What follows belongs to an exercise in optimizing a design on an open flow for small area; a production flow would make more cautious choices. Where RTL was checked, it was by simulation tests only, not by an equivalence proof against the original. Some runs may be left out. An edit can pass the tests and still lose a function that they never use. Function not checked in runs 2 to 5: the RTL went through the layout flow alone. The clock port is modelled as an ideal driver; clocking choices that lean on that would not hold on a real chip.

`flow/design.v`:
```
module battleship (
    input            clk  ,
    input            rst  ,
    input            start,
    input      [1:0] X    ,
    input      [1:0] Y    ,
    input            pAb  ,
    input            pBb  ,
    output reg [7:0] disp0,
    output reg [7:0] disp1,
    output reg [7:0] disp2,
    output reg [7:0] disp3,
    output reg [7:0] led
  );
  localparam [2:0] T_IN    = 3'd0;  
  localparam [2:0] T_SHOOT = 3'd1;  
  localparam [2:0] T_SHOW  = 3'd2;  
  localparam [2:0] T_ERR   = 3'd3;  
  localparam [2:0] T_SINK  = 3'd4;  
  localparam [2:0] T_WIN   = 3'd5;  
  localparam [2:0] T_NEW   = 3'd6;  
  localparam [2:0] T_MISC  = 3'd7;  
  reg  [2:0] t;
  reg        p;
  reg  [5:0] cnt;       
  reg  [1:0] wa, wb;    
  reg        chk;       
  reg        sca, scb;  
  reg        ns;        
  reg [15:0] ma, mb;    
  wire [3:0] idx  = {X, Y};
  wire       ra   = ma[idx];
  wire       rb   = mb[idx];
  wire       own  = p ? rb : ra;
  wire       oth  = p ? ra : rb;
  wire       btn  = p ? pBb : pAb;
  wire [1:0] myw  = p ? wb : wa;
  wire       mysc = p ? scb : sca;
  wire       done = cnt[5] & cnt[4] & cnt[0];    
  wire idle  = (t == T_MISC) & ~p;
  wire clr   = idle | (t == T_NEW);
  wire win4  = chk & (myw == 2'd0);
  wire place = (t == T_IN) & btn & ~own;
  wire hit   = (t == T_SHOOT) & btn & oth;
  wire inc   = place | hit | (t == T_WIN);
  wire count = ~((t == T_IN) | (t == T_SHOOT) | idle);
  always @(posedge clk or posedge rst)
    if (rst) begin
      t <= T_MISC;
      p <= 1'b0;
    end else begin
      case (t)
        T_IN:
          if (btn) begin
            if (own)
              t <= T_ERR;
            else if (myw == 2'd3) begin
              if (p == ns) begin
                t <= T_SHOW;
                p <= ~p;
              end else begin
                t <= T_MISC;
                p <= 1'b1;
              end
            end
          end
        T_SHOOT:
          if (btn) t <= T_SINK;
        T_SHOW, T_ERR, T_NEW:
          if (done) t <= T_IN;
        T_SINK:
          if (done) begin
            if (win4)
              t <= mysc ? T_WIN : T_NEW;
            else begin
              t <= T_SHOOT;
              p <= ~p;
            end
          end
        T_WIN: ;
        default:  
          if (~p) begin
            if (start) t <= T_SHOW;
          end else if (done) begin
            t <= T_SHOOT;
            p <= ns;
          end
      endcase
    end
  wire       wea = btn & (((t == T_IN) & ~p) | ((t == T_SHOOT) & p));
  wire       web = btn & (((t == T_IN) & p) | ((t == T_SHOOT) & ~p));
  wire       v   = (t == T_IN);
  wire [3:0] rxa = ({4{wea}} & (4'b0001 << X)) | {4{clr}};
  wire [3:0] rxb = ({4{web}} & (4'b0001 << X)) | {4{clr}};
  wire [3:0] cy  = (4'b0001 << Y) | {4{clr}};
  integer i;
  always @(posedge clk) begin
    cnt <= (count & ~done) ? cnt + 6'd1 : 6'd0;
    if (t != T_SINK) chk <= oth;
    if (clr) begin
      wa <= 2'd0;
      wb <= 2'd0;
    end else begin
      if (inc & ~p) wa <= wa + 2'd1;
      if (inc &  p) wb <= wb + 2'd1;
    end
    for (i = 0; i < 16; i = i + 1) begin
      if (rxa[i/4] & cy[i%4]) ma[i] <= v;
      if (rxb[i/4] & cy[i%4]) mb[i] <= v;
    end
    if (idle) begin
      sca <= 1'b0;
      scb <= 1'b0;
      ns  <= 1'b0;
    end else if ((t == T_SINK) & done & win4) begin
      if (~p) sca <= 1'b1;
      if (p)  scb <= 1'b1;
      ns <= p;
    end
  end
  function [7:0] dig;
    input [1:0] v;
    case (v)
      2'd0: dig = 8'b00111111;
      2'd1: dig = 8'b00000110;
      2'd2: dig = 8'b01011011;
      default: dig = 8'b01001111;
    endcase
  endfunction
  function [7:0] rot;
    input [1:0] v;
    case (v)
      2'd0: rot = 8'b10000001;
      2'd1: rot = 8'b01000010;
      2'd2: rot = 8'b00100100;
      default: rot = 8'b00011000;
    endcase
  endfunction
  always @(*) begin
    disp0 = 8'b00000000;
    disp1 = 8'b00000000;
    disp2 = 8'b00000000;
    disp3 = 8'b00000000;
    led   = 8'b10011001;
    case (t)
      T_IN, T_SHOOT: begin
        disp0 = dig(Y);
        disp1 = dig(X);
        led   = {~p, 1'b0, wa, wb, 1'b0, p};
      end
      T_SHOW: begin
        disp3 = p ? 8'b01111100 : 8'b01110111;
        led   = {~p, 6'b000000, p};
      end
      T_ERR: begin
        disp0 = 8'b00111111;
        disp1 = 8'b01110111;
        disp2 = 8'b01110111;
        disp3 = 8'b01111001;
      end
      T_SINK: begin
        disp0 = (p & win4) ? 8'b00000000 : dig(wb);
        disp1 = 8'b01000000;
        disp2 = (~p & win4) ? 8'b00000000 : dig(wa);
        led   = {8{chk}};
      end
      T_WIN: begin
        disp0 = p ? 8'b01100110 : dig(wb);
        disp1 = 8'b01000000;
        disp2 = p ? dig(wa) : 8'b01100110;
        disp3 = p ? 8'b01111100 : 8'b01110111;
        led   = rot(myw);
      end
      T_NEW: begin
        disp0 = dig({1'b0, scb});
        disp1 = 8'b01000000;
        disp2 = dig({1'b0, sca});
      end
      default:
        if (~p) begin
          disp0 = 8'b01111001;
          disp1 = 8'b00111000;
          disp2 = 8'b01011110;
          disp3 = 8'b00000110;
        end else begin
          disp0 = 8'b00111111;
          disp1 = 8'b01000000;
          disp2 = 8'b00111111;
        end
    endcase
  end
endmodule
```
`flow/run.sh`:
```
#!/bin/bash
# synth_recipe.tcl (not shown) runs the flow's synth.tcl, then flattens the netlist and writes it again
# the make line also repeats each setting of config.mk as NAME=value (left out here)
make -C /OpenROAD-flow-scripts/flow DESIGN_CONFIG=/design/flow/config.mk WORK_HOME=/design/flow/orfs CLKGATE_MAP_FILE= SYNTH_SCRIPT=/design/flow/synth_recipe.tcl finish
```
`flow/config.mk`:
```
export PLATFORM = sky130hd
export DESIGN_NAME = battleship
export DESIGN_NICKNAME = battleship
export VERILOG_FILES = /design/flow/design.v
export SDC_FILE = /design/flow/constraint.sdc
export NUM_CORES = 4
export LEC_CHECK = 0
export ABC_AREA = 1
export CAP_MARGIN = 20
export CORE_MARGIN = 2
export CORE_UTILIZATION = 40
export SLEW_MARGIN = 20
```
`flow/constraint.sdc`:
```
create_clock -name core_clock -period 10.0 [get_ports {clk}]
set_input_delay 2.0000 -clock core_clock [delete_from_list [all_inputs] [get_ports {clk}]]
set_output_delay 2.0000 -clock core_clock [all_outputs]
set_load 0.01 [all_outputs]
```
**Run 1: cell classes on the final placement**

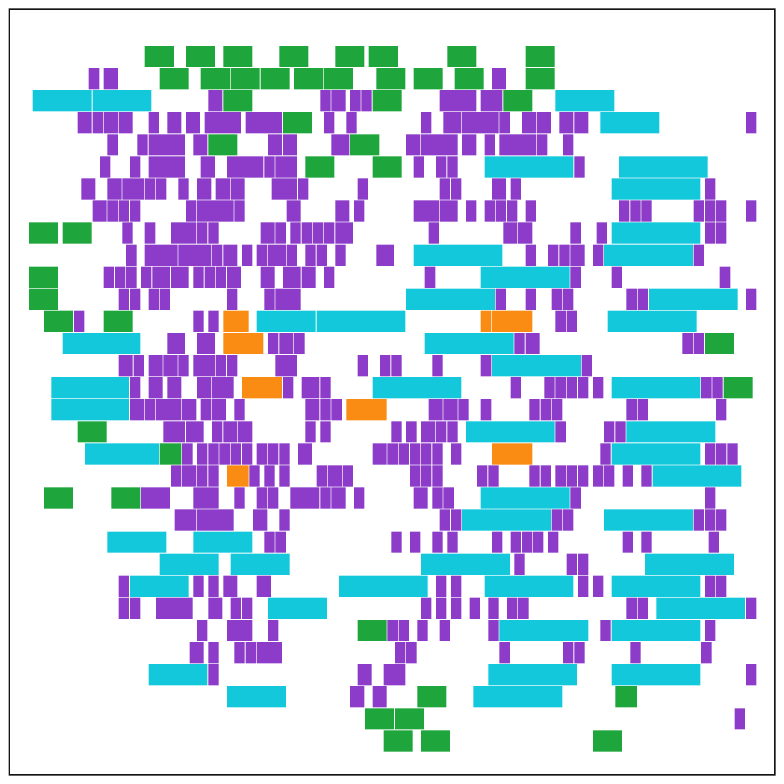
Key: green = other buffers and delay cells [cells 46]; cyan = flip-flops [cells 50]; orange = clock drivers and dummy loads [cells 8]; purple = all other logic [cells 389]

**Run 1: routed metal, one color a layer**

Scale bar: 20 um.
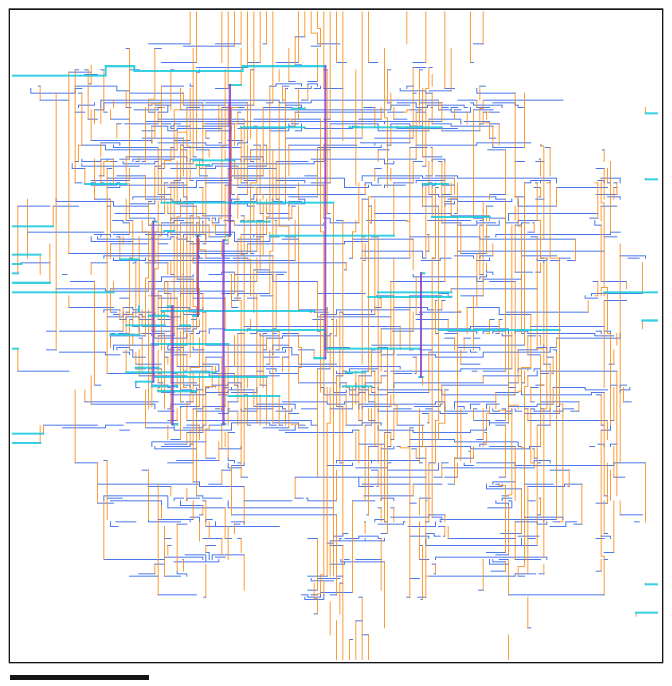
Key: blue = met1 [wire length 3,820 um]; orange = met2 [wire length 4,200 um]; purple = met4 [wire length 157 um]; cyan = met3 [wire length 390 um]

**Run 1: layout detail**

Scale bar: 10 um. Window x 4 to 44, y 4 to 44 um. Cells in gray, sequential cells in the stronger gray; small squares are vias.
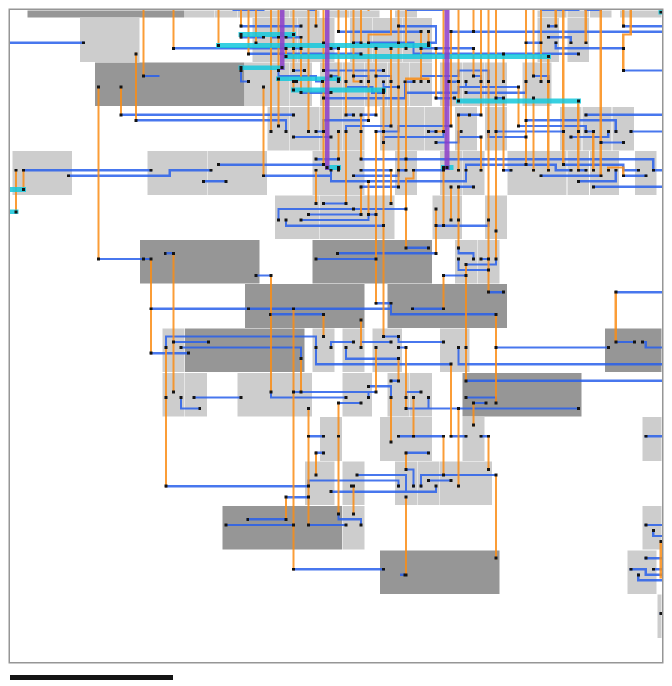
Key: purple = met4; cyan = met3; orange = met2; blue = met1
78 logic cells have their middle in the window. Sequential cells in the window: 9. Most frequent: nand2_1 (20), nor2_1 (13), dfxtp_1 (8). Netlist names of flops here include cnt (6).

==> run summary, run 1 <==
status=no timing/DRC/antenna violations; Syn. warnings=1; clock buf count=5; core area=slightly below 8000 um2; utilization after layout=about half; FF+latch count=50; Tot GR Track Use=roughly a fifth; worst skew pair latency=roughly 300 ps; pin count of the biggest net entering global routing=39; placed insts=587; ys flop type=edfxtp_1; Synth top area share=about 30%; CP endpoint=disp0[2]; Layout Skew=7.67 ps; RSZ-0062 raised after global routing=no; Inverters=48; layout cell share with drive strength beyond 1=between 6 and 7%; DRC=0; DR top layer=met4; port buffer count=44; most frequent CP cell=clkdlybuf4s50_1; Seq/Total Area, Yosys=41.7%; io pins=49; crit path launch=Y[1]; Die Wd=94.1 um; pre-CTS WS=3870 ps; postcts setup bufs=0; Hold Crit Depth=1; drt wl/cell=between 10 and 15 um; Well Taps=between 100 and 150; Tmin final=about 6000 ps; Synth top cells by count=nand2_1, nor2_1, inv_1; Clock Path Buffers=2; cell breakdown of the critical path=clkdlybuf4s50_1 -> clkinv_1 -> o21ai_0 -> a41oi_1 -> clkdlybuf4s50_1; via count=3,033; CP peak stage delay=between 700 and 800 ps; met3 usage=around 3.1%; Arr. time, crit path=4150 ps; GPL Wtd Cong=just under 0.9; Hold Vio Cnt, Final=0; Die Ht=94.1 um; async set-reset flop share out of synthesis=8.00%; Synth area leaders=edfxtp_1, nand2_1, nor2_1; DR vias/cell=5.10; clock-pin slew on the worst setup and hold paths=around 100 ps; Clock Sinks=50; number of global-route vias before repair=between 2,000 and 3,000; Seq area share=between 30% and 40%; Setup WS post-layout=roughly 3900 ps; busiest grt layer=met2; Final Cell Area=3810 um2; Max-Cap Viols=0; row count=32; Top Registers=ma x16, mb x16, cnt x6; Max FO, Critical Path=13; period utilization=61.5%; area delta synth->final=17.3%; Netlist cell types=38; type of origin of the critical path=input port; flops & latches, synth=50; Post-synth EDFFs=33; footprint of the multi-input gates=1600 um2; Synth Area in Adders=around 4.6%; H-tree depth=2; final slew viol count=0; TritonCTS buffer count=5; wl on met1=between 3 and 4 mm; Seq. cell area=between 1000 and 1500 um2; Post-Synth Simple-Gate Area=between 30% and 40%; first-pass GRT wire length=13.8 mm; Slowest-stage cell, CP=clkdlybuf4s50_1; area leader, netlist=edfxtp_1; # fillers=between 700 and 800; Compound-Gate Fraction of Synth Area=11.4%; remaining global-route overflow=0; kind of critical path=in -> out; xor/xnor share of the synthesized area=0.539%; FF-to-FF End=mb[7]; reg-to-reg slack, setup=approximately 7500 ps; fmax=about 160 MHz; worst endpoint required time=roughly 8000 ps; synthesized cell area=3250 um2; # diodes=0; most frequent cell after synthesis=nand2_1; Hold Crit Start=cnt[0]; placed inst area=3720 um2; CTS root buffer=clkbuf_8; buffers and inverters on the worst path=3; Initial Util=about two fifths; metal3 WL=between 300 and 400 um; DIE AREA=between 8000 and 9000 um2; critical path endpoint category=primary output; met1 Use GR=about a quarter; comb_multi_in=between 300 and 400
**Run 1: critical path on the layout**

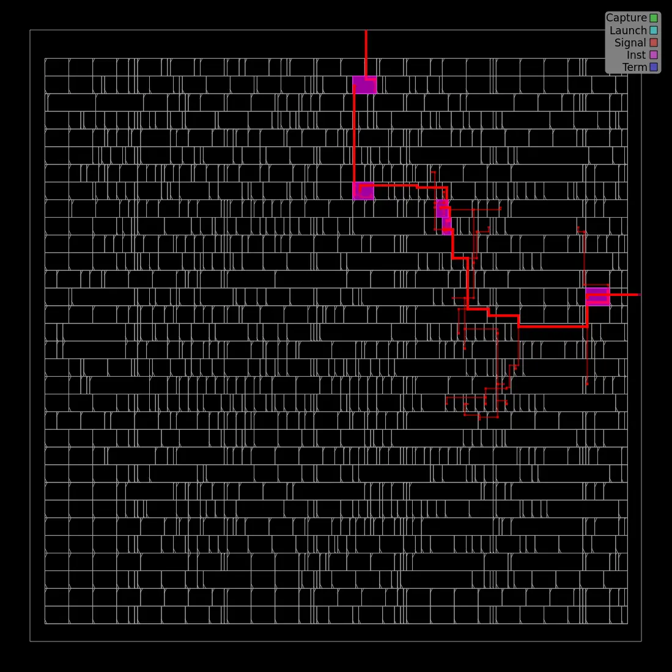

==> run 1 -> run 2 <==
--- a/flow/design.v
+++ b/flow/design.v
@@ -88,11 +88,4 @@
       endcase
     end
-  wire       wea = btn & (((t == T_IN) & ~p) | ((t == T_SHOOT) & p));
-  wire       web = btn & (((t == T_IN) & p) | ((t == T_SHOOT) & ~p));
-  wire       v   = (t == T_IN);
-  wire [3:0] rxa = ({4{wea}} & (4'b0001 << X)) | {4{clr}};
-  wire [3:0] rxb = ({4{web}} & (4'b0001 << X)) | {4{clr}};
-  wire [3:0] cy  = (4'b0001 << Y) | {4{clr}};
-  integer i;
   always @(posedge clk) begin
     cnt <= (count & ~done) ? cnt + 6'd1 : 6'd0;
@@ -101,11 +94,13 @@
       wa <= 2'd0;
       wb <= 2'd0;
+      ma <= 16'd0;
+      mb <= 16'd0;
     end else begin
       if (inc & ~p) wa <= wa + 2'd1;
       if (inc &  p) wb <= wb + 2'd1;
-    end
-    for (i = 0; i < 16; i = i + 1) begin
-      if (rxa[i/4] & cy[i%4]) ma[i] <= v;
-      if (rxb[i/4] & cy[i%4]) mb[i] <= v;
+      if (btn & (((t == T_IN) & ~p) | ((t == T_SHOOT) & p)))
+        ma[idx] <= (t == T_IN);
+      if (btn & (((t == T_IN) & p) | ((t == T_SHOOT) & ~p)))
+        mb[idx] <= (t == T_IN);
     end
     if (idle) begin
**Run 2: critical path on the layout**

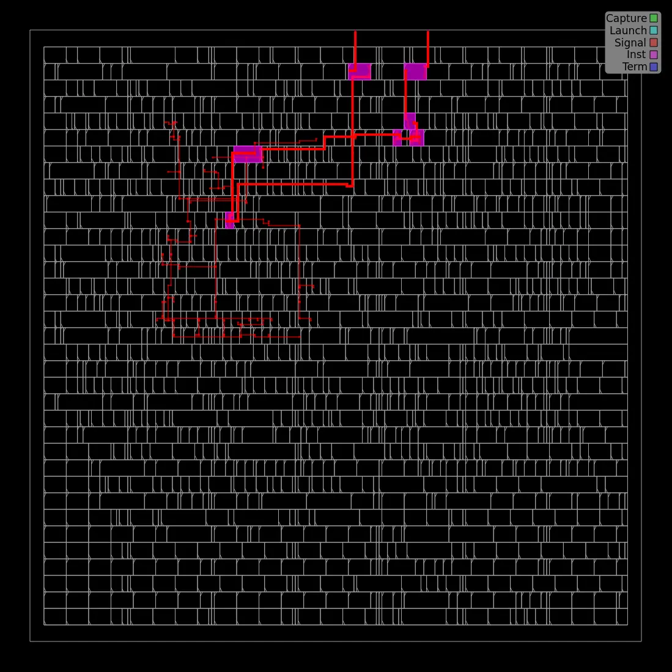
Tmin final: 6710 ps
setup_tns: 0 ps
utilization after layout: 46.4%
Final Instance Count excl. Fillers: 726

**Run 2: routed metal, one color a layer**

Scale bar: 20 um.
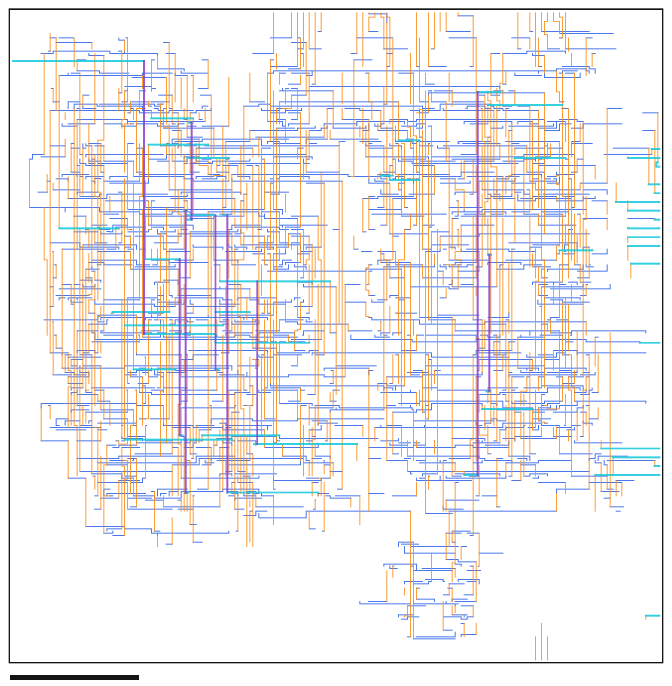
Key: blue = met1 [wire length 4,680 um]; purple = met4 [wire length 300 um]; orange = met2 [wire length 5,090 um]; cyan = met3 [wire length 322 um]

**Run 2: cell classes on the final placement**

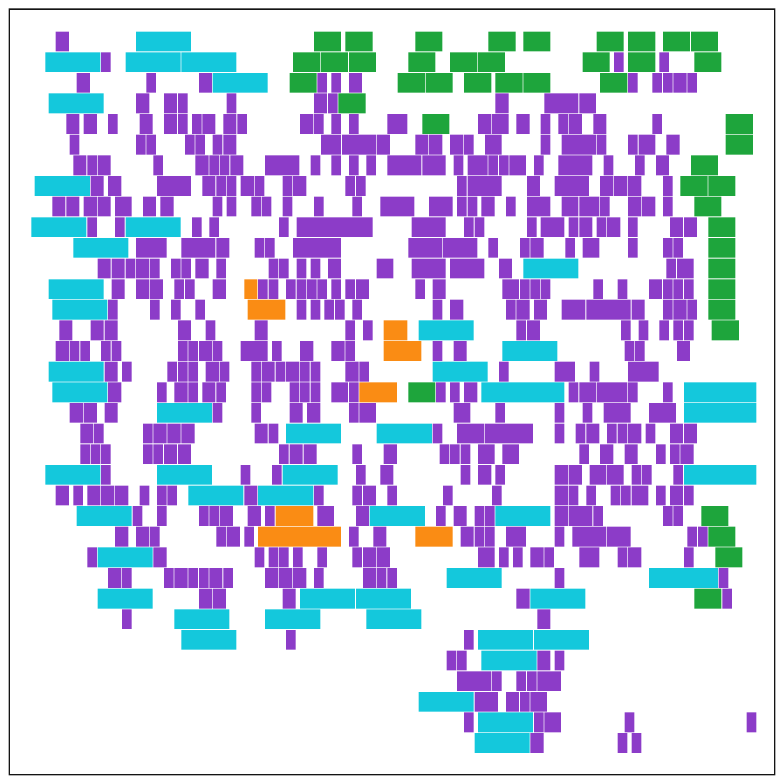
Key: green = other buffers and delay cells [cells 44]; cyan = flip-flops [cells 50]; purple = all other logic [cells 513]; orange = clock drivers and dummy loads [cells 8]

==> run summary, run 2 <==
cell breakdown of the critical path=clkdlybuf4s50_1 -> inv_2 -> ha_1 -> nor2_1 -> nor4_1 -> a21oi_1 -> clkdlybuf4s50_1; kind of critical path=in -> out; type of origin of the critical path=input port; RSZ-0062 raised after global routing=no; Setup WS post-layout=between 3000 and 4000 ps; Hold Crit Start=cnt[5]; DR top layer=met4; Tot GR Track Use=21.3%; Layout Skew=about 9.6 ps; core area=between 9000 and 10,000 um2; CP endpoint=disp0[2]; synthesized cell area=between 3000 and 4000 um2; # fillers=roughly 1,000; async set-reset flop share out of synthesis=under 10%; wl on met1=approximately 4.7 mm; area leader, netlist=dfxtp_1; CTS root buffer=clkbuf_8; clock buf count=5; final slew viol count=0; Routed WL=just over 10 mm; DRC=0; first-pass GRT wire length=~17 mm; number of global-route vias before repair=roughly 3,600; Well Taps=~110; TritonCTS buffer count=5; reg-to-reg slack, setup=a little over 7000 ps; Synth top cells by count=nand2_1, inv_1, o21ai_0; Max-Cap Viols=0; Final Cell Area=between 4000 and 5000 um2; Hold Crit Depth=2; Post-synth EDFFs=1; port buffer count=44; flops & latches, synth=50; row count=35; buffers and inverters on the worst path=3; remaining global-route overflow=0; fmax=around 150 MHz; via count=about 3,800; Compound-Gate Fraction of Synth Area=about 18%; # diodes=0; Synth Area in Adders=around 6%; most frequent CP cell=clkdlybuf4s50_1; postcts setup bufs=0; pre-CTS WS=about 3300 ps; Arr. time, crit path=4710 ps; clock-pin slew on the worst setup and hold paths=approximately 100 ps; DIE AREA=a little over 10,000 um2; placed insts=718; io pins=49; Seq area share=between 20% and 30%; Slowest-stage cell, CP=clkdlybuf4s50_1; placed inst area=4140 um2; FF+latch count=50; metal3 WL=between 300 and 400 um; drt wl/cell=about 14 um; Seq/Total Area, Yosys=approximately 28%; Clock Sinks=50; ys flop type=dfxtp_1; period utilization=67.1%; pin count of the biggest net entering global routing=29; area delta synth->final=13.6%; H-tree depth=2; Clock Path Buffers=2; DR vias/cell=5.19; Top Registers=ma x16, mb x16, cnt x6; most frequent cell after synthesis=nand2_1; Netlist cell types=46; worst skew pair latency=just over 300 ps; xor/xnor share of the synthesized area=1.20%; status=no timing/DRC/antenna violations; Post-Synth Simple-Gate Area=33.4%; Synth top area share=about a quarter; met3 usage=about 2.6%; Synth area leaders=dfxtp_1, nand2_1, o21ai_0; Inverters=84; critical path endpoint category=primary output; Seq. cell area=roughly 1000 um2; crit path launch=Y[0]; FF-to-FF End=mb[0]; Die Wd=101 um; GPL Wtd Cong=approximately 0.91; Syn. warnings=1; Die Ht=around 100 um; Initial Util=roughly two fifths; Hold Vio Cnt, Final=0; footprint of the multi-input gates=roughly 2200 um2; layout cell share with drive strength beyond 1=about 8%; Synth Area per Inst=about 6.4 um2
**Run 2: placed standard cells**

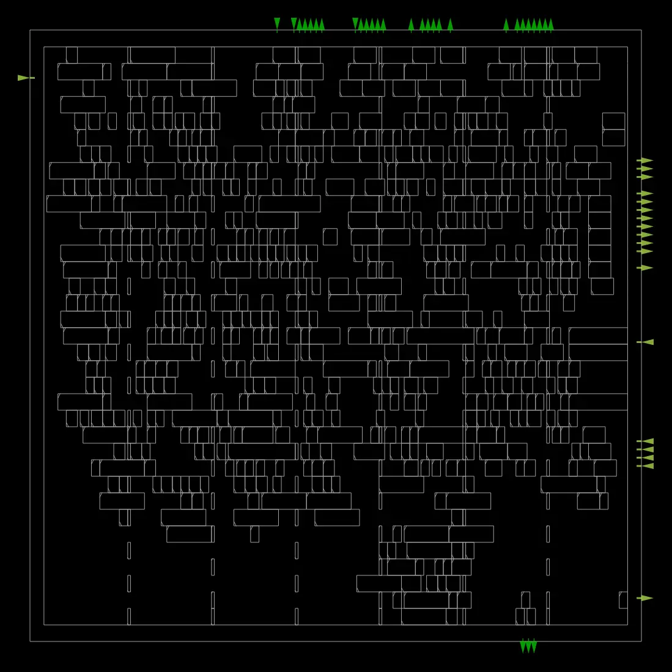

==> run 2 -> run 3 <==
--- a/flow/design.v
+++ b/flow/design.v
@@ -37,5 +37,5 @@
   wire [1:0] myw  = p ? wb : wa;
   wire       mysc = p ? scb : sca;
-  wire       done = cnt[5] & cnt[4] & cnt[0];    
+  wire       done = cnt[5] & cnt[4] & cnt[1] & cnt[0];  
   wire idle  = (t == T_MISC) & ~p;
   wire clr   = idle | (t == T_NEW);
@@ -88,19 +88,24 @@
       endcase
     end
+  wire       wea = btn & (((t == T_IN) & ~p) | ((t == T_SHOOT) & p));
+  wire       web = btn & (((t == T_IN) & p) | ((t == T_SHOOT) & ~p));
+  wire       v   = (t == T_IN);
+  wire [3:0] rxa = ({4{wea}} & (4'b0001 << X)) | {4{clr}};
+  wire [3:0] rxb = ({4{web}} & (4'b0001 << X)) | {4{clr}};
+  wire [3:0] cy  = (4'b0001 << Y) | {4{clr}};
+  integer i;
   always @(posedge clk) begin
-    cnt <= (count & ~done) ? cnt + 6'd1 : 6'd0;
+    cnt <= (count & ~done) ? {cnt[4:0], ~(cnt[5] ^ cnt[0])} : 6'd0;
     if (t != T_SINK) chk <= oth;
     if (clr) begin
       wa <= 2'd0;
       wb <= 2'd0;
-      ma <= 16'd0;
-      mb <= 16'd0;
     end else begin
       if (inc & ~p) wa <= wa + 2'd1;
       if (inc &  p) wb <= wb + 2'd1;
-      if (btn & (((t == T_IN) & ~p) | ((t == T_SHOOT) & p)))
-        ma[idx] <= (t == T_IN);
-      if (btn & (((t == T_IN) & p) | ((t == T_SHOOT) & ~p)))
-        mb[idx] <= (t == T_IN);
+    end
+    for (i = 0; i < 16; i = i + 1) begin
+      if (rxa[i/4] & cy[i%4]) ma[i] <= v;
+      if (rxb[i/4] & cy[i%4]) mb[i] <= v;
     end
     if (idle) begin
==> flow/flow/run.sh (new file) <==
#!/bin/bash
# Standard synthesis, then the combinational logic remapped by ABC for area
# (flip-flops, their cells and names untouched), then the standard layout
# with minimum-size port buffers and a lighter clock tree.
set -euo pipefail
LIB=$FLOW_HOME/platforms/$FLOW_PLATFORM/lib/sky130_fd_sc_hd__tt_025C_1v80.lib
R=orfs/results/$FLOW_PLATFORM/battleship/base

bash standard.sh synth > std_synth.log 2>&1
cp $R/1_2_yosys.v std_1_2_yosys.v

yosys -l resynth.log -q -p "
read_liberty -ignore_miss_func $LIB
read_verilog std_1_2_yosys.v
hierarchy -top $FLOW_TOP
setattr -mod -set keep_hierarchy 1 sky130_fd_sc_hd__df* sky130_fd_sc_hd__edf*
flatten -wb
select $FLOW_TOP
opt -purge
abc -script flow/area.abc -liberty $LIB -dont_use *lpflow* -dont_use *probe* -dont_use *clkdly* -dont_use *dlygate* -dont_use *dlymetal*
opt_clean -purge
hilomap -singleton -hicell sky130_fd_sc_hd__conb_1 HI -locell sky130_fd_sc_hd__conb_1 LO
splitnets
opt_clean -purge
insbuf -buf sky130_fd_sc_hd__buf_1 A X
opt_clean -purge
write_verilog -noattr -noexpr -nohex -nodec -selected resynth.v
tee -o resynth_stat.txt stat -liberty $LIB
"
cp resynth.v $R/1_2_yosys.v
rm -f $R/1_synth.odb $R/1_synth.sdc

bash standard.sh \
  "BUFFER_PORTS_ARGS=-buffer_cell sky130_fd_sc_hd__buf_1" \
  "CTS_ARGS=-sink_clustering_enable -repair_clock_nets -dont_use_dummy_load -buf_list sky130_fd_sc_hd__clkbuf_8" \
  finish > std_finish.log 2>&1
==> flow/flow/area.abc (new file) <==
strash
dch
map -a
==> flow/standard.sh (new file) <==
#!/bin/bash
# synth_recipe.tcl (not shown) runs the flow's synth.tcl, then flattens the netlist and writes it again
# the make line also repeats each setting of config.mk as NAME=value (left out here)
make -C /OpenROAD-flow-scripts/flow DESIGN_CONFIG=/design/flow/config.mk WORK_HOME=/design/flow/orfs CLKGATE_MAP_FILE= SYNTH_SCRIPT=/design/flow/synth_recipe.tcl "${@:-finish}"
removed: flow/run.sh
**Run 3: placed standard cells**

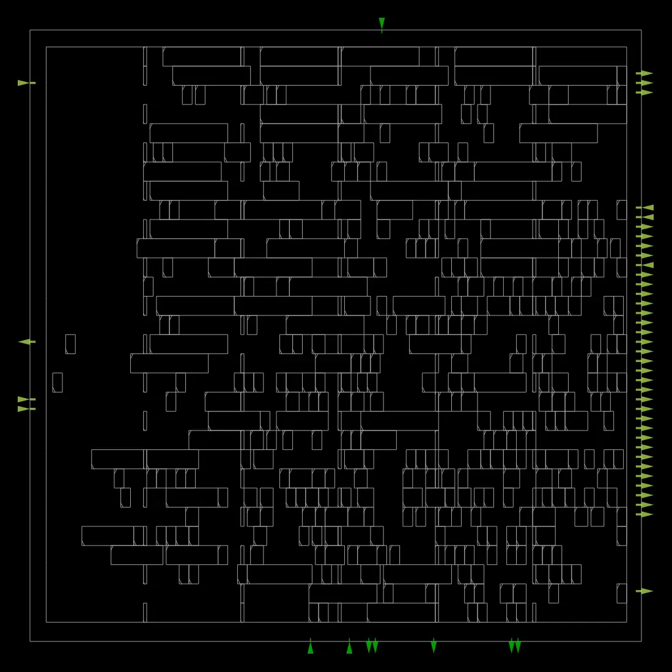
core area: 6720 um2
Final Instance Count excl. Fillers: 473

**Run 3: routed metal, one color a layer**

Scale bar: 20 um.
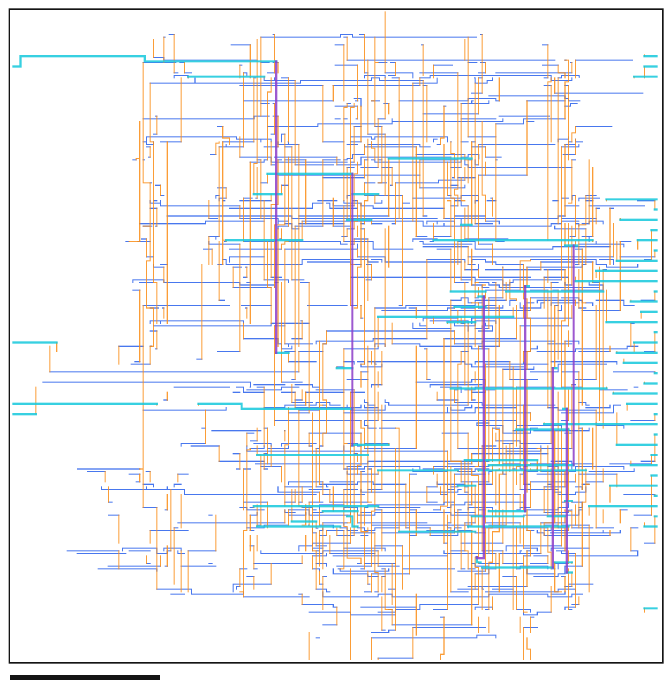
Key: cyan = met3 [wire length 523 um]; blue = met1 [wire length 3,340 um]; orange = met2 [wire length 3,290 um]; purple = met4 [wire length 218 um]

==> run summary, run 3 <==
pre-CTS WS=roughly 4500 ps; worst endpoint required time=approximately 8000 ps; Tmin final=5460 ps; Inverters=between 40 and 50; Final Cell Area=just over 3000 um2; via count=around 2,600; Max-Cap Viols=0; Seq. cell area=~1400 um2; Syn. warnings=1; TritonCTS buffer count=5; CP peak stage delay=between 500 and 600 ps; Die Ht=86.7 um; Synth Area per Inst=7.89 um2; Hold Crit Start=cnt[3]; Layout Skew=17.7 ps; busiest grt layer=met2; first-pass GRT wire length=approximately 12 mm; CTS root buffer=clkbuf_8; clock-pin slew on the worst setup and hold paths=around 80 ps; status=no timing/DRC/antenna violations; metal3 WL=between 500 and 600 um; period utilization=54.6%; fmax=between 150 and 200 MHz; placed inst area=3000 um2; GPL Wtd Cong=around 0.98; placed insts=around 470; FF-to-FF End=ma[6]; crit path launch=Y[1]; DIE AREA=between 7000 and 8000 um2; Die Wd=~87 um; clock buf count=5; RSZ-0062 raised after global routing=no; Seq area share=around 44%; comb_multi_in=247; Arr. time, crit path=3460 ps; type of origin of the critical path=input port; postcts setup bufs=0; Well Taps=80; buffers and inverters on the worst path=3; area delta synth->final=11.9%; met1 Use GR=between 20% and 30%; pin count of the biggest net entering global routing=37; final slew viol count=0; Slowest-stage cell, CP=nor2_1; wl on met1=3.34 mm; Routed WL=about 7.4 mm; Hold Vio Cnt, Final=0; Hold Crit Depth=2; setup_tns=0 ps; footprint of the multi-input gates=between 1000 and 1500 um2; worst skew pair latency=approximately 300 ps; Max FO, Critical Path=10; Setup WS post-layout=4540 ps; cell breakdown of the critical path=buf_1 -> clkinv_1 -> nor2_1 -> nand2_1 -> a221oi_1 -> o21ai_0 -> buf_1; number of global-route vias before repair=~2,400; DR top layer=met4
**Run 3: met4 routing**

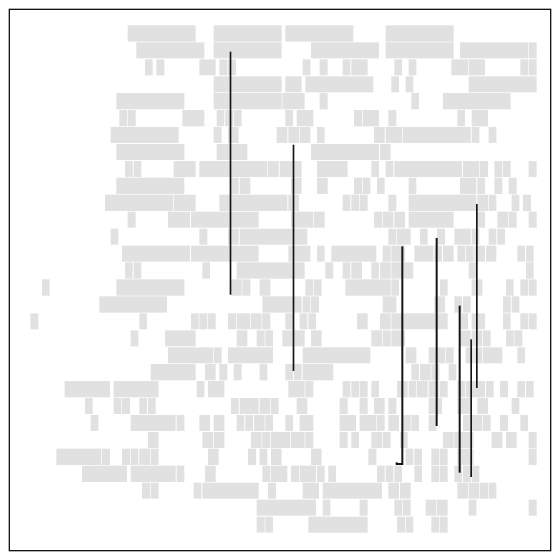
The longest straight run is 38.8 um. 7 nets have wire on it. The wires run mostly vertical. The layer holds 3.0% of the routed length.

**Run 3: critical path on the layout**

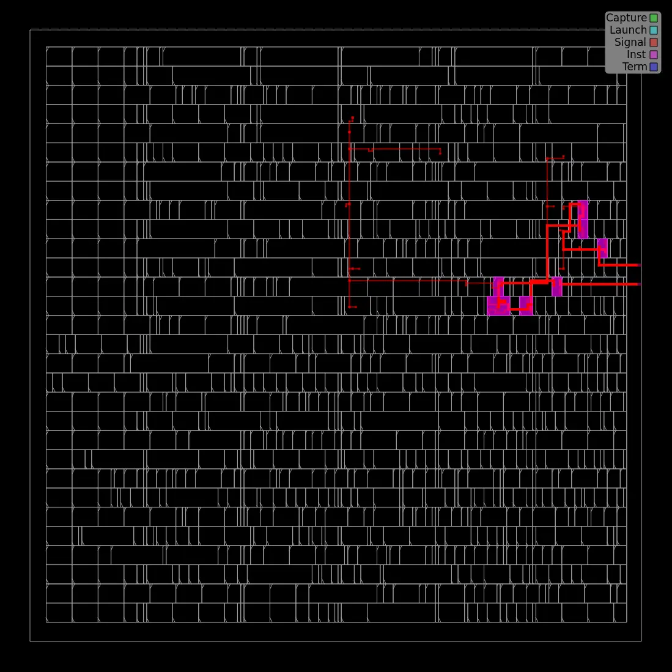

==> run 3 -> run 4 <==
--- a/flow/design.v
+++ b/flow/design.v
@@ -25,7 +25,7 @@
   reg  [5:0] cnt;       
   reg  [1:0] wa, wb;    
-  reg        chk;       
   reg        sca, scb;  
   reg        ns;        
+  wire       chk = ns;
   reg [15:0] ma, mb;    
   wire [3:0] idx  = {X, Y};
@@ -97,5 +97,4 @@
   always @(posedge clk) begin
     cnt <= (count & ~done) ? {cnt[4:0], ~(cnt[5] ^ cnt[0])} : 6'd0;
-    if (t != T_SINK) chk <= oth;
     if (clr) begin
       wa <= 2'd0;
@@ -117,5 +116,6 @@
       if (p)  scb <= 1'b1;
       ns <= p;
-    end
+    end else if (t == T_SHOOT)
+      ns <= oth;
   end
   function [7:0] dig;
--- a/flow/config.mk
+++ b/flow/config.mk
@@ -9,4 +9,4 @@
 export CAP_MARGIN = 20
 export CORE_MARGIN = 2
-export CORE_UTILIZATION = 40
+export CORE_UTILIZATION = 60
 export SLEW_MARGIN = 20
**Run 4: critical path on the layout**

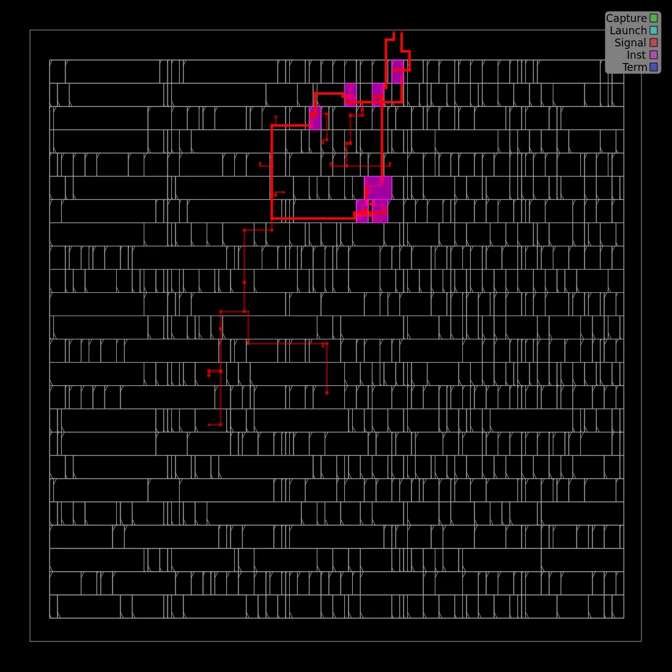
utilization after layout: 69.0%
Tmin final: 5460 ps
Final Instance Count excl. Fillers: 452
Setup WS post-layout: 4540 ps

**Run 4: layout detail**

Scale bar: 10 um. Window x 0 to 40, y 0 to 40 um. Cells in gray, sequential cells in the stronger gray; small squares are vias.
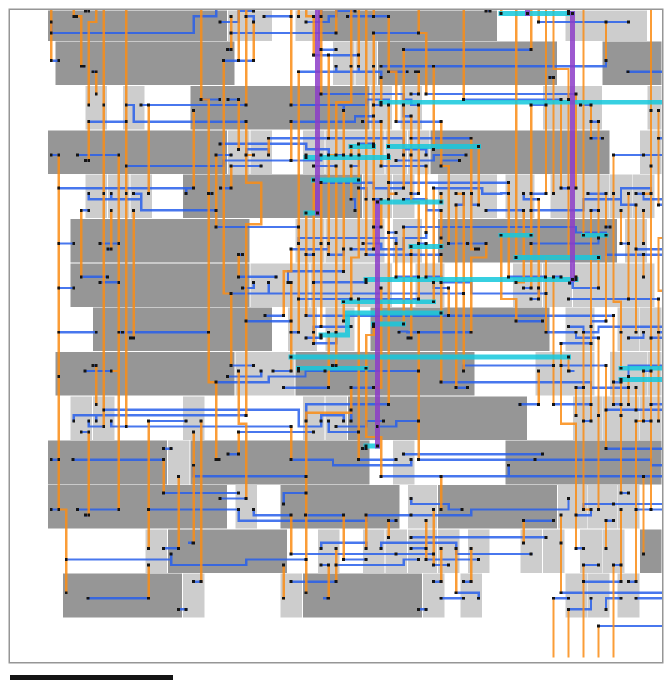
Key: purple = met4; blue = met1; orange = met2; cyan = met3
Most frequent: nor2_1 (27), edfxtp_1 (19), nand2_1 (10). Netlist names of flops here include mb (11), ma (8), cnt (6). Sequential cells in the window: 25. 104 logic cells have their middle in the window.

**Run 4: placed standard cells**

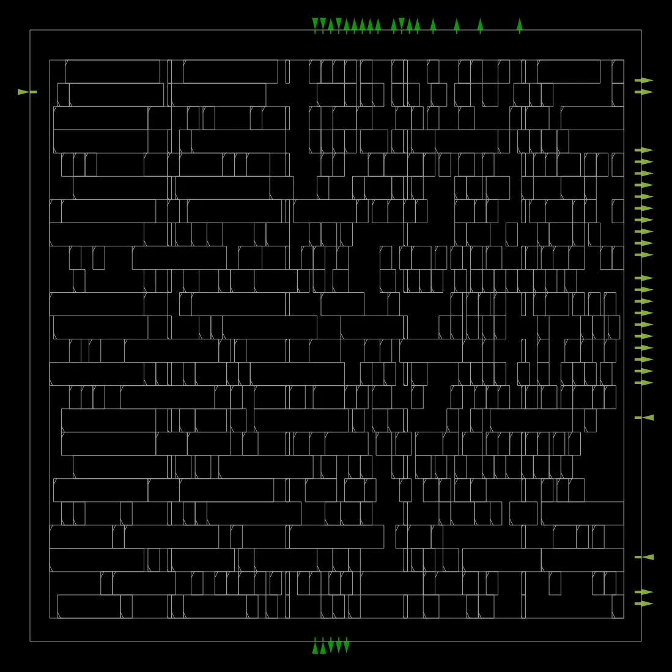
Seq area share: 43.8%
Well Taps: 52
row count: 24
core area: 4380 um2

==> run summary, run 4 <==
status=no timing/DRC/antenna violations; TritonCTS buffer count=5; pre-CTS WS=4560 ps; WHS=approximately 410 ps; final slew viol count=0; CP endpoint=disp0[2]; estimated wirelength of the detail-placed design=between 5 and 6 mm; fmax=~180 MHz; FF-to-FF End=mb[4]; Seq. cell area=approximately 1300 um2; area delta synth->final=10.7%; pin count of the biggest net entering global routing=35; Final nets=between 400 and 500; Clock Path Buffers=2; Arr. time, crit path=about 3500 ps; placed inst area=between 2000 and 3000 um2; wl on met1=between 2 and 3 mm; RSZ-0062 raised after global routing=no; placed insts=about 450; Non-clock buffers=45; comb_multi_in=250; worst skew pair latency=between 200 and 300 ps; CP peak stage delay=550 ps; busiest grt layer=met2; Top Registers=ma x16, mb x16, cnt x6; Final Cell Area=about 3000 um2; # fillers=416; Hold Crit Start=cnt[2]; DR vias/cell=slightly below 6; dominant kind of cell=flip-flops and latches; Die Wd=71.5 um; Max FO, Critical Path=10; setup_tns=0 ps; Hold Crit Depth=2; Slowest-stage cell, CP=nor2_1; initial antenna violation count=0; Synth Area per Inst=between 7 and 8 um2; metal3 WL=approximately 520 um; Max-Cap Viols=0; Layout Skew=between 10 and 15 ps; met1 Use GR=35.6%; number of global-route vias before repair=2,458; Post-DRT Antenna Nets=0; postcts setup bufs=0; GPL Wtd Cong=0.982; crit path launch=Y[1]; Syn. warnings=1; Routed WL=6.91 mm; Tot GR Track Use=between 20 and 30%; Clock Sinks=between 40 and 50; kind of critical path=in -> out; FF+latch count=between 40 and 50; critical path endpoint category=primary output; first-pass GRT wire length=~11 mm; Die Ht=just over 70 um; CTS root buffer=clkbuf_8; footprint of the multi-input gates=between 1000 and 1500 um2; remaining global-route overflow=0; H-tree depth=2; buffers and inverters on the worst path=3; layout cell share with drive strength beyond 1=between 4 and 5%; worst endpoint required time=roughly 8000 ps; DRC=0; CTS tree=done; most frequent cells in the layout=nor2_1, clkinv_1, nand2_1; type of origin of the critical path=input port; clock-pin slew on the worst setup and hold paths=80 ps; multi-input combinational area share=39.8%; Hold Vio Cnt, Final=0; clock buf count=5; # diodes=0; period utilization=54.6%; post-cts hold buffer count=0; via count=2,691; met3 usage=about 5.5%; Initial Util=between 60% and 70%; drt wl/cell=approximately 15 um; port buffer count=44; synthesized cell area=between 2000 and 3000 um2; reg-to-reg slack, setup=between 6000 and 7000 ps; DR top layer=met4; io pins=49; DIE AREA=slightly above 5000 um2; cell breakdown of the critical path=buf_1 -> clkinv_1 -> nor2_1 -> nor2_1 -> nor3_1 -> o221ai_1 -> buf_1; Inverters=51
**Run 4: met4 routing**

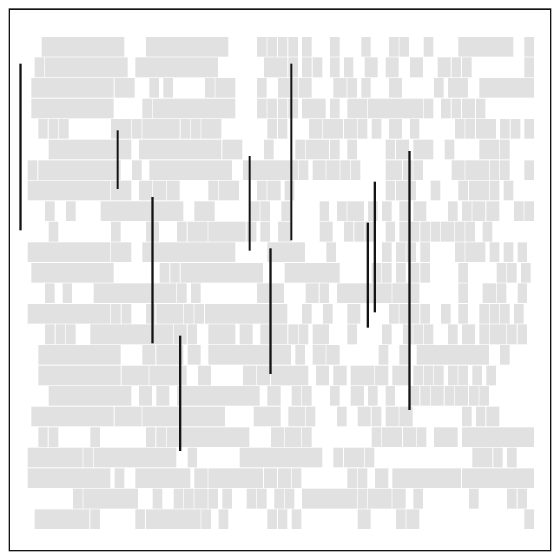

==> run 4 -> run 5 <==
--- a/flow/config.mk
+++ b/flow/config.mk
@@ -9,4 +9,4 @@
 export CAP_MARGIN = 20
 export CORE_MARGIN = 2
-export CORE_UTILIZATION = 60
+export CORE_UTILIZATION = 80
 export SLEW_MARGIN = 20
**Run 5: met4 routing**

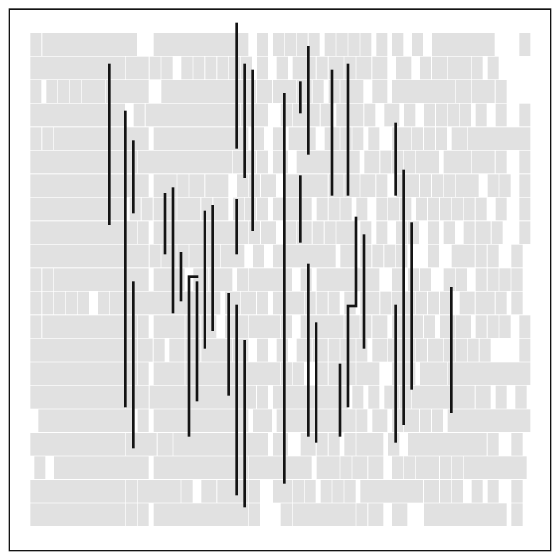
34 nets have wire on it. The layer carries 534 um of wire. The wires run mostly vertical.

**Run 5: critical path on the layout**

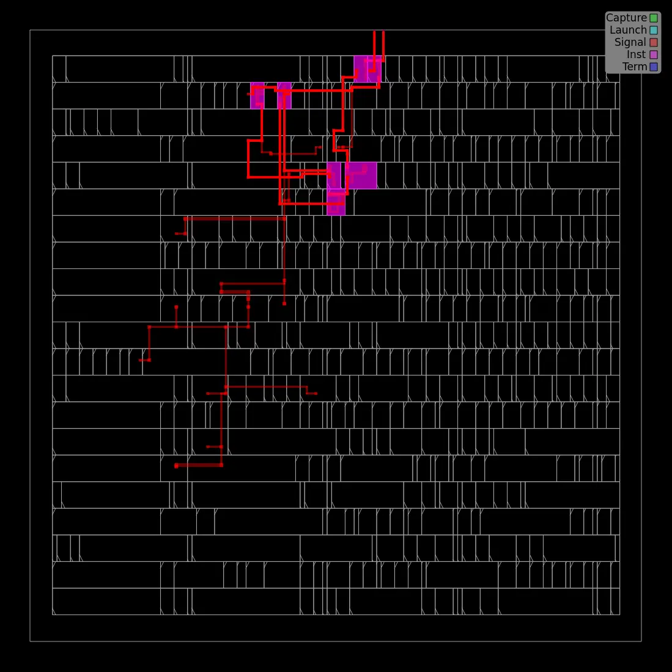
Final Instance Count excl. Fillers: 446
Setup WS post-layout: 4410 ps

==> run summary, run 5 <==
RSZ-0062 raised after global routing=no; Max-Cap Viols=0; Tot GR Track Use=a little over two fifths; final slew viol count=0; most frequent cells in the layout=nor2_1, clkinv_1, nand2_1; # diodes=0; GPL Wtd Cong=~1.1; busiest grt layer=met2; fmax=179 MHz; clock-pin slew on the worst setup and hold paths=70 ps; Routed WL=about 8 mm; setup_tns=0 ps; Arr. time, crit path=between 3000 and 4000 ps; row count=21; metal3 WL=1.02 mm; synthesized cell area=around 2700 um2; type of origin of the critical path=input port; number of global-route vias before repair=roughly 2,700; CP endpoint=disp0[2]; pre-CTS WS=between 4000 and 5000 ps; FF+latch count=approximately 50; cell breakdown of the critical path=buf_1 -> clkinv_1 -> nor2_1 -> nor2_1 -> nor3_1 -> o221ai_1 -> buf_1; critical path endpoint category=primary output; Layout Skew=~9.7 ps; via count=a little over 3,000; Tmin final=between 5000 and 6000 ps; Final Cell Area=3020 um2; H-tree depth=2; buffers and inverters on the worst path=3; status=no timing/DRC/antenna violations; multi-input combinational area share=between 30% and 40%; Hold Vio Cnt, Final=0; Final nets=411; FF-to-FF End=ma[5]; clock buf count=5; layout cell share with drive strength beyond 1=4.50%; period utilization=between 50% and 60%; met1 Use GR=49.6%; kind of critical path=in -> out; post-cts hold buffer count=0; Seq area share=between 40% and 50%; placed inst area=about 3000 um2; worst endpoint required time=roughly 8000 ps; core area=between 3000 and 4000 um2; TritonCTS buffer count=5; port buffer count=44; pin count of the biggest net entering global routing=36; placed insts=approximately 440
**Run 5: routed metal, one color a layer**

Scale bar: 20 um.
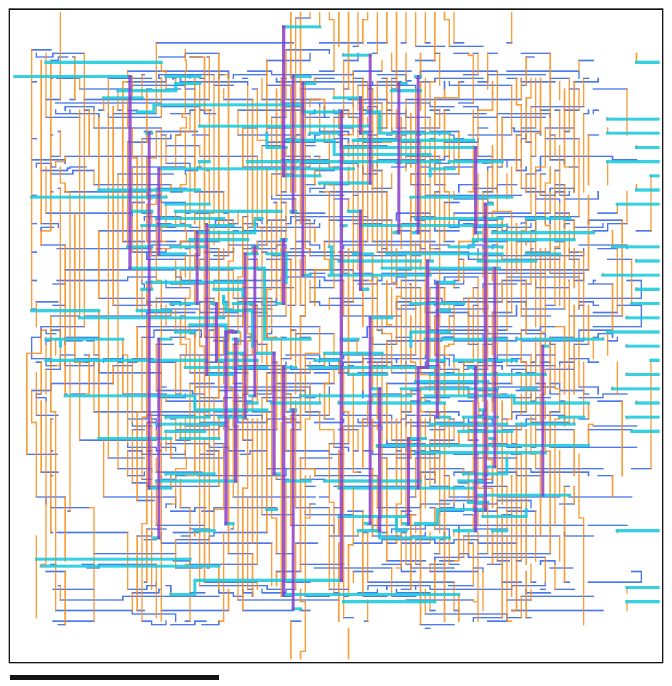
Key: purple = met4 [wire length 534 um]; cyan = met3 [wire length 1,020 um]; orange = met2 [wire length 3,720 um]; blue = met1 [wire length 2,690 um]

**Run 5: layout detail**

Scale bar: 10 um. Window x 0 to 40, y 0 to 40 um. Cells in gray, sequential cells in the stronger gray; small squares are vias.
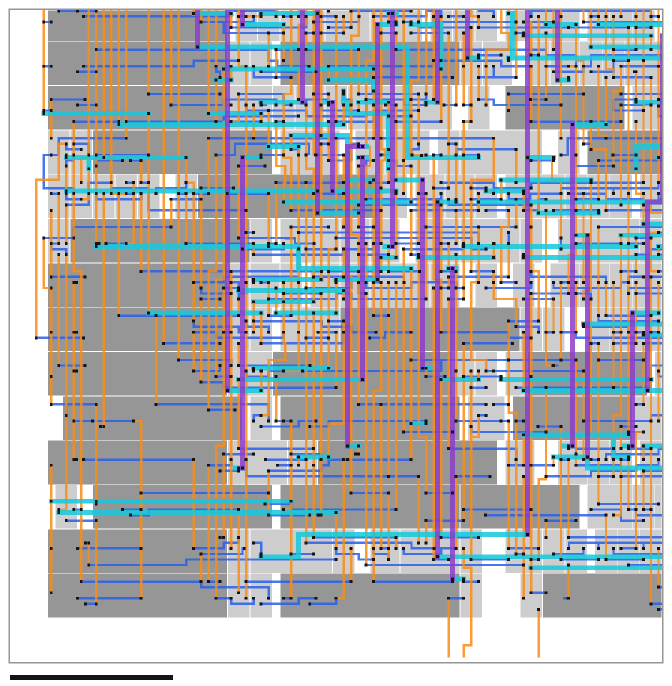

==> run 5 -> run 6 <==
--- a/flow/design.v
+++ b/flow/design.v
@@ -20,5 +20,5 @@
   localparam [2:0] T_WIN   = 3'd5;  
   localparam [2:0] T_NEW   = 3'd6;  
-  localparam [2:0] T_MISC  = 3'd7;  
+  localparam [2:0] T_IDLE  = 3'd7;  
   reg  [2:0] t;
   reg        p;
@@ -27,6 +27,6 @@
   reg        sca, scb;  
   reg        ns;        
+  reg [15:0] ma, mb;    
   wire       chk = ns;
-  reg [15:0] ma, mb;    
   wire [3:0] idx  = {X, Y};
   wire       ra   = ma[idx];
@@ -38,14 +38,16 @@
   wire       mysc = p ? scb : sca;
   wire       done = cnt[5] & cnt[4] & cnt[1] & cnt[0];  
-  wire idle  = (t == T_MISC) & ~p;
-  wire clr   = idle | (t == T_NEW);
+  wire idle  = (t == T_IDLE);
   wire win4  = chk & (myw == 2'd0);
+  wire rwin  = (t == T_SINK) & done & win4;         
+  wire clr   = idle | rwin;
   wire place = (t == T_IN) & btn & ~own;
   wire hit   = (t == T_SHOOT) & btn & oth;
   wire inc   = place | hit | (t == T_WIN);
   wire count = ~((t == T_IN) | (t == T_SHOOT) | idle);
+  wire nz    = wa[0] | wb[0];                       
   always @(posedge clk or posedge rst)
     if (rst) begin
-      t <= T_MISC;
+      t <= T_IDLE;
       p <= 1'b0;
     end else begin
@@ -56,17 +58,14 @@
               t <= T_ERR;
             else if (myw == 2'd3) begin
-              if (p == ns) begin
-                t <= T_SHOW;
-                p <= ~p;
-              end else begin
-                t <= T_MISC;
-                p <= 1'b1;
-              end
+              t <= (p == ns) ? T_SHOW : T_NEW;
+              p <= ~p;
             end
           end
         T_SHOOT:
           if (btn) t <= T_SINK;
-        T_SHOW, T_ERR, T_NEW:
+        T_SHOW, T_ERR:
           if (done) t <= T_IN;
+        T_NEW:
+          if (done) t <= nz ? T_IN : T_SHOOT;
         T_SINK:
           if (done) begin
@@ -80,10 +79,5 @@
         T_WIN: ;
         default:  
-          if (~p) begin
-            if (start) t <= T_SHOW;
-          end else if (done) begin
-            t <= T_SHOOT;
-            p <= ns;
-          end
+          if (start) t <= T_SHOW;
       endcase
     end
@@ -97,7 +91,10 @@
   always @(posedge clk) begin
     cnt <= (count & ~done) ? {cnt[4:0], ~(cnt[5] ^ cnt[0])} : 6'd0;
-    if (clr) begin
+    if (idle | ((t == T_NEW) & done)) begin
       wa <= 2'd0;
       wb <= 2'd0;
+    end else if (rwin & ~mysc) begin
+      wa <= {1'b0, sca | ~p};
+      wb <= {1'b0, scb | p};
     end else begin
       if (inc & ~p) wa <= wa + 2'd1;
@@ -112,5 +109,5 @@
       scb <= 1'b0;
       ns  <= 1'b0;
-    end else if ((t == T_SINK) & done & win4) begin
+    end else if (rwin) begin
       if (~p) sca <= 1'b1;
       if (p)  scb <= 1'b1;
@@ -151,5 +148,5 @@
       T_SHOW: begin
         disp3 = p ? 8'b01111100 : 8'b01110111;
-        led   = {~p, 6'b000000, p};
+        led   = {~p, 1'b0, wa, wb, 1'b0, p};
       end
       T_ERR: begin
@@ -173,19 +170,14 @@
       end
       T_NEW: begin
-        disp0 = dig({1'b0, scb});
+        disp0 = dig(wb);
         disp1 = 8'b01000000;
-        disp2 = dig({1'b0, sca});
+        disp2 = dig(wa);
       end
-      default:
-        if (~p) begin
-          disp0 = 8'b01111001;
-          disp1 = 8'b00111000;
-          disp2 = 8'b01011110;
-          disp3 = 8'b00000110;
-        end else begin
-          disp0 = 8'b00111111;
-          disp1 = 8'b01000000;
-          disp2 = 8'b00111111;
-        end
+      default: begin
+        disp0 = 8'b01111001;
+        disp1 = 8'b00111000;
+        disp2 = 8'b01011110;
+        disp3 = 8'b00000110;
+      end
     endcase
   end
==> flow/flow/area.abc (replaced) <==
strash
&get -n
&deepsyn -T 30
&put
dch -f
map -a
--- a/flow/config.mk
+++ b/flow/config.mk
@@ -9,4 +9,4 @@
 export CAP_MARGIN = 20
 export CORE_MARGIN = 2
-export CORE_UTILIZATION = 80
+export CORE_UTILIZATION = 60
 export SLEW_MARGIN = 20
**Run 6: layout detail**

Scale bar: 10 um. Window x 0 to 40, y 0 to 40 um. Cells in gray, sequential cells in the stronger gray; small squares are vias.
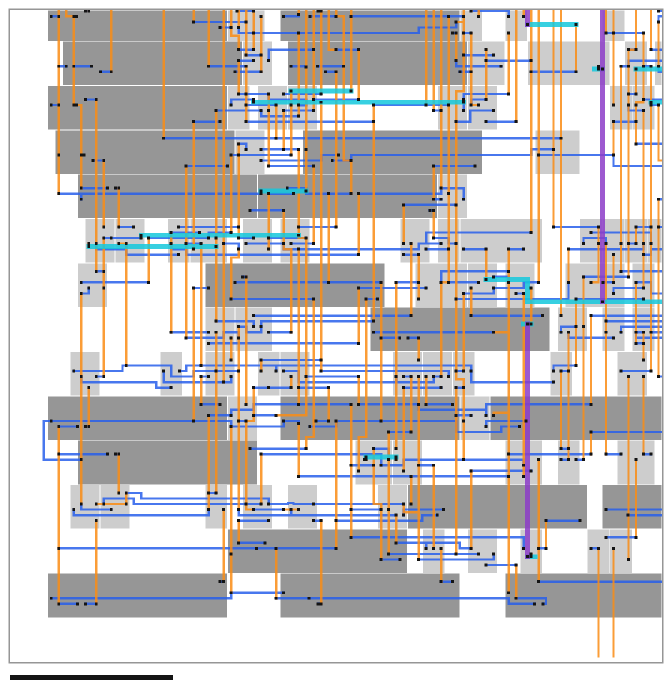
Key: orange = met2; purple = met4; blue = met1; cyan = met3
Netlist names of flops here include mb (16), ma (4). 90 logic cells have their middle in the window. Sequential cells in the window: 20. Most frequent: o21ai_0 (26), edfxtp_1 (20), nor2_1 (13).

**Run 6: met4 routing**

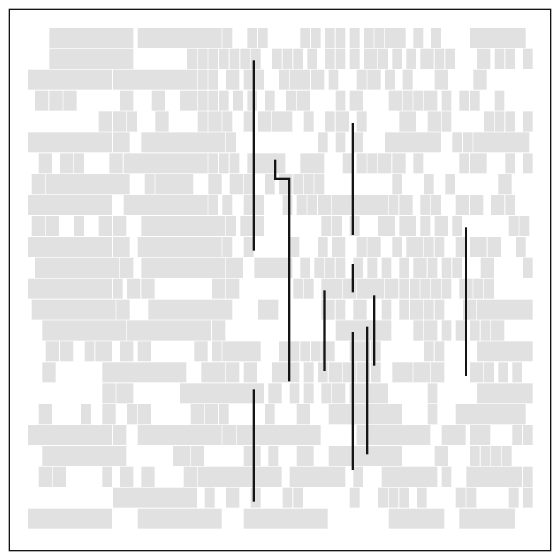
The longest straight run is 26.2 um. The layer holds 2.4% of the routed length. 10 nets have wire on it. The wires run mostly vertical.

**Run 6: critical path on the layout**

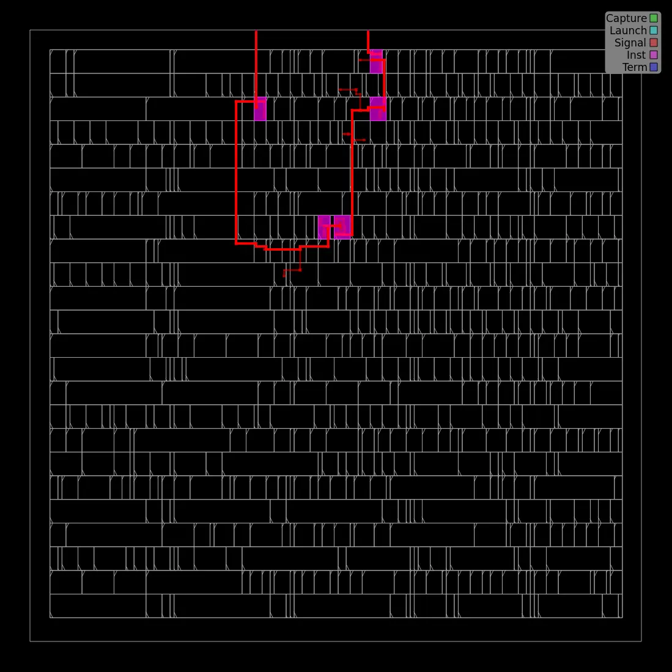
Tmin final: 5080 ps
utilization after layout: 68.3%
Final Instance Count excl. Fillers: 438
Setup WS post-layout: 4920 ps

==> run summary, run 6 <==
status=no timing/DRC/antenna violations; busiest grt layer=met2; FF+latch count=between 40 and 50; Hold Crit Start=cnt[3]; row count=24; met3 usage=around 4.8%; initial antenna violation count=0; most frequent CP cell=buf_1; Hold Crit Depth=2; clock-pin slew on the worst setup and hold paths=roughly 80 ps; final slew viol count=0; fmax=197 MHz; CP peak stage delay=about 450 ps; Well Taps=52; crit path launch=Y[0]; core area=around 4300 um2; Global Route met2 Usage=47.5%; Layout Skew=~18 ps; estimated wirelength of the detail-placed design=roughly 4.7 mm; first-pass GRT wire length=between 10 and 15 mm; port buffer count=between 40 and 50; area delta synth->final=11.3%; comb_multi_in=238; Die Wd=around 70 um; RSZ-0062 raised after global routing=no; DR top layer=met4; footprint of the multi-input gates=~1100 um2; TritonCTS buffer count=5; CTS root buffer=clkbuf_8; Clock Sinks=49; WHS=approximately 420 ps; synthesized cell area=approximately 2600 um2; number of global-route vias before repair=about 2,400; period utilization=approximately 51%; Final nets=between 300 and 400; critical path endpoint category=primary output; Max-Cap Viols=0; worst skew pair latency=~300 ps; met1 Use GR=roughly a third; Final Cell Area=between 2000 and 3000 um2; CP delay by family, top=simple AND/OR/NAND/NOR gates; cell breakdown of the critical path=buf_1 -> nor2_1 -> nor3_1 -> o21ai_0 -> buf_1; Post-DRT Antenna Nets=0; # fillers=roughly 380; drt wl/cell=14.9 um; DRC=0; buffers and inverters on the worst path=2; wl on met1=between 2 and 3 mm; placed insts=433; post-cts hold buffer count=0; multi-input combinational area share=about 38%; DIE AREA=~4900 um2; clock buf count=5; via count=roughly 2,500; placed inst area=about 2900 um2; most frequent cells in the layout=nor2_1, o21ai_0, clkinv_1; CP endpoint=disp0[3]; Clock Path Buffers=2; Initial Util=61.4%; pin count of the biggest net entering global routing=33; type of origin of the critical path=input port; Arr. time, crit path=3080 ps; Non-clock buffers=46; Seq. cell area=1330 um2; Syn. warnings=1; Inverters=48; Seq area share=45.2%; CTS tree=done; Non-clock buffers, area share=under 10%; reg-to-reg slack, setup=a little under 7000 ps; H-tree depth=2; GPL Wtd Cong=~0.95; kind of critical path=in -> out; # diodes=0; Slowest-stage cell, CP=nor3_1; Synth Area per Inst=approximately 7.8 um2; setup_tns=0 ps; worst endpoint required time=roughly 8000 ps; FF-to-FF End=t[0]; Hold Vio Cnt, Final=0; Routed WL=approximately 6.5 mm; io pins=slightly below 50; metal3 WL=348 um; Tot GR Track Use=between 20% and 30%; Max FO, Critical Path=5; Top Registers=ma x16, mb x16, cnt x6; DR vias/cell=between 5 and 6; layout cell share with drive strength beyond 1=roughly 4%; Die Ht=70.3 um; remaining global-route overflow=0; postcts setup bufs=0
**Run 6: placed standard cells**

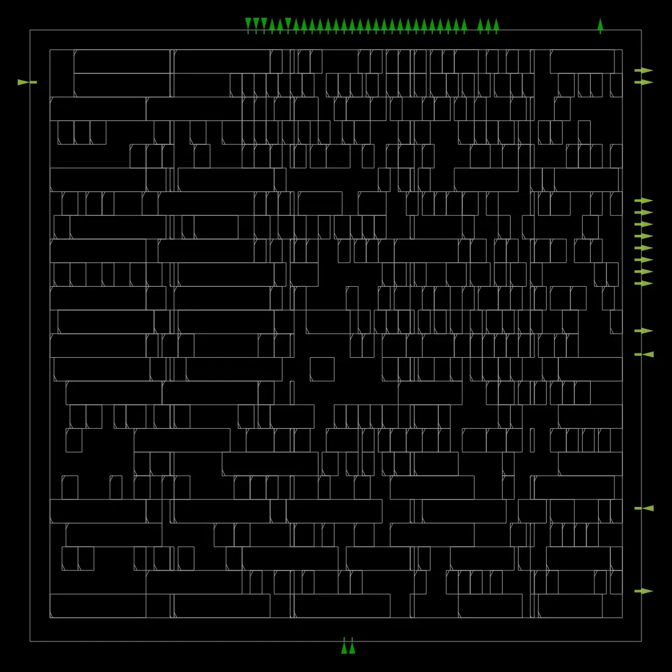

==> run 6 -> run 7 <==
==> flow/flow/run.sh (replaced) <==
#!/bin/bash
# Standard synthesis, then the combinational logic remapped by ABC for area
# (flip-flops, their cells and names untouched; several randomised runs, the
# smallest kept), then the standard layout with minimum-size port buffers and
# the clock tree's buffers shrunk to what the clock-pin slew allows.
set -euo pipefail
LIB=$FLOW_HOME/platforms/$FLOW_PLATFORM/lib/sky130_fd_sc_hd__tt_025C_1v80.lib
R=orfs/results/$FLOW_PLATFORM/battleship/base
J=${NUM_CORES:-4}

bash standard.sh synth > std_synth.log 2>&1
cp $R/1_2_yosys.v std_1_2_yosys.v

# flatten every combinational cell into logic, keep the flip-flop cells
yosys -l resynth_prep.log -q -p "
read_liberty -ignore_miss_func $LIB
read_verilog std_1_2_yosys.v
hierarchy -top $FLOW_TOP
setattr -mod -set keep_hierarchy 1 sky130_fd_sc_hd__df* sky130_fd_sc_hd__edf*
flatten -wb
opt -purge
write_rtlil resynth_prep.il
"

mkdir -p resynth
run_one() {
  local seed=$1 mapper=$2 tag=$1_$2
  if [[ $mapper == map ]]; then m="dch -f; map -a"; else m="dch -f; &get -n; &nf -a; &put"; fi
  printf 'strash\n&get -n\n&deepsyn -T 15 -S %s\n&put\n%s\n' $seed "$m" | tr ';' '\n' > resynth/$tag.abc
  yosys -l resynth/$tag.log -q -p "
read_rtlil resynth_prep.il
select $FLOW_TOP
abc -script resynth/$tag.abc -liberty $LIB -dont_use *lpflow* -dont_use *probe* -dont_use *clkdly* -dont_use *dlygate* -dont_use *dlymetal*
opt_clean -purge
hilomap -singleton -hicell sky130_fd_sc_hd__conb_1 HI -locell sky130_fd_sc_hd__conb_1 LO
splitnets
opt_clean -purge
insbuf -buf sky130_fd_sc_hd__buf_1 A X
opt_clean -purge
write_verilog -noattr -noexpr -nohex -nodec -selected resynth/$tag.v
tee -q -o resynth/$tag.stat stat -liberty $LIB
" || true
}
n=0
for seed in 1 2 3 4 5 6 7 8; do
  for mapper in map nf; do
    run_one $seed $mapper &
    n=$((n+1))
    if (( n % J == 0 )); then wait; fi
  done
done
wait
best=$(for f in resynth/*.stat; do a=$(sed -n "s/.*Chip area for module .*: //p" $f); [[ -n $a && -s ${f%.stat}.v ]] && echo "$a ${f%.stat}.v"; done | sort -n | head -1)
echo "resynthesis results:" > resynth_choice.txt
for f in resynth/*.stat; do echo "$(sed -n "s/.*Chip area for module .*: //p" $f) $f"; done | sort -n >> resynth_choice.txt
echo "chosen: $best" >> resynth_choice.txt
cp ${best#* } resynth.v

cp resynth.v $R/1_2_yosys.v
rm -f $R/1_synth.odb $R/1_synth.sdc

bash standard.sh \
  "BUFFER_PORTS_ARGS=-buffer_cell sky130_fd_sc_hd__buf_1" \
  "CTS_ARGS=-sink_clustering_enable -repair_clock_nets -dont_use_dummy_load -buf_list sky130_fd_sc_hd__clkbuf_8" \
  "POST_CTS_TCL=$PWD/flow/shrink_clock.tcl" \
  finish > std_finish.log 2>&1
==> flow/flow/shrink_clock.tcl (new file) <==
# Shrink the clock buffers CTS placed: each leaf buffer becomes the smallest
# clkbuf whose clock-pin slews stay under a target, the root the smallest
# that keeps every leaf within it.
set db [ord::get_db]
set block [ord::get_db_block]
set target [expr {[info exists ::env(CLK_SLEW_TARGET)] ? $::env(CLK_SLEW_TARGET) : 0.110}]
set sizes {sky130_fd_sc_hd__clkbuf_1 sky130_fd_sc_hd__clkbuf_2 sky130_fd_sc_hd__clkbuf_4 sky130_fd_sc_hd__clkbuf_8 sky130_fd_sc_hd__clkbuf_16}
proc sink_slew {} {
  set w 0
  foreach p [get_pins -hierarchical */CLK] {
    foreach s [list [get_property $p slew_max_rise] [get_property $p slew_max_fall]] {
      if {$s > $w} {set w $s}
    }
  }
  return $w
}
set bufs {}
set root ""
foreach inst [$block getInsts] {
  set n [$inst getName]
  if {[string match "clkbuf_*_clk" $n]} {
    if {$n eq "clkbuf_0_clk"} { set root $inst } else { lappend bufs $inst }
  }
}
foreach inst [concat $bufs [list $root]] {
  if {$inst eq ""} continue
  set orig [[$inst getMaster] getName]
  foreach m $sizes {
    $inst swapMaster [$db findMaster $m]
    estimate_parasitics -placement
    if {[sink_slew] <= $target} break
    if {$m eq $orig} break
  }
  puts "clock buffer [$inst getName]: $orig -> [[$inst getMaster] getName]"
}
puts "clock sink slew after shrinking: [sink_slew]"
removed: flow/flow/area.abc
**Run 7: placed standard cells**

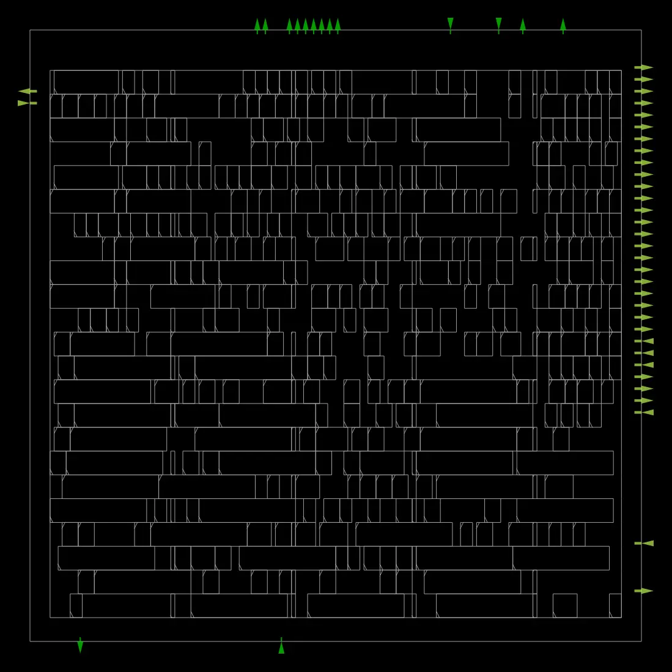
core area: 4090 um2
Well Taps: 50
utilization after layout: 70.6%
Final Instance Count excl. Fillers: 418
# fillers: 355

**Run 7: routed metal, one color a layer**

Scale bar: 20 um.
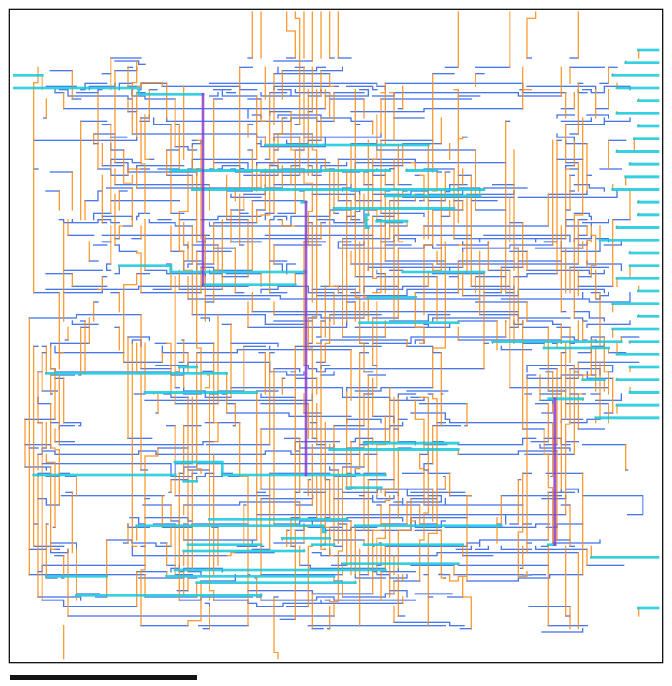
Key: purple = met4 [wire length 65.3 um]; cyan = met3 [wire length 615 um]; orange = met2 [wire length 2,790 um]; blue = met1 [wire length 3,000 um]

==> run summary, run 7 <==
layout cell share with drive strength beyond 1=roughly 3.5%; buffers and inverters on the worst path=4; Non-clock buffers=46; Tot GR Track Use=a little over a quarter; Final Cell Area=2890 um2; io pins=about 50; Routed WL=approximately 6.5 mm; period utilization=between 50% and 60%; footprint of the multi-input gates=between 1000 and 1500 um2; met1 Use GR=40.6%; critical path endpoint category=primary output; DR top layer=met4; DRC=0; # diodes=0; Top Registers=ma x16, mb x16, cnt x6; synthesized cell area=2610 um2; Clock Sinks=a little under 50; Layout Skew=between 20 and 30 ps; Hold Crit Depth=2; first-pass GRT wire length=roughly 10 mm; multi-input combinational area share=a little under two fifths; number of global-route vias before repair=approximately 2,200; reg-to-reg slack, setup=6750 ps; dominant kind of cell=flip-flops and latches; remaining global-route overflow=0; Post-DRT Antenna Nets=0; Inverters=46; Global Route met2 Usage=around two fifths; clock-pin slew on the worst setup and hold paths=~80 ps; DIE AREA=4890 um2; met3 usage=between 4 and 5%; RSZ-0062 raised after global routing=no; via count=approximately 2,500; initial antenna violation count=0; status=no timing/DRC/antenna violations; fmax=approximately 180 MHz; placed inst area=between 2000 and 3000 um2; WHS=405 ps; FF-to-FF End=p; placed insts=around 410; Arr. time, crit path=3420 ps; Hold Vio Cnt, Final=0
**Run 7: cell classes on the final placement**

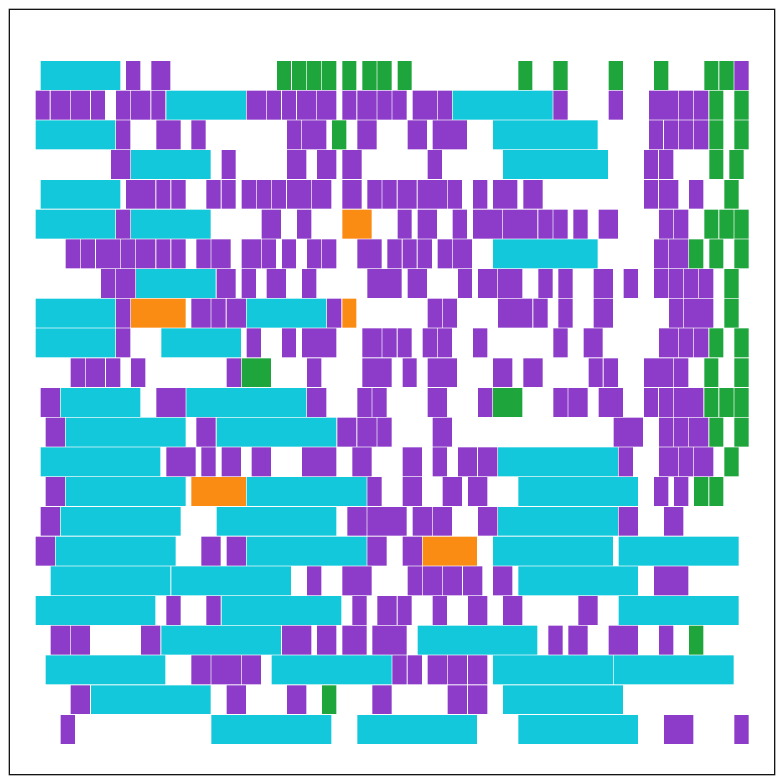
Key: green = other buffers and delay cells [cells 46]; cyan = flip-flops [cells 49]; orange = cells driving clock nets [cells 5]; purple = all other logic [cells 268]

**Run 7: critical path on the layout**

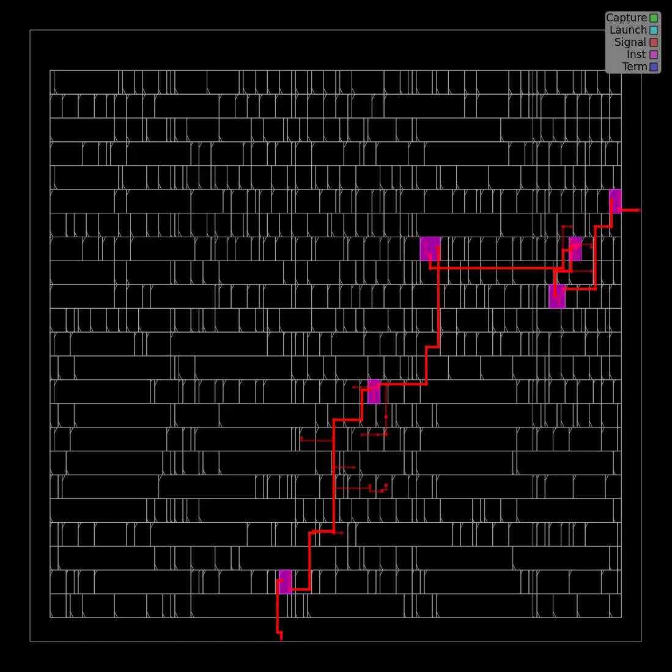

==> run 7 -> run 8 <==
--- a/flow/flow/run.sh
+++ b/flow/flow/run.sh
@@ -26,5 +26,9 @@
 run_one() {
   local seed=$1 mapper=$2 tag=$1_$2
-  if [[ $mapper == map ]]; then m="dch -f; map -a"; else m="dch -f; &get -n; &nf -a; &put"; fi
+  case $mapper in
+    map)   m="dch -f; map -a" ;;
+    amap)  m="dch -f; amap -F 50 -A 50" ;;
+    amapm) m="dch -f; amap -m -F 50 -A 50" ;;
+  esac
   printf 'strash\n&get -n\n&deepsyn -T 15 -S %s\n&put\n%s\n' $seed "$m" | tr ';' '\n' > resynth/$tag.abc
   yosys -l resynth/$tag.log -q -p "
@@ -44,5 +48,5 @@
 n=0
 for seed in 1 2 3 4 5 6 7 8; do
-  for mapper in map nf; do
+  for mapper in map amap amapm; do
     run_one $seed $mapper &
     n=$((n+1))
**Run 8: critical path on the layout**

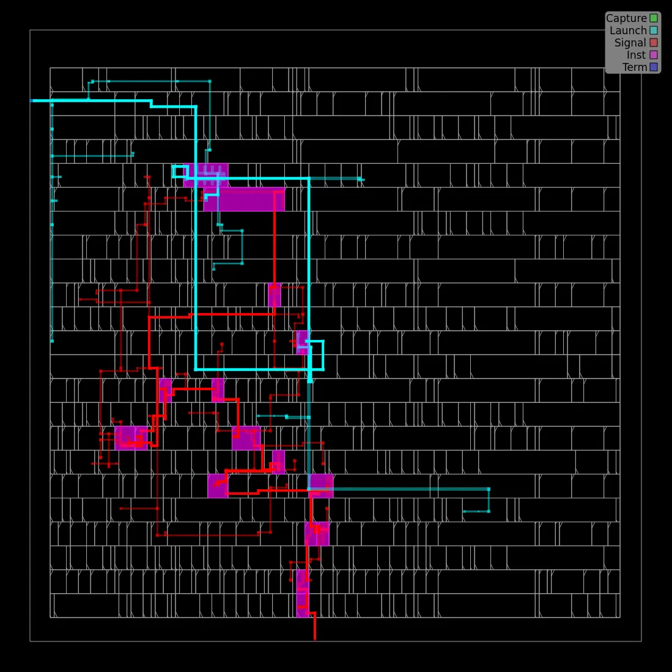
utilization after layout: 70.7%
Tmin final: 5930 ps
Setup WS post-layout: 4070 ps
Final Instance Count excl. Fillers: 390

**Run 8: routed metal, one color a layer**

Scale bar: 20 um.
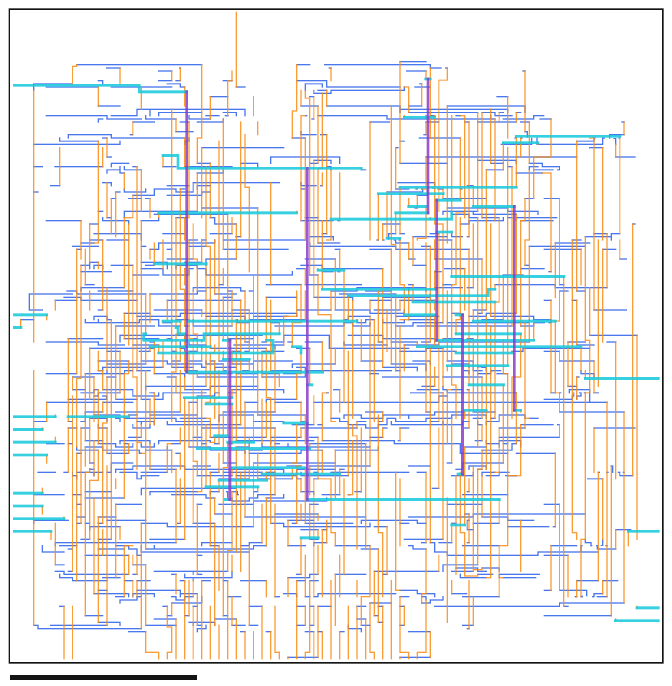
Key: orange = met2 [wire length 3,460 um]; cyan = met3 [wire length 460 um]; blue = met1 [wire length 2,430 um]; purple = met4 [wire length 150 um]

==> run summary, run 8 <==
Slowest-stage cell, CP=dfrtp_1; wl on met1=2.43 mm; Layout Skew=about 19 ps; CTS tree=done; DR vias/cell=around 6.2; placed inst area=between 2000 and 3000 um2; footprint of the multi-input gates=1080 um2; critical path endpoint category=primary output; DIE AREA=roughly 4800 um2; kind of critical path=reg -> out; pre-CTS WS=~4300 ps; remaining global-route overflow=0; Hold Vio Cnt, Final=0; Clock Sinks=about 50; CP peak stage delay=roughly 680 ps; RSZ-0062 raised after global routing=no; Routed WL=~6.5 mm; status=no timing/DRC/antenna violations; Hold Crit Start=cnt[4]; met3 usage=5.81%; # diodes=0; initial antenna violation count=0; Non-clock buffers, area share=6.28%; met1 Use GR=a little under a third; comb_multi_in=~200; Die Ht=a little under 70 um; Initial Util=a little under two thirds; final slew viol count=0; Well Taps=50; Seq. cell area=1330 um2; clock buf count=5; number of global-route vias before repair=2,187; GPL Wtd Cong=around 0.94; fmax=about 170 MHz; worst skew pair latency=between 500 and 600 ps; most frequent cells in the layout=nor2_1, o21ai_0, buf_1; Max FO, Critical Path=16; area delta synth->final=11.1%; io pins=49; Max-Cap Viols=0; layout cell share with drive strength beyond 1=2.65%; period utilization=59.3%; setup_tns=0 ps; DR top layer=met4; drt wl/cell=16.7 um; estimated wirelength of the detail-placed design=approximately 4.8 mm; FF-to-FF End=wb[0]
**Run 8: layout detail**

Scale bar: 10 um. Window x 0 to 40, y 0 to 40 um. Cells in gray, sequential cells in the stronger gray; small squares are vias.
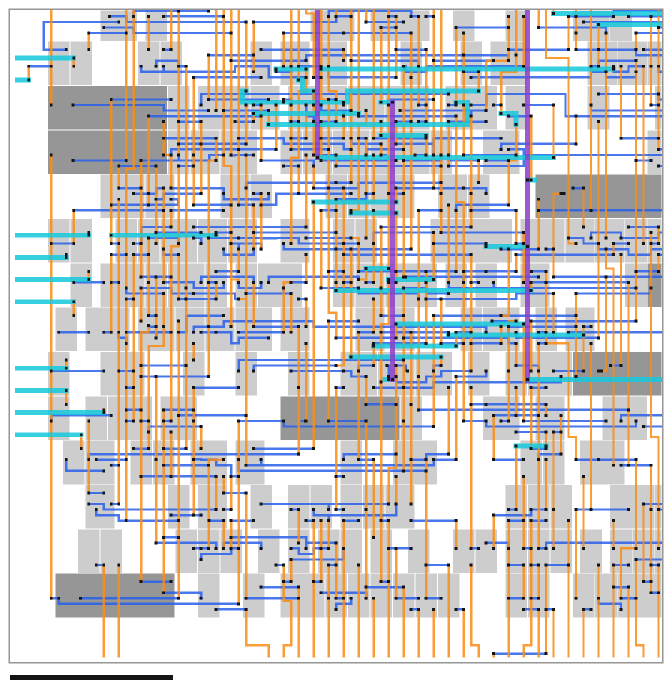
Key: cyan = met3; purple = met4; orange = met2; blue = met1
Sequential cells in the window: 5. 173 logic cells have their middle in the window. Most frequent: buf_1 (36), clkinv_1 (27), nor2_1 (27). Netlist names of flops here include wb (2).

**Run 8: cell classes on the final placement**

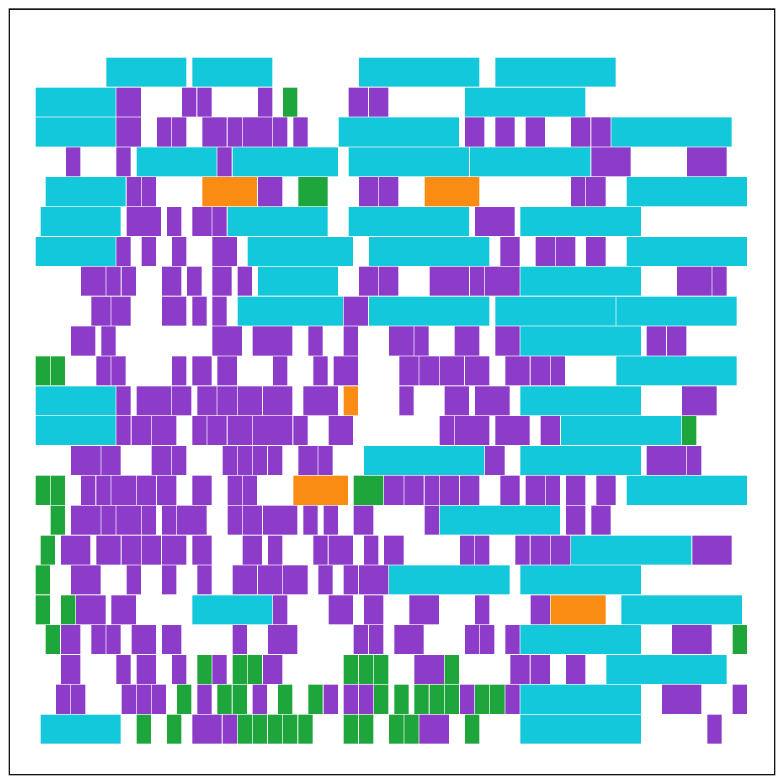

==> run 8 -> run 9 <==
--- a/flow/config.mk
+++ b/flow/config.mk
@@ -10,3 +10,4 @@
 export CORE_MARGIN = 2
 export CORE_UTILIZATION = 60
+export GPL_TIMING_DRIVEN = 0
 export SLEW_MARGIN = 20
**Run 9: cell classes on the final placement**

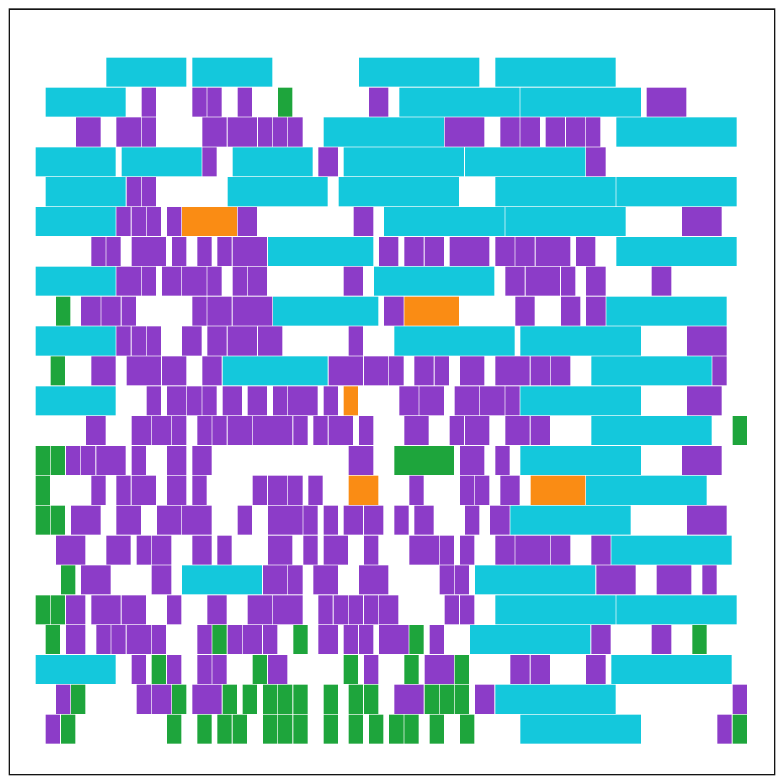
Key: orange = cells driving clock nets [cells 5]; cyan = flip-flops [cells 49]; green = other buffers and delay cells [cells 52]; purple = all other logic [cells 240]

**Run 9: layout detail**

Scale bar: 10 um. Window x 0 to 40, y 0 to 40 um. Cells in gray, sequential cells in the stronger gray; small squares are vias.
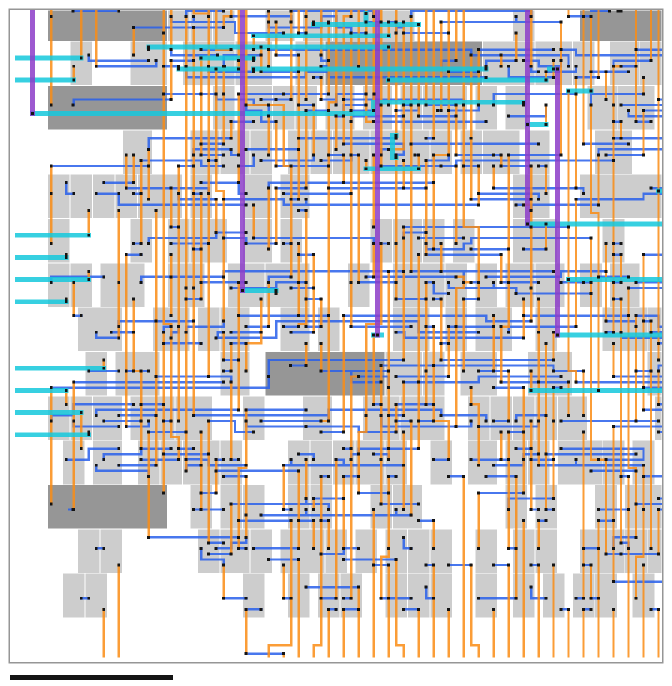
Key: blue = met1; purple = met4; cyan = met3; orange = met2
179 logic cells have their middle in the window. Most frequent: buf_1 (43), clkinv_1 (27), nor2_1 (27). Netlist names of flops here include wb (2). Sequential cells in the window: 5.

==> run summary, run 9 <==
critical path endpoint category=primary output; Arr. time, crit path=3910 ps; Routed WL=approximately 6.3 mm; GPL Wtd Cong=roughly 0.94; final slew viol count=0; row count=23; clock-pin slew on the worst setup and hold paths=80 ps; reg-to-reg slack, setup=approximately 6400 ps; worst skew pair latency=roughly 530 ps; busiest grt layer=met2; type of origin of the critical path=flip-flop; CTS tree=done; area delta synth->final=12.1%; dominant kind of cell=flip-flops and latches; buffers and inverters on the worst path=5; first-pass GRT wire length=10.4 mm; most frequent cells in the layout=buf_1, nor2_1, o21ai_0; Die Wd=69.6 um; Seq. cell area=~1300 um2; # fillers=approximately 350; WHS=between 400 and 500 ps; pre-CTS WS=around 4200 ps; cell breakdown of the critical path=clkinv_1 -> o22ai_1 -> nor2_1 -> nand2_1 -> nor2_1 -> a311oi_1 -> clkinv_1 -> or3_1 -> o211ai_1 -> clkinv_1 -> o21ai_0 -> buf_1 -> buf_1; pin count of the biggest net entering global routing=33; initial antenna violation count=0; estimated wirelength of the detail-placed design=~4.6 mm; met1 Use GR=around a third; Seq area share=between 40% and 50%; fmax=roughly 170 MHz; Top Registers=ma x16, mb x16, cnt x6; kind of critical path=reg -> out; drt wl/cell=16.0 um; Well Taps=50; io pins=just under 50; metal3 WL=about 410 um; multi-input combinational area share=a little under two fifths; Syn. warnings=1; Inverters=42; period utilization=about three fifths; Hold Vio Cnt, Final=0; core area=4060 um2; DIE AREA=between 4000 and 5000 um2; status=no timing/DRC/antenna violations
**Run 9: critical path on the layout**

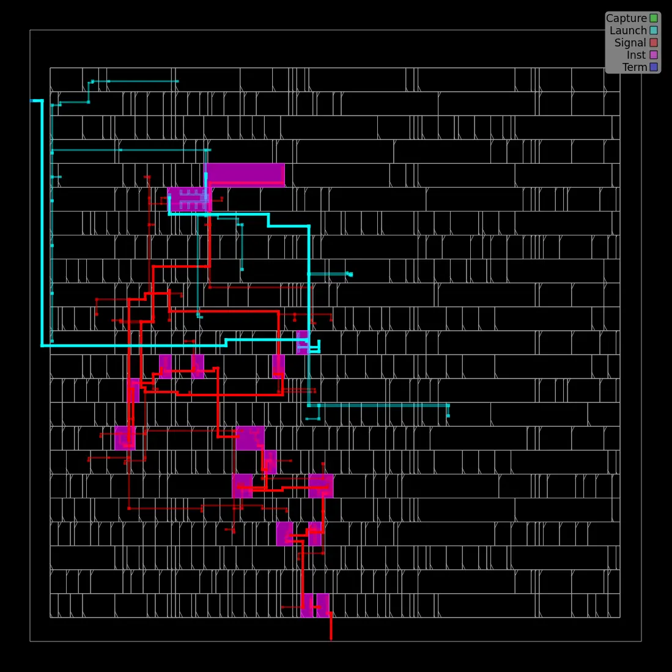
utilization after layout: 71.3%
Final Instance Count excl. Fillers: 396
Setup WS post-layout: 4090 ps
Tmin final: 5910 ps

**Run 9: placed standard cells**

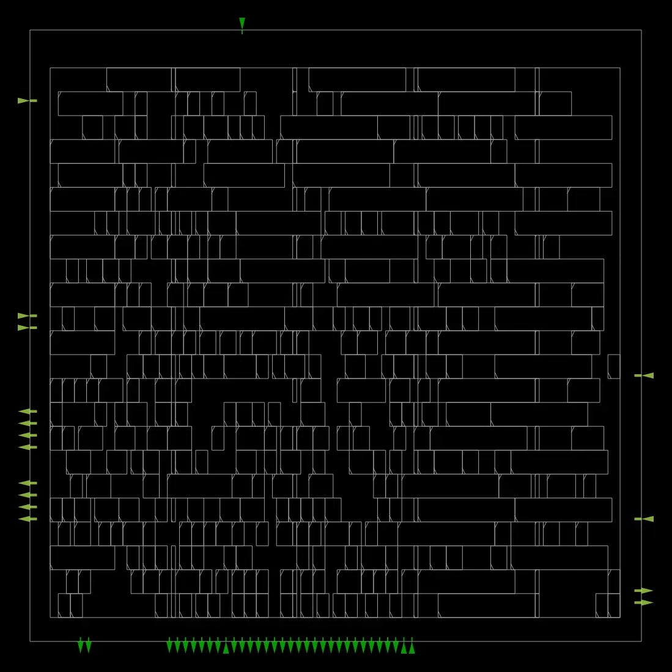

==> run 9 -> run 10 <==
--- a/flow/design.v
+++ b/flow/design.v
@@ -13,12 +13,12 @@
     output reg [7:0] led
   );
-  localparam [2:0] T_IN    = 3'd0;  
-  localparam [2:0] T_SHOOT = 3'd1;  
-  localparam [2:0] T_SHOW  = 3'd2;  
-  localparam [2:0] T_ERR   = 3'd3;  
-  localparam [2:0] T_SINK  = 3'd4;  
-  localparam [2:0] T_WIN   = 3'd5;  
-  localparam [2:0] T_NEW   = 3'd6;  
-  localparam [2:0] T_IDLE  = 3'd7;  
+  localparam [2:0] T_IN    = 3'd6;  
+  localparam [2:0] T_SHOOT = 3'd7;  
+  localparam [2:0] T_SHOW  = 3'd1;  
+  localparam [2:0] T_ERR   = 3'd2;  
+  localparam [2:0] T_SINK  = 3'd3;  
+  localparam [2:0] T_WIN   = 3'd4;  
+  localparam [2:0] T_NEW   = 3'd5;  
+  localparam [2:0] T_IDLE  = 3'd0;  
   reg  [2:0] t;
   reg        p;
@@ -58,5 +58,5 @@
               t <= T_ERR;
             else if (myw == 2'd3) begin
-              t <= (p == ns) ? T_SHOW : T_NEW;
+              t <= ns ? T_SHOW : T_NEW;
               p <= ~p;
             end
@@ -108,11 +108,13 @@
       sca <= 1'b0;
       scb <= 1'b0;
-      ns  <= 1'b0;
+      ns  <= 1'b1;
     end else if (rwin) begin
       if (~p) sca <= 1'b1;
       if (p)  scb <= 1'b1;
-      ns <= p;
+      ns <= 1'b1;
     end else if (t == T_SHOOT)
       ns <= oth;
+    else if (place & (myw == 2'd3))
+      ns <= 1'b0;
   end
   function [7:0] dig;
--- a/flow/flow/run.sh
+++ b/flow/flow/run.sh
@@ -47,5 +47,5 @@
 }
 n=0
-for seed in 1 2 3 4 5 6 7 8; do
+for seed in 1 2 3 4 5 6 7 8 9 10 11 12; do
   for mapper in map amap amapm; do
     run_one $seed $mapper &
@@ -68,3 +68,4 @@
   "CTS_ARGS=-sink_clustering_enable -repair_clock_nets -dont_use_dummy_load -buf_list sky130_fd_sc_hd__clkbuf_8" \
   "POST_CTS_TCL=$PWD/flow/shrink_clock.tcl" \
+  "PRE_GLOBAL_PLACE_TCL=$PWD/flow/pre_place.tcl" \
   finish > std_finish.log 2>&1
==> flow/flow/pre_place.tcl (new file) <==
# Drop the buffers synthesis inserted for pass-through and duplicated
# outputs before the ports get their own buffers.
remove_buffers
**Run 10: placed standard cells**

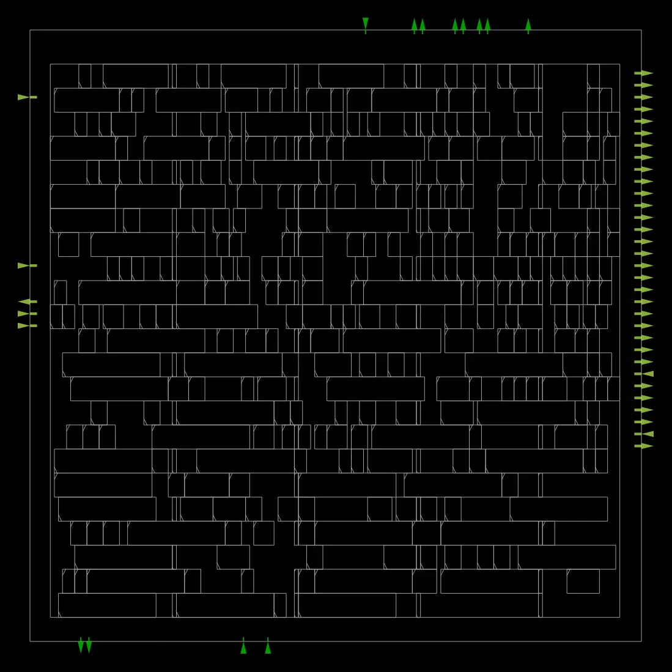
row count: 23
Final Instance Count excl. Fillers: 380
FF+latch count: 49
utilization after layout: 70.2%
Seq area share: 46.7%

**Run 10: routed metal, one color a layer**

Scale bar: 20 um.
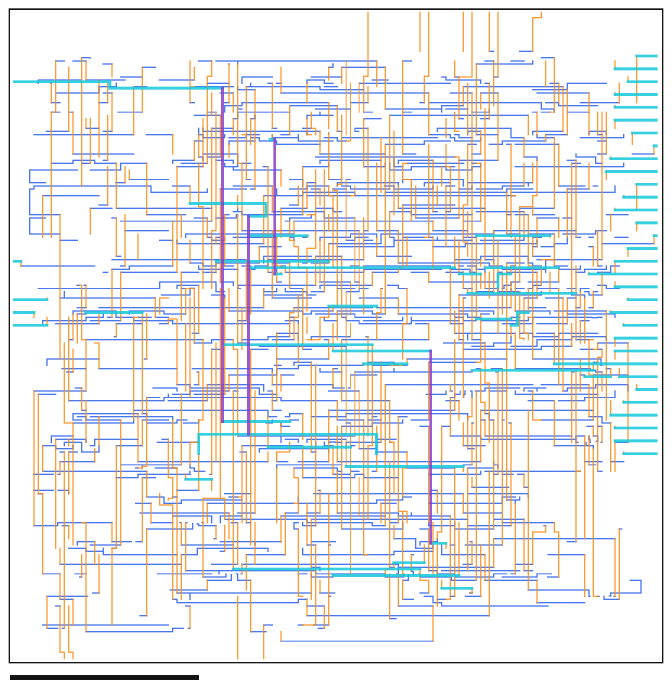
Key: cyan = met3 [wire length 400 um]; purple = met4 [wire length 93.2 um]; orange = met2 [wire length 2,760 um]; blue = met1 [wire length 2,920 um]

**Run 10: layout detail**

Scale bar: 10 um. Window x 0 to 40, y 0 to 40 um. Cells in gray, sequential cells in the stronger gray; small squares are vias.
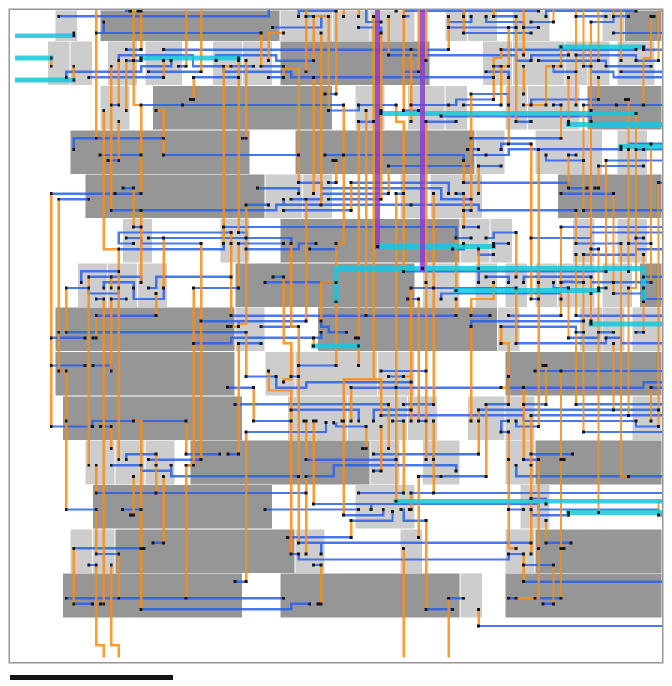
Key: orange = met2; blue = met1; purple = met4; cyan = met3
Netlist names of flops here include mb (16), ma (5). Most frequent: o21ai_0 (26), edfxtp_1 (21). 96 logic cells have their middle in the window. Sequential cells in the window: 22.

==> run summary, run 10 <==
GPL Wtd Cong=approximately 0.94; DRC=0; CP delay by family, top=buffers and inverters; placed inst area=2780 um2; core area=between 4000 and 5000 um2; status=no timing/DRC/antenna violations; Max FO, Critical Path=11; DR vias/cell=~6.3; Arr. time, crit path=between 3000 and 4000 ps; # diodes=0; kind of critical path=in -> out; first-pass GRT wire length=between 10 and 15 mm; clock-pin slew on the worst setup and hold paths=about 90 ps; Inverters=34; estimated wirelength of the detail-placed design=4.42 mm; CTS tree=done; layout cell share with drive strength beyond 1=~2.1%; cell breakdown of the critical path=buf_1 -> clkinv_1 -> nor2_1 -> clkinv_1 -> o21a_1 -> buf_1; Die Ht=69.1 um; # fillers=around 360; Final nets=roughly 340; dominant kind of cell=flip-flops and latches; Non-clock buffers=45; Syn. warnings=1; comb_multi_in=just under 200; multi-input combinational area share=between 30% and 40%; DR top layer=met4; io pins=just under 50; Seq. cell area=between 1000 and 1500 um2; via count=about 2,400; Max-Cap Viols=0; RSZ-0062 raised after global routing=no; drt wl/cell=about 16 um; period utilization=~58%; Post-DRT Antenna Nets=0; metal3 WL=roughly 400 um; Hold Crit Depth=2; type of origin of the critical path=input port; Hold Crit Start=cnt[1]; reg-to-reg slack, setup=6570 ps; synthesized cell area=2550 um2; placed insts=~380; Routed WL=6.18 mm
**Run 10: cell classes on the final placement**

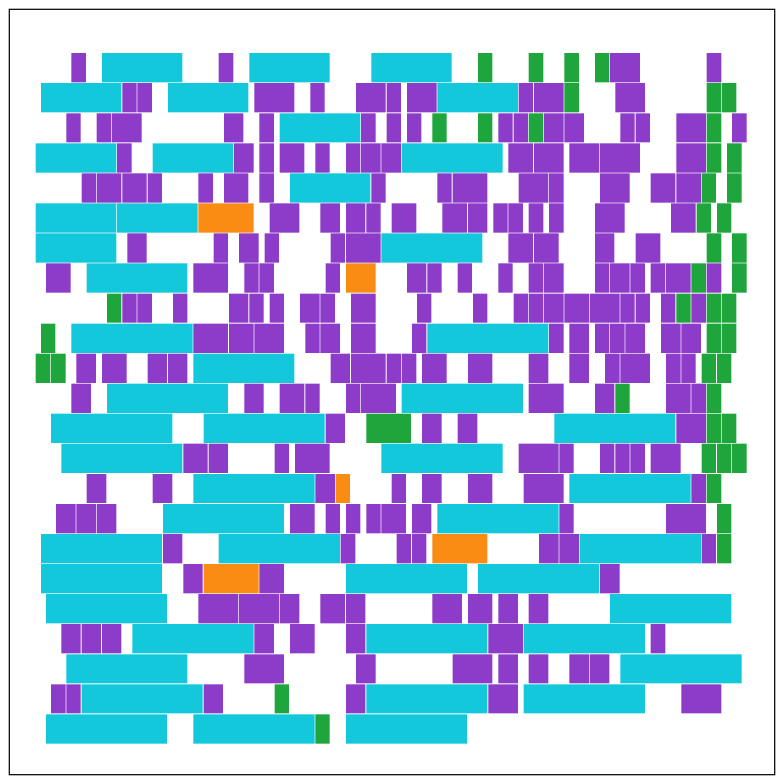

==> run 10 -> run 11 <==
--- a/flow/design.v
+++ b/flow/design.v
@@ -30,8 +30,14 @@
   wire       chk = ns;
   wire [3:0] idx  = {X, Y};
-  wire       ra   = ma[idx];
-  wire       rb   = mb[idx];
-  wire       own  = p ? rb : ra;
-  wire       oth  = p ? ra : rb;
+  wire       clr;
+  wire       wea, web;
+  wire [3:0] rxa = ({4{wea}} & (4'b0001 << X)) | {4{clr}};
+  wire [3:0] rxb = ({4{web}} & (4'b0001 << X)) | {4{clr}};
+  wire [3:0] cy  = (4'b0001 << Y) | {4{clr}};
+  wire [15:0] dea = {{4{rxa[3]}} & cy, {4{rxa[2]}} & cy, {4{rxa[1]}} & cy, {4{rxa[0]}} & cy};
+  wire [15:0] deb = {{4{rxb[3]}} & cy, {4{rxb[2]}} & cy, {4{rxb[1]}} & cy, {4{rxb[0]}} & cy};
+  wire       rd   = |(ma & dea) | |(mb & deb);
+  wire       own  = rd;
+  wire       oth  = rd;
   wire       btn  = p ? pBb : pAb;
   wire [1:0] myw  = p ? wb : wa;
@@ -41,5 +47,5 @@
   wire win4  = chk & (myw == 2'd0);
   wire rwin  = (t == T_SINK) & done & win4;         
-  wire clr   = idle | rwin;
+  assign clr = idle | rwin;
   wire place = (t == T_IN) & btn & ~own;
   wire hit   = (t == T_SHOOT) & btn & oth;
@@ -82,10 +88,7 @@
       endcase
     end
-  wire       wea = btn & (((t == T_IN) & ~p) | ((t == T_SHOOT) & p));
-  wire       web = btn & (((t == T_IN) & p) | ((t == T_SHOOT) & ~p));
+  assign     wea = btn & (((t == T_IN) & ~p) | ((t == T_SHOOT) & p));
+  assign     web = btn & (((t == T_IN) & p) | ((t == T_SHOOT) & ~p));
   wire       v   = (t == T_IN);
-  wire [3:0] rxa = ({4{wea}} & (4'b0001 << X)) | {4{clr}};
-  wire [3:0] rxb = ({4{web}} & (4'b0001 << X)) | {4{clr}};
-  wire [3:0] cy  = (4'b0001 << Y) | {4{clr}};
   integer i;
   always @(posedge clk) begin
@@ -102,6 +105,6 @@
     end
     for (i = 0; i < 16; i = i + 1) begin
-      if (rxa[i/4] & cy[i%4]) ma[i] <= v;
-      if (rxb[i/4] & cy[i%4]) mb[i] <= v;
+      if (dea[i]) ma[i] <= v;
+      if (deb[i]) mb[i] <= v;
     end
     if (idle) begin
**Run 11: cell classes on the final placement**

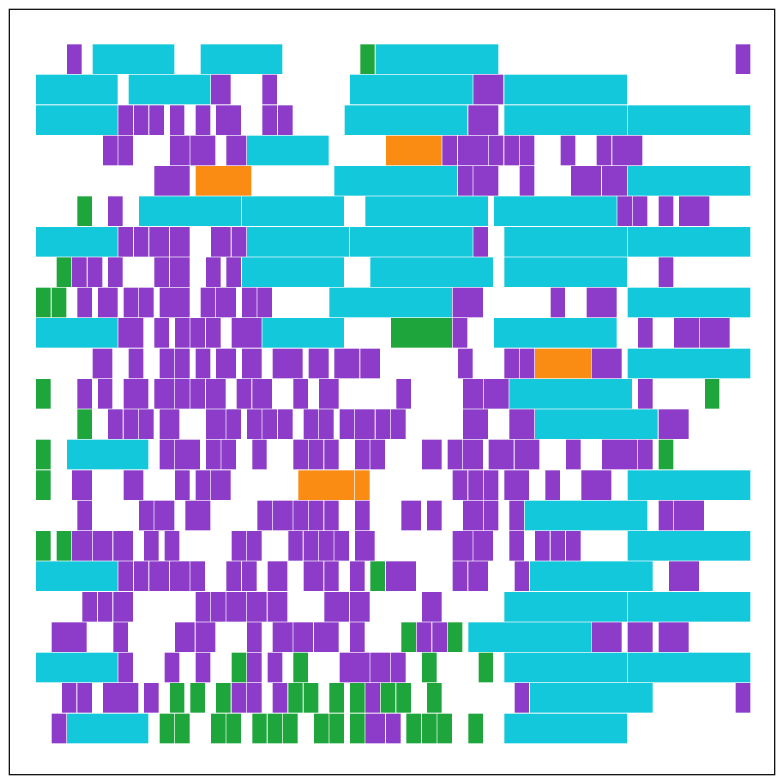
Key: cyan = flip-flops [cells 49]; orange = cells driving clock nets [cells 5]; purple = all other logic [cells 249]; green = other buffers and delay cells [cells 45]

**Run 11: met4 routing**

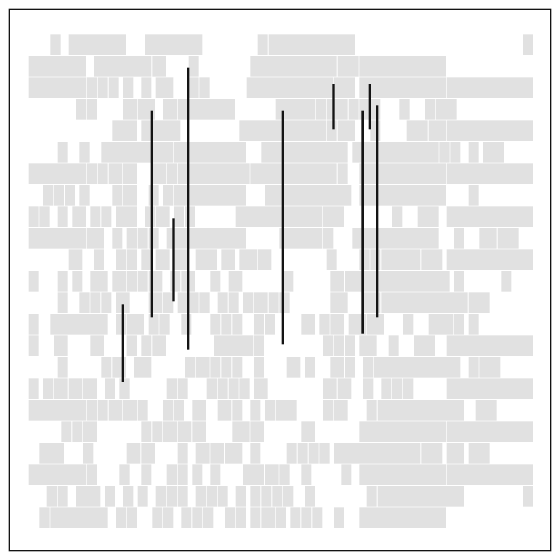
The wires run mostly vertical. The layer holds 3.0% of the routed length. The longest straight run is 35.4 um.

==> run summary, run 11 <==
ClkCell Share=2.12%; Top Registers=ma x16, mb x16, cnt x6; placed inst area=2710 um2; setup_tns=0 ps; DIE AREA=4670 um2; fmax=202 MHz; DR vias/cell=just under 6; comb_multi_in=213; synthesized cell area=roughly 2500 um2; buffers and inverters on the worst path=2; Non-clock buffers, area share=~6.5%; Global Route met2 Usage=45.1%; layout cell share with drive strength beyond 1=under 10%; busiest grt layer=met2; CTS tree=done; initial antenna violation count=0; Final nets=~360; most frequent cells in the layout=nor2_1, buf_1, clkinv_1, nand2_1, edfxtp_1; Final Instance Count excl. Fillers=roughly 400; Layout Skew=~19 ps; metal3 WL=329 um; TritonRoute pass-1 iters=5; DR top layer=met4; Syn. warnings=1; Seq. cell area=roughly 1300 um2; met1 Use GR=roughly 33%; worst endpoint required time=8000 ps; GPL Wtd Cong=a little under 1; kind of critical path=in -> out; FF-to-FF End=wb[1]; critical path endpoint category=primary output; cell breakdown of the critical path=buf_1 -> o21ai_0 -> a31oi_1 -> o21ai_0 -> buf_1; worst skew pair latency=510 ps; via count=2,310; placed insts=393; Slowest-stage cell, CP=a31oi_1; Hold Crit Depth=2; dominant kind of cell=flip-flops and latches; type of origin of the critical path=input port; Post-DRT Antenna Nets=0; estimated wirelength of the detail-placed design=about 4.5 mm; period utilization=between 40 and 50%; Max FO, Critical Path=5; clock buf count=5; Hold Crit Start=cnt[3]; reg-to-reg slack, setup=a little over 5000 ps; Initial Util=approximately 62%; number of global-route vias before repair=~2,000; RSZ-0062 raised after global routing=no; Routed WL=5.78 mm; met3 usage=under 10%; # fillers=around 340; row count=23; Non-clock buffers=45; RR Startpoint=p; status=no timing/DRC/antenna violations; pin count of the biggest net entering global routing=25; Die Ht=a little under 70 um; final slew viol count=0; WL met2=~2.9 mm; WHS=a little over 400 ps; io pins=49; Well Taps=50; core area=about 4000 um2; commonest non-fill, non-tap cell in the layout=nor2_1; Arr. time, crit path=between 2000 and 3000 ps; Worst Hold End=cnt[4]; CP endpoint=disp0[3]; Max-Cap Viols=0; Inverters=36; CP delay by family, top=compound AO/OA/AOI/OAI gates; remaining global-route overflow=0; Tmin final=roughly 5000 ps; Hold Vio Cnt, Final=0; Seq area share=47.7%; Tot GR Track Use=a little over a quarter; multi-input combinational area share=between 30% and 40%; Die Wd=68.3 um; CP peak stage delay=320 ps; Synth Area per Inst=just over 8 um2; utilization after layout=between 60% and 70%; DRC=0; first-pass GRT wire length=between 9 and 10 mm; Setup WS post-layout=5040 ps; port buffer count=44; footprint of the multi-input gates=about 1000 um2; clock-pin slew on the worst setup and hold paths=approximately 80 ps; area delta synth->final=11.6%; headroom to the max-slew limit=about half; pre-CTS WS=between 4000 and 5000 ps; # diodes=0; Clock Sinks=just under 50; drt wl/cell=14.5 um; FF+latch count=49; Final Cell Area=2770 um2; wl on met1=between 2 and 2.5 mm; crit path launch=Y[0]
**Run 11: routed metal, one color a layer**

Scale bar: 20 um.
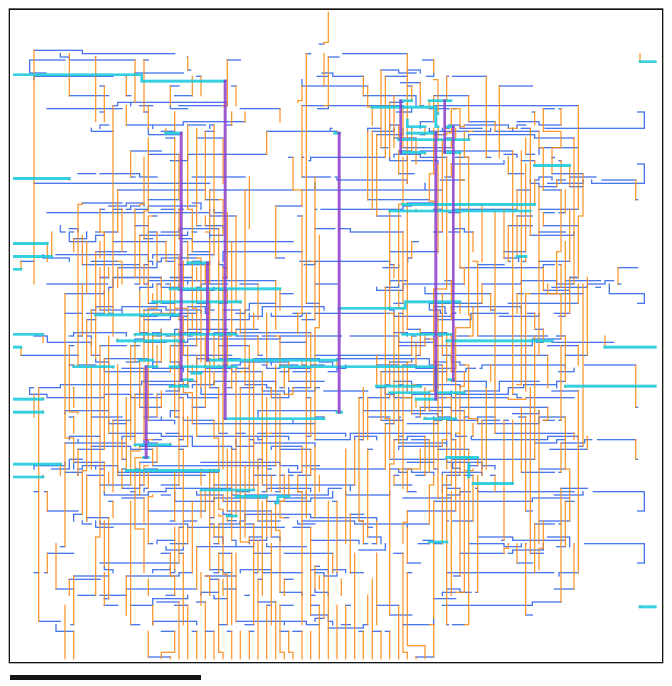
Key: orange = met2 [wire length 2,880 um]; blue = met1 [wire length 2,400 um]; purple = met4 [wire length 175 um]; cyan = met3 [wire length 329 um]

**Run 11: layout detail**

Scale bar: 10 um. Window x 0 to 40, y 0 to 40 um. Cells in gray, sequential cells in the stronger gray; small squares are vias.
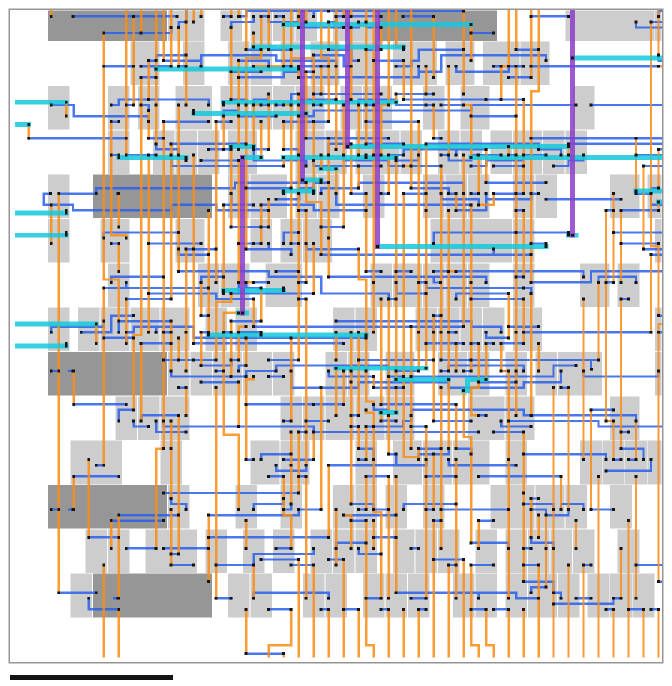

==> run 11 -> run 12 <==
--- a/flow/design.v
+++ b/flow/design.v
@@ -13,11 +13,11 @@
     output reg [7:0] led
   );
-  localparam [2:0] T_IN    = 3'd6;  
-  localparam [2:0] T_SHOOT = 3'd7;  
-  localparam [2:0] T_SHOW  = 3'd1;  
-  localparam [2:0] T_ERR   = 3'd2;  
-  localparam [2:0] T_SINK  = 3'd3;  
-  localparam [2:0] T_WIN   = 3'd4;  
-  localparam [2:0] T_NEW   = 3'd5;  
+  localparam [2:0] T_IN    = 3'd4;  
+  localparam [2:0] T_SHOOT = 3'd1;  
+  localparam [2:0] T_SHOW  = 3'd5;  
+  localparam [2:0] T_ERR   = 3'd6;  
+  localparam [2:0] T_SINK  = 3'd2;  
+  localparam [2:0] T_WIN   = 3'd3;  
+  localparam [2:0] T_NEW   = 3'd7;  
   localparam [2:0] T_IDLE  = 3'd0;  
   reg  [2:0] t;
@@ -90,5 +90,5 @@
   assign     wea = btn & (((t == T_IN) & ~p) | ((t == T_SHOOT) & p));
   assign     web = btn & (((t == T_IN) & p) | ((t == T_SHOOT) & ~p));
-  wire       v   = (t == T_IN);
+  wire       v   = t[2];
   integer i;
   always @(posedge clk) begin
--- a/flow/config.mk
+++ b/flow/config.mk
@@ -11,3 +11,4 @@
 export CORE_UTILIZATION = 60
 export GPL_TIMING_DRIVEN = 0
+export PLACE_DENSITY = 0.85
 export SLEW_MARGIN = 20
**Run 12: layout detail**

Scale bar: 10 um. Window x 0 to 40, y 0 to 40 um. Cells in gray, sequential cells in the stronger gray; small squares are vias.
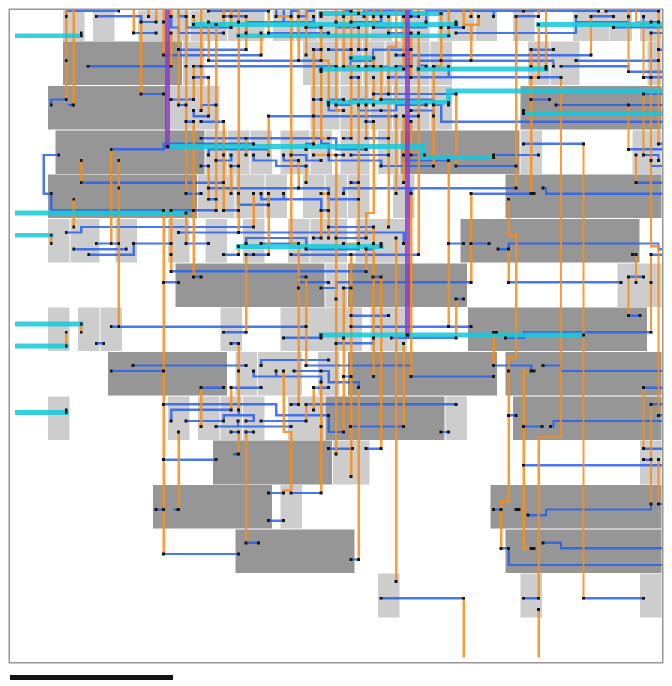
Key: purple = met4; cyan = met3; blue = met1; orange = met2
Sequential cells in the window: 21. Netlist names of flops here include cnt (6), ma (4), mb (4). Most frequent: nor2_1 (23), clkinv_1 (17), dfxtp_1 (9). 101 logic cells have their middle in the window.

**Run 12: cell classes on the final placement**

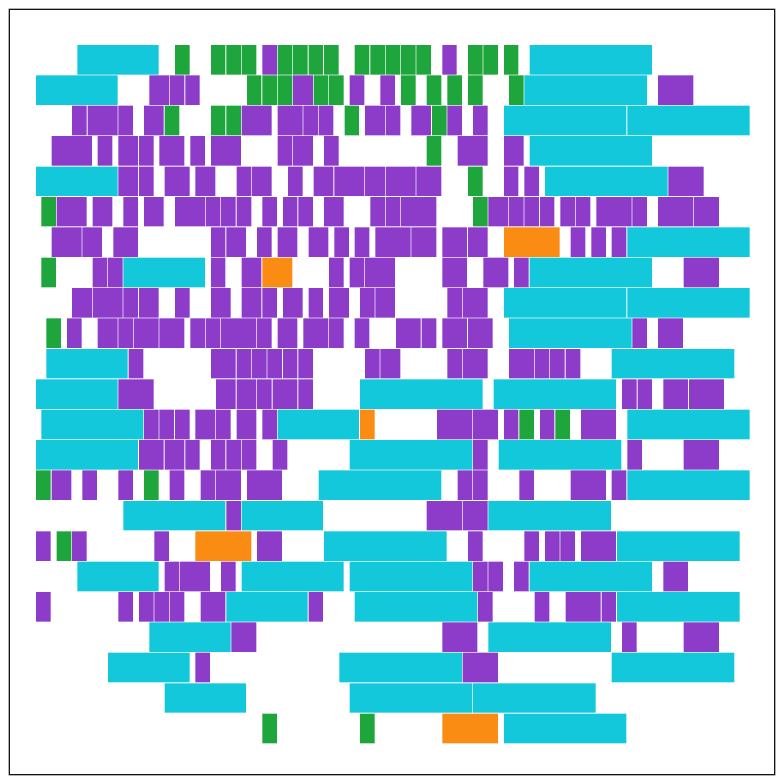
Key: purple = all other logic [cells 231]; cyan = flip-flops [cells 49]; green = other buffers and delay cells [cells 44]; orange = cells driving clock nets [cells 5]

==> run summary, run 12 <==
status=no timing/DRC/antenna violations; Top Registers=ma x16, mb x16, cnt x6; DIE AREA=approximately 4700 um2; met1 Use GR=a little over a third; Tot GR Track Use=26.7%; Hold Crit Start=cnt[1]; Global Route met2 Usage=~42%; drt wl/cell=between 15 and 20 um; footprint of the multi-input gates=1020 um2; headroom to the max-slew limit=roughly two fifths; DR vias/cell=roughly 6.0; synthesized cell area=2490 um2; WL met2=about 2.8 mm; Hold Vio Cnt, Final=0; Seq area share=48.0%; Max FO, Critical Path=35; area delta synth->final=10.7%; Initial Util=62.2%; most frequent CP cell=nor2_1; CTS tree=done; worst endpoint required time=~8000 ps; Synth Area per Inst=slightly below 9 um2; initial antenna violation count=0; RSZ-0062 raised after global routing=no; CP delay by family, top=compound AO/OA/AOI/OAI gates; busiest grt layer=met2; Syn. warnings=1; Clock Sinks=49; DRC=0; Final nets=340; Hold Crit Depth=2; WHS=426 ps; metal3 WL=437 um; final slew viol count=0; via count=between 2,000 and 2,500; kind of critical path=reg -> out; clock-pin slew on the worst setup and hold paths=around 80 ps; type of origin of the critical path=flip-flop; core area=4000 um2; Die Ht=~70 um; wl on met1=2.35 mm; reg-to-reg slack, setup=approximately 4800 ps; commonest non-fill, non-tap cell in the layout=nor2_1; # diodes=0; DR top layer=met4; placed inst area=approximately 2700 um2
**Run 12: critical path on the layout**

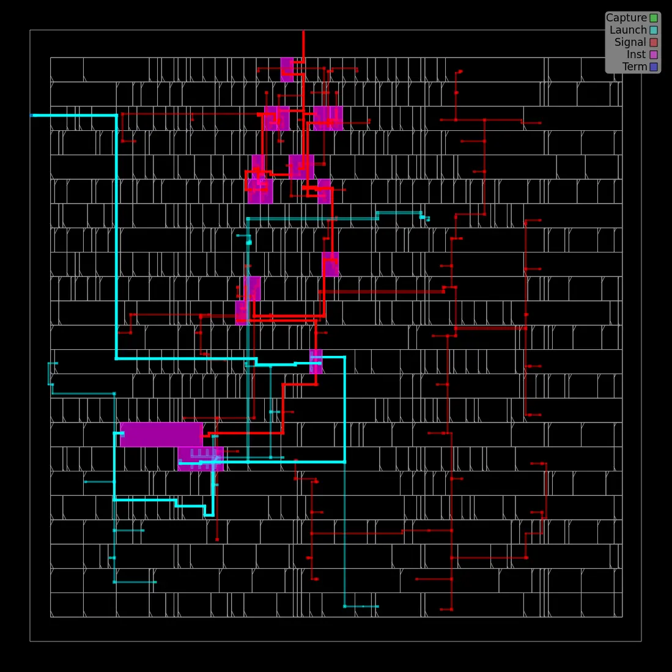
Final Instance Count excl. Fillers: 379
utilization after layout: 68.8%
Setup WS post-layout: 3710 ps
Tmin final: 6290 ps

**Run 12: nets reached from selected ports**

Scale bar: 20 um.
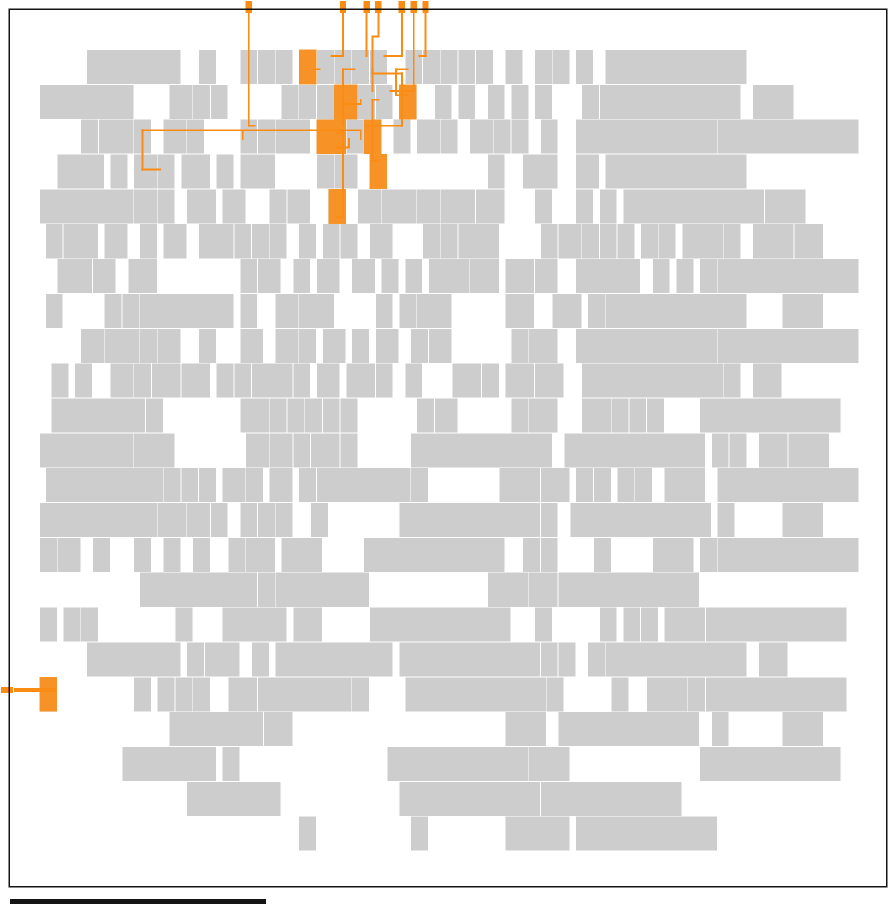

==> run 12 -> run 13 <==
--- a/flow/config.mk
+++ b/flow/config.mk
@@ -11,4 +11,3 @@
 export CORE_UTILIZATION = 60
 export GPL_TIMING_DRIVEN = 0
-export PLACE_DENSITY = 0.85
 export SLEW_MARGIN = 20
**Run 13: nets reached from selected ports**

Scale bar: 20 um.
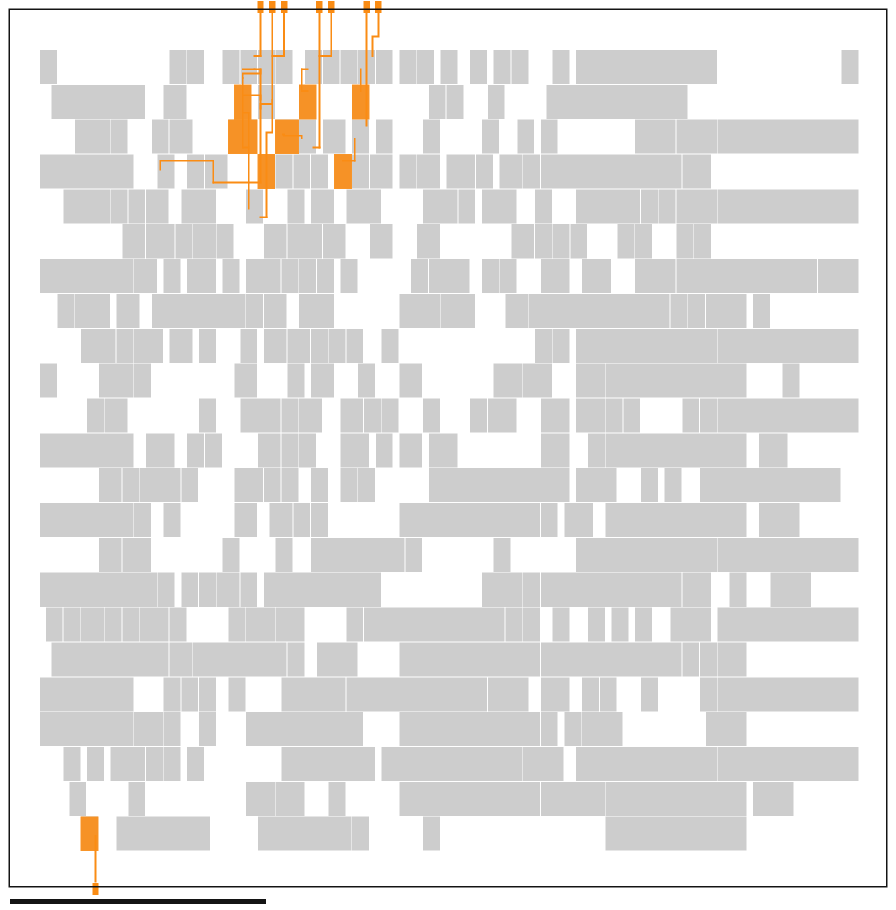
Key: orange = disp2 [bits 8, direction output, edge 7 top, 1 bottom, end cells 8, buffers 7, wire 105 um]

**Run 13: critical path on the layout**

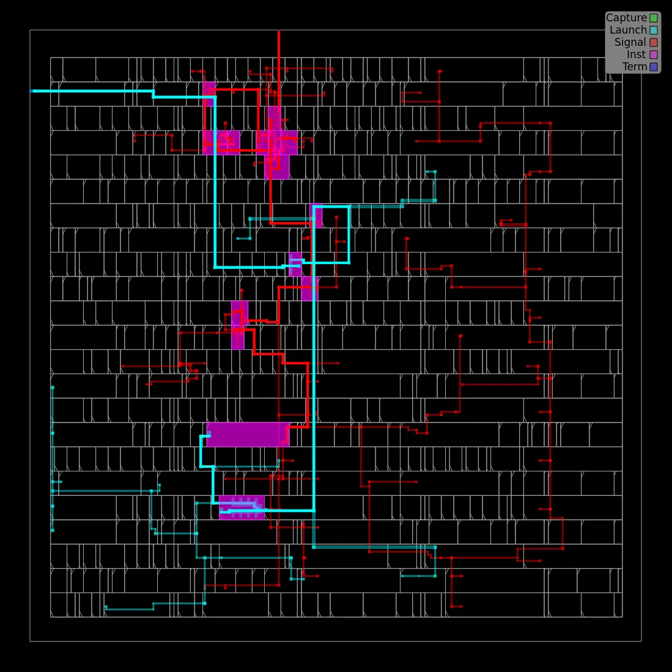
Tmin final: 6340 ps
Setup WS post-layout: 3660 ps

**Run 13: placed standard cells**

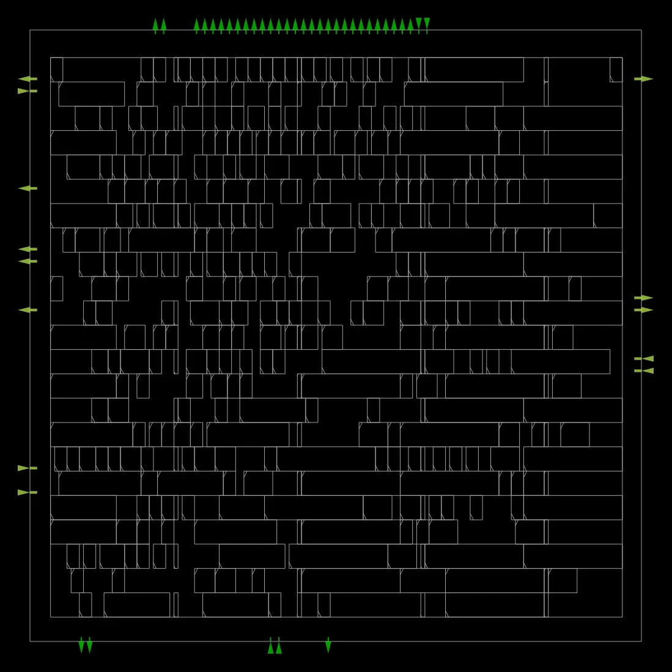
core area: 4000 um2
Seq area share: 48.0%

==> run summary, run 13 <==
status=no timing/DRC/antenna violations; worst skew pair latency=590 ps; Non-clock buffers=44; most frequent CP cell=nor2_1; remaining global-route overflow=0; footprint of the multi-input gates=slightly above 1000 um2; Synth Area per Inst=between 8 and 9 um2; Final Cell Area=2750 um2; area delta synth->final=10.7%; Seq. cell area=~1300 um2; estimated wirelength of the detail-placed design=roughly 4.6 mm; Arr. time, crit path=roughly 4300 ps; clock-pin slew on the worst setup and hold paths=roughly 90 ps; # fillers=324; pin count of the biggest net entering global routing=36; commonest non-fill, non-tap cell in the layout=nor2_1; Clock Sinks=between 40 and 50; busiest grt layer=met2; most frequent cells in the layout=nor2_1, buf_1, clkinv_1; RSZ-0062 raised after global routing=no; WHS=about 440 ps; headroom to the max-slew limit=roughly 37%; met3 usage=approximately 6%; pre-CTS WS=4340 ps; io pins=slightly below 50; initial antenna violation count=0; Non-clock buffers, area share=roughly 6.0%; fmax=158 MHz; Hold Crit Start=cnt[1]; DIE AREA=between 4000 and 5000 um2; TritonRoute pass-1 iters=5; Max-Cap Viols=0; RR Startpoint=t[2]; placed inst area=approximately 2700 um2; placed insts=between 300 and 400; number of global-route vias before repair=2,145; Top Registers=ma x16, mb x16, cnt x6; Final nets=340; Die Ht=between 60 and 70 um; synthesized cell area=approximately 2500 um2; FF-to-FF End=wa[1]; Syn. warnings=1; clock buf count=5; CP delay by family, top=compound AO/OA/AOI/OAI gates; CP endpoint=disp2[3]; port buffer count=44; Post-DRT Antenna Nets=0; DR vias/cell=6.08; utilization after layout=between 60 and 70%; Inverters=35; type of origin of the critical path=flip-flop; Initial Util=a little over 60%; met1 Use GR=33.6%; dominant kind of cell=flip-flops and latches; ClkCell Share=1.91%; GPL Wtd Cong=~0.84; final slew viol count=0; row count=23; Hold Crit Depth=2; # diodes=0; multi-input combinational area share=a little under two fifths

[static timing again, ports no longer ideal]
In the flow no input, the clock included, has a driving cell. The finished layouts below were timed again as built, in two steps.
Step 1 (the two cells are an assumption about what drives the block):
set clk [get_ports {clk}]
set_driving_cell -lib_cell sky130_fd_sc_hd__clkbuf_16 $clk
set_driving_cell -lib_cell sky130_fd_sc_hd__buf_2 [delete_from_list [all_inputs] $clk]
Step 2 also shifts input and output timing later by t, the mid clock arrival at the registers, as if the neighbouring blocks saw the same clock.
Slacks: no drivers / after step 1 / after step 2; pairs: no drivers / after step 1.
| run | t (ns) | slack for setup (ns) | hold WS [ns] | worst register clock-pin slew, ns | worst data-port slew with drivers (ns) |
|---|---|---|---|---|---|
| run 1 | 0.333 | 3.854 / 3.829 / 3.829 | 0.473 / 0.473 / 0.473 | 0.10 / 0.10 | 0.03 |
| run 2 | 0.338 | 3.287 / 3.264 / 3.264 | 0.455 / 0.455 / 0.455 | 0.10 / 0.10 | 0.06 |
| run 3 | 0.327 | 4.544 / 4.518 / 4.518 | 0.406 / 0.406 / 0.406 | 0.09 / 0.09 | 0.03 |
| run 4 | 0.314 | 4.542 / 4.518 / 4.518 | 0.407 / 0.407 / 0.407 | 0.08 / 0.08 | 0.03 |
| run 5 | 0.329 | 4.414 / 4.392 / 4.392 | 0.406 / 0.406 / 0.406 | 0.08 / 0.08 | 0.04 |
| run 6 | 0.320 | 4.922 / 4.896 / 4.630 | 0.421 / 0.421 / 0.421 | 0.09 / 0.09 | 0.03 |
| run 7 | 0.557 | 4.579 / 4.555 / 4.555 | 0.405 / 0.405 / 0.405 | 0.10 / 0.10 | 0.03 |
| run 8 | 0.589 | 4.066 / 4.038 / 4.257 | 0.426 / 0.426 / 0.426 | 0.10 / 0.10 | 0.03 |
| run 9 | 0.530 | 4.089 / 4.065 / 4.140 | 0.424 / 0.424 / 0.424 | 0.11 / 0.11 | 0.03 |
| run 10 | 0.534 | 4.236 / 4.210 / 4.210 | 0.431 / 0.431 / 0.431 | 0.10 / 0.10 | 0.03 |
| run 11 | 0.530 | 5.040 / 5.013 / 4.675 | 0.408 / 0.408 / 0.408 | 0.10 / 0.10 | 0.03 |
| run 12 | 0.571 | 3.711 / 3.684 / 4.255 | 0.426 / 0.426 / 0.426 | 0.10 / 0.10 | 0.04 |
| run 13 | 0.596 | 3.663 / 3.638 / 4.234 | 0.441 / 0.441 / 0.441 | 0.10 / 0.10 | 0.04 |
After both steps setup and hold are still met in every run listed. The setup slack of run 11, which loses most, moves by -0.027 ns with the drivers and by -0.365 ns with both steps.
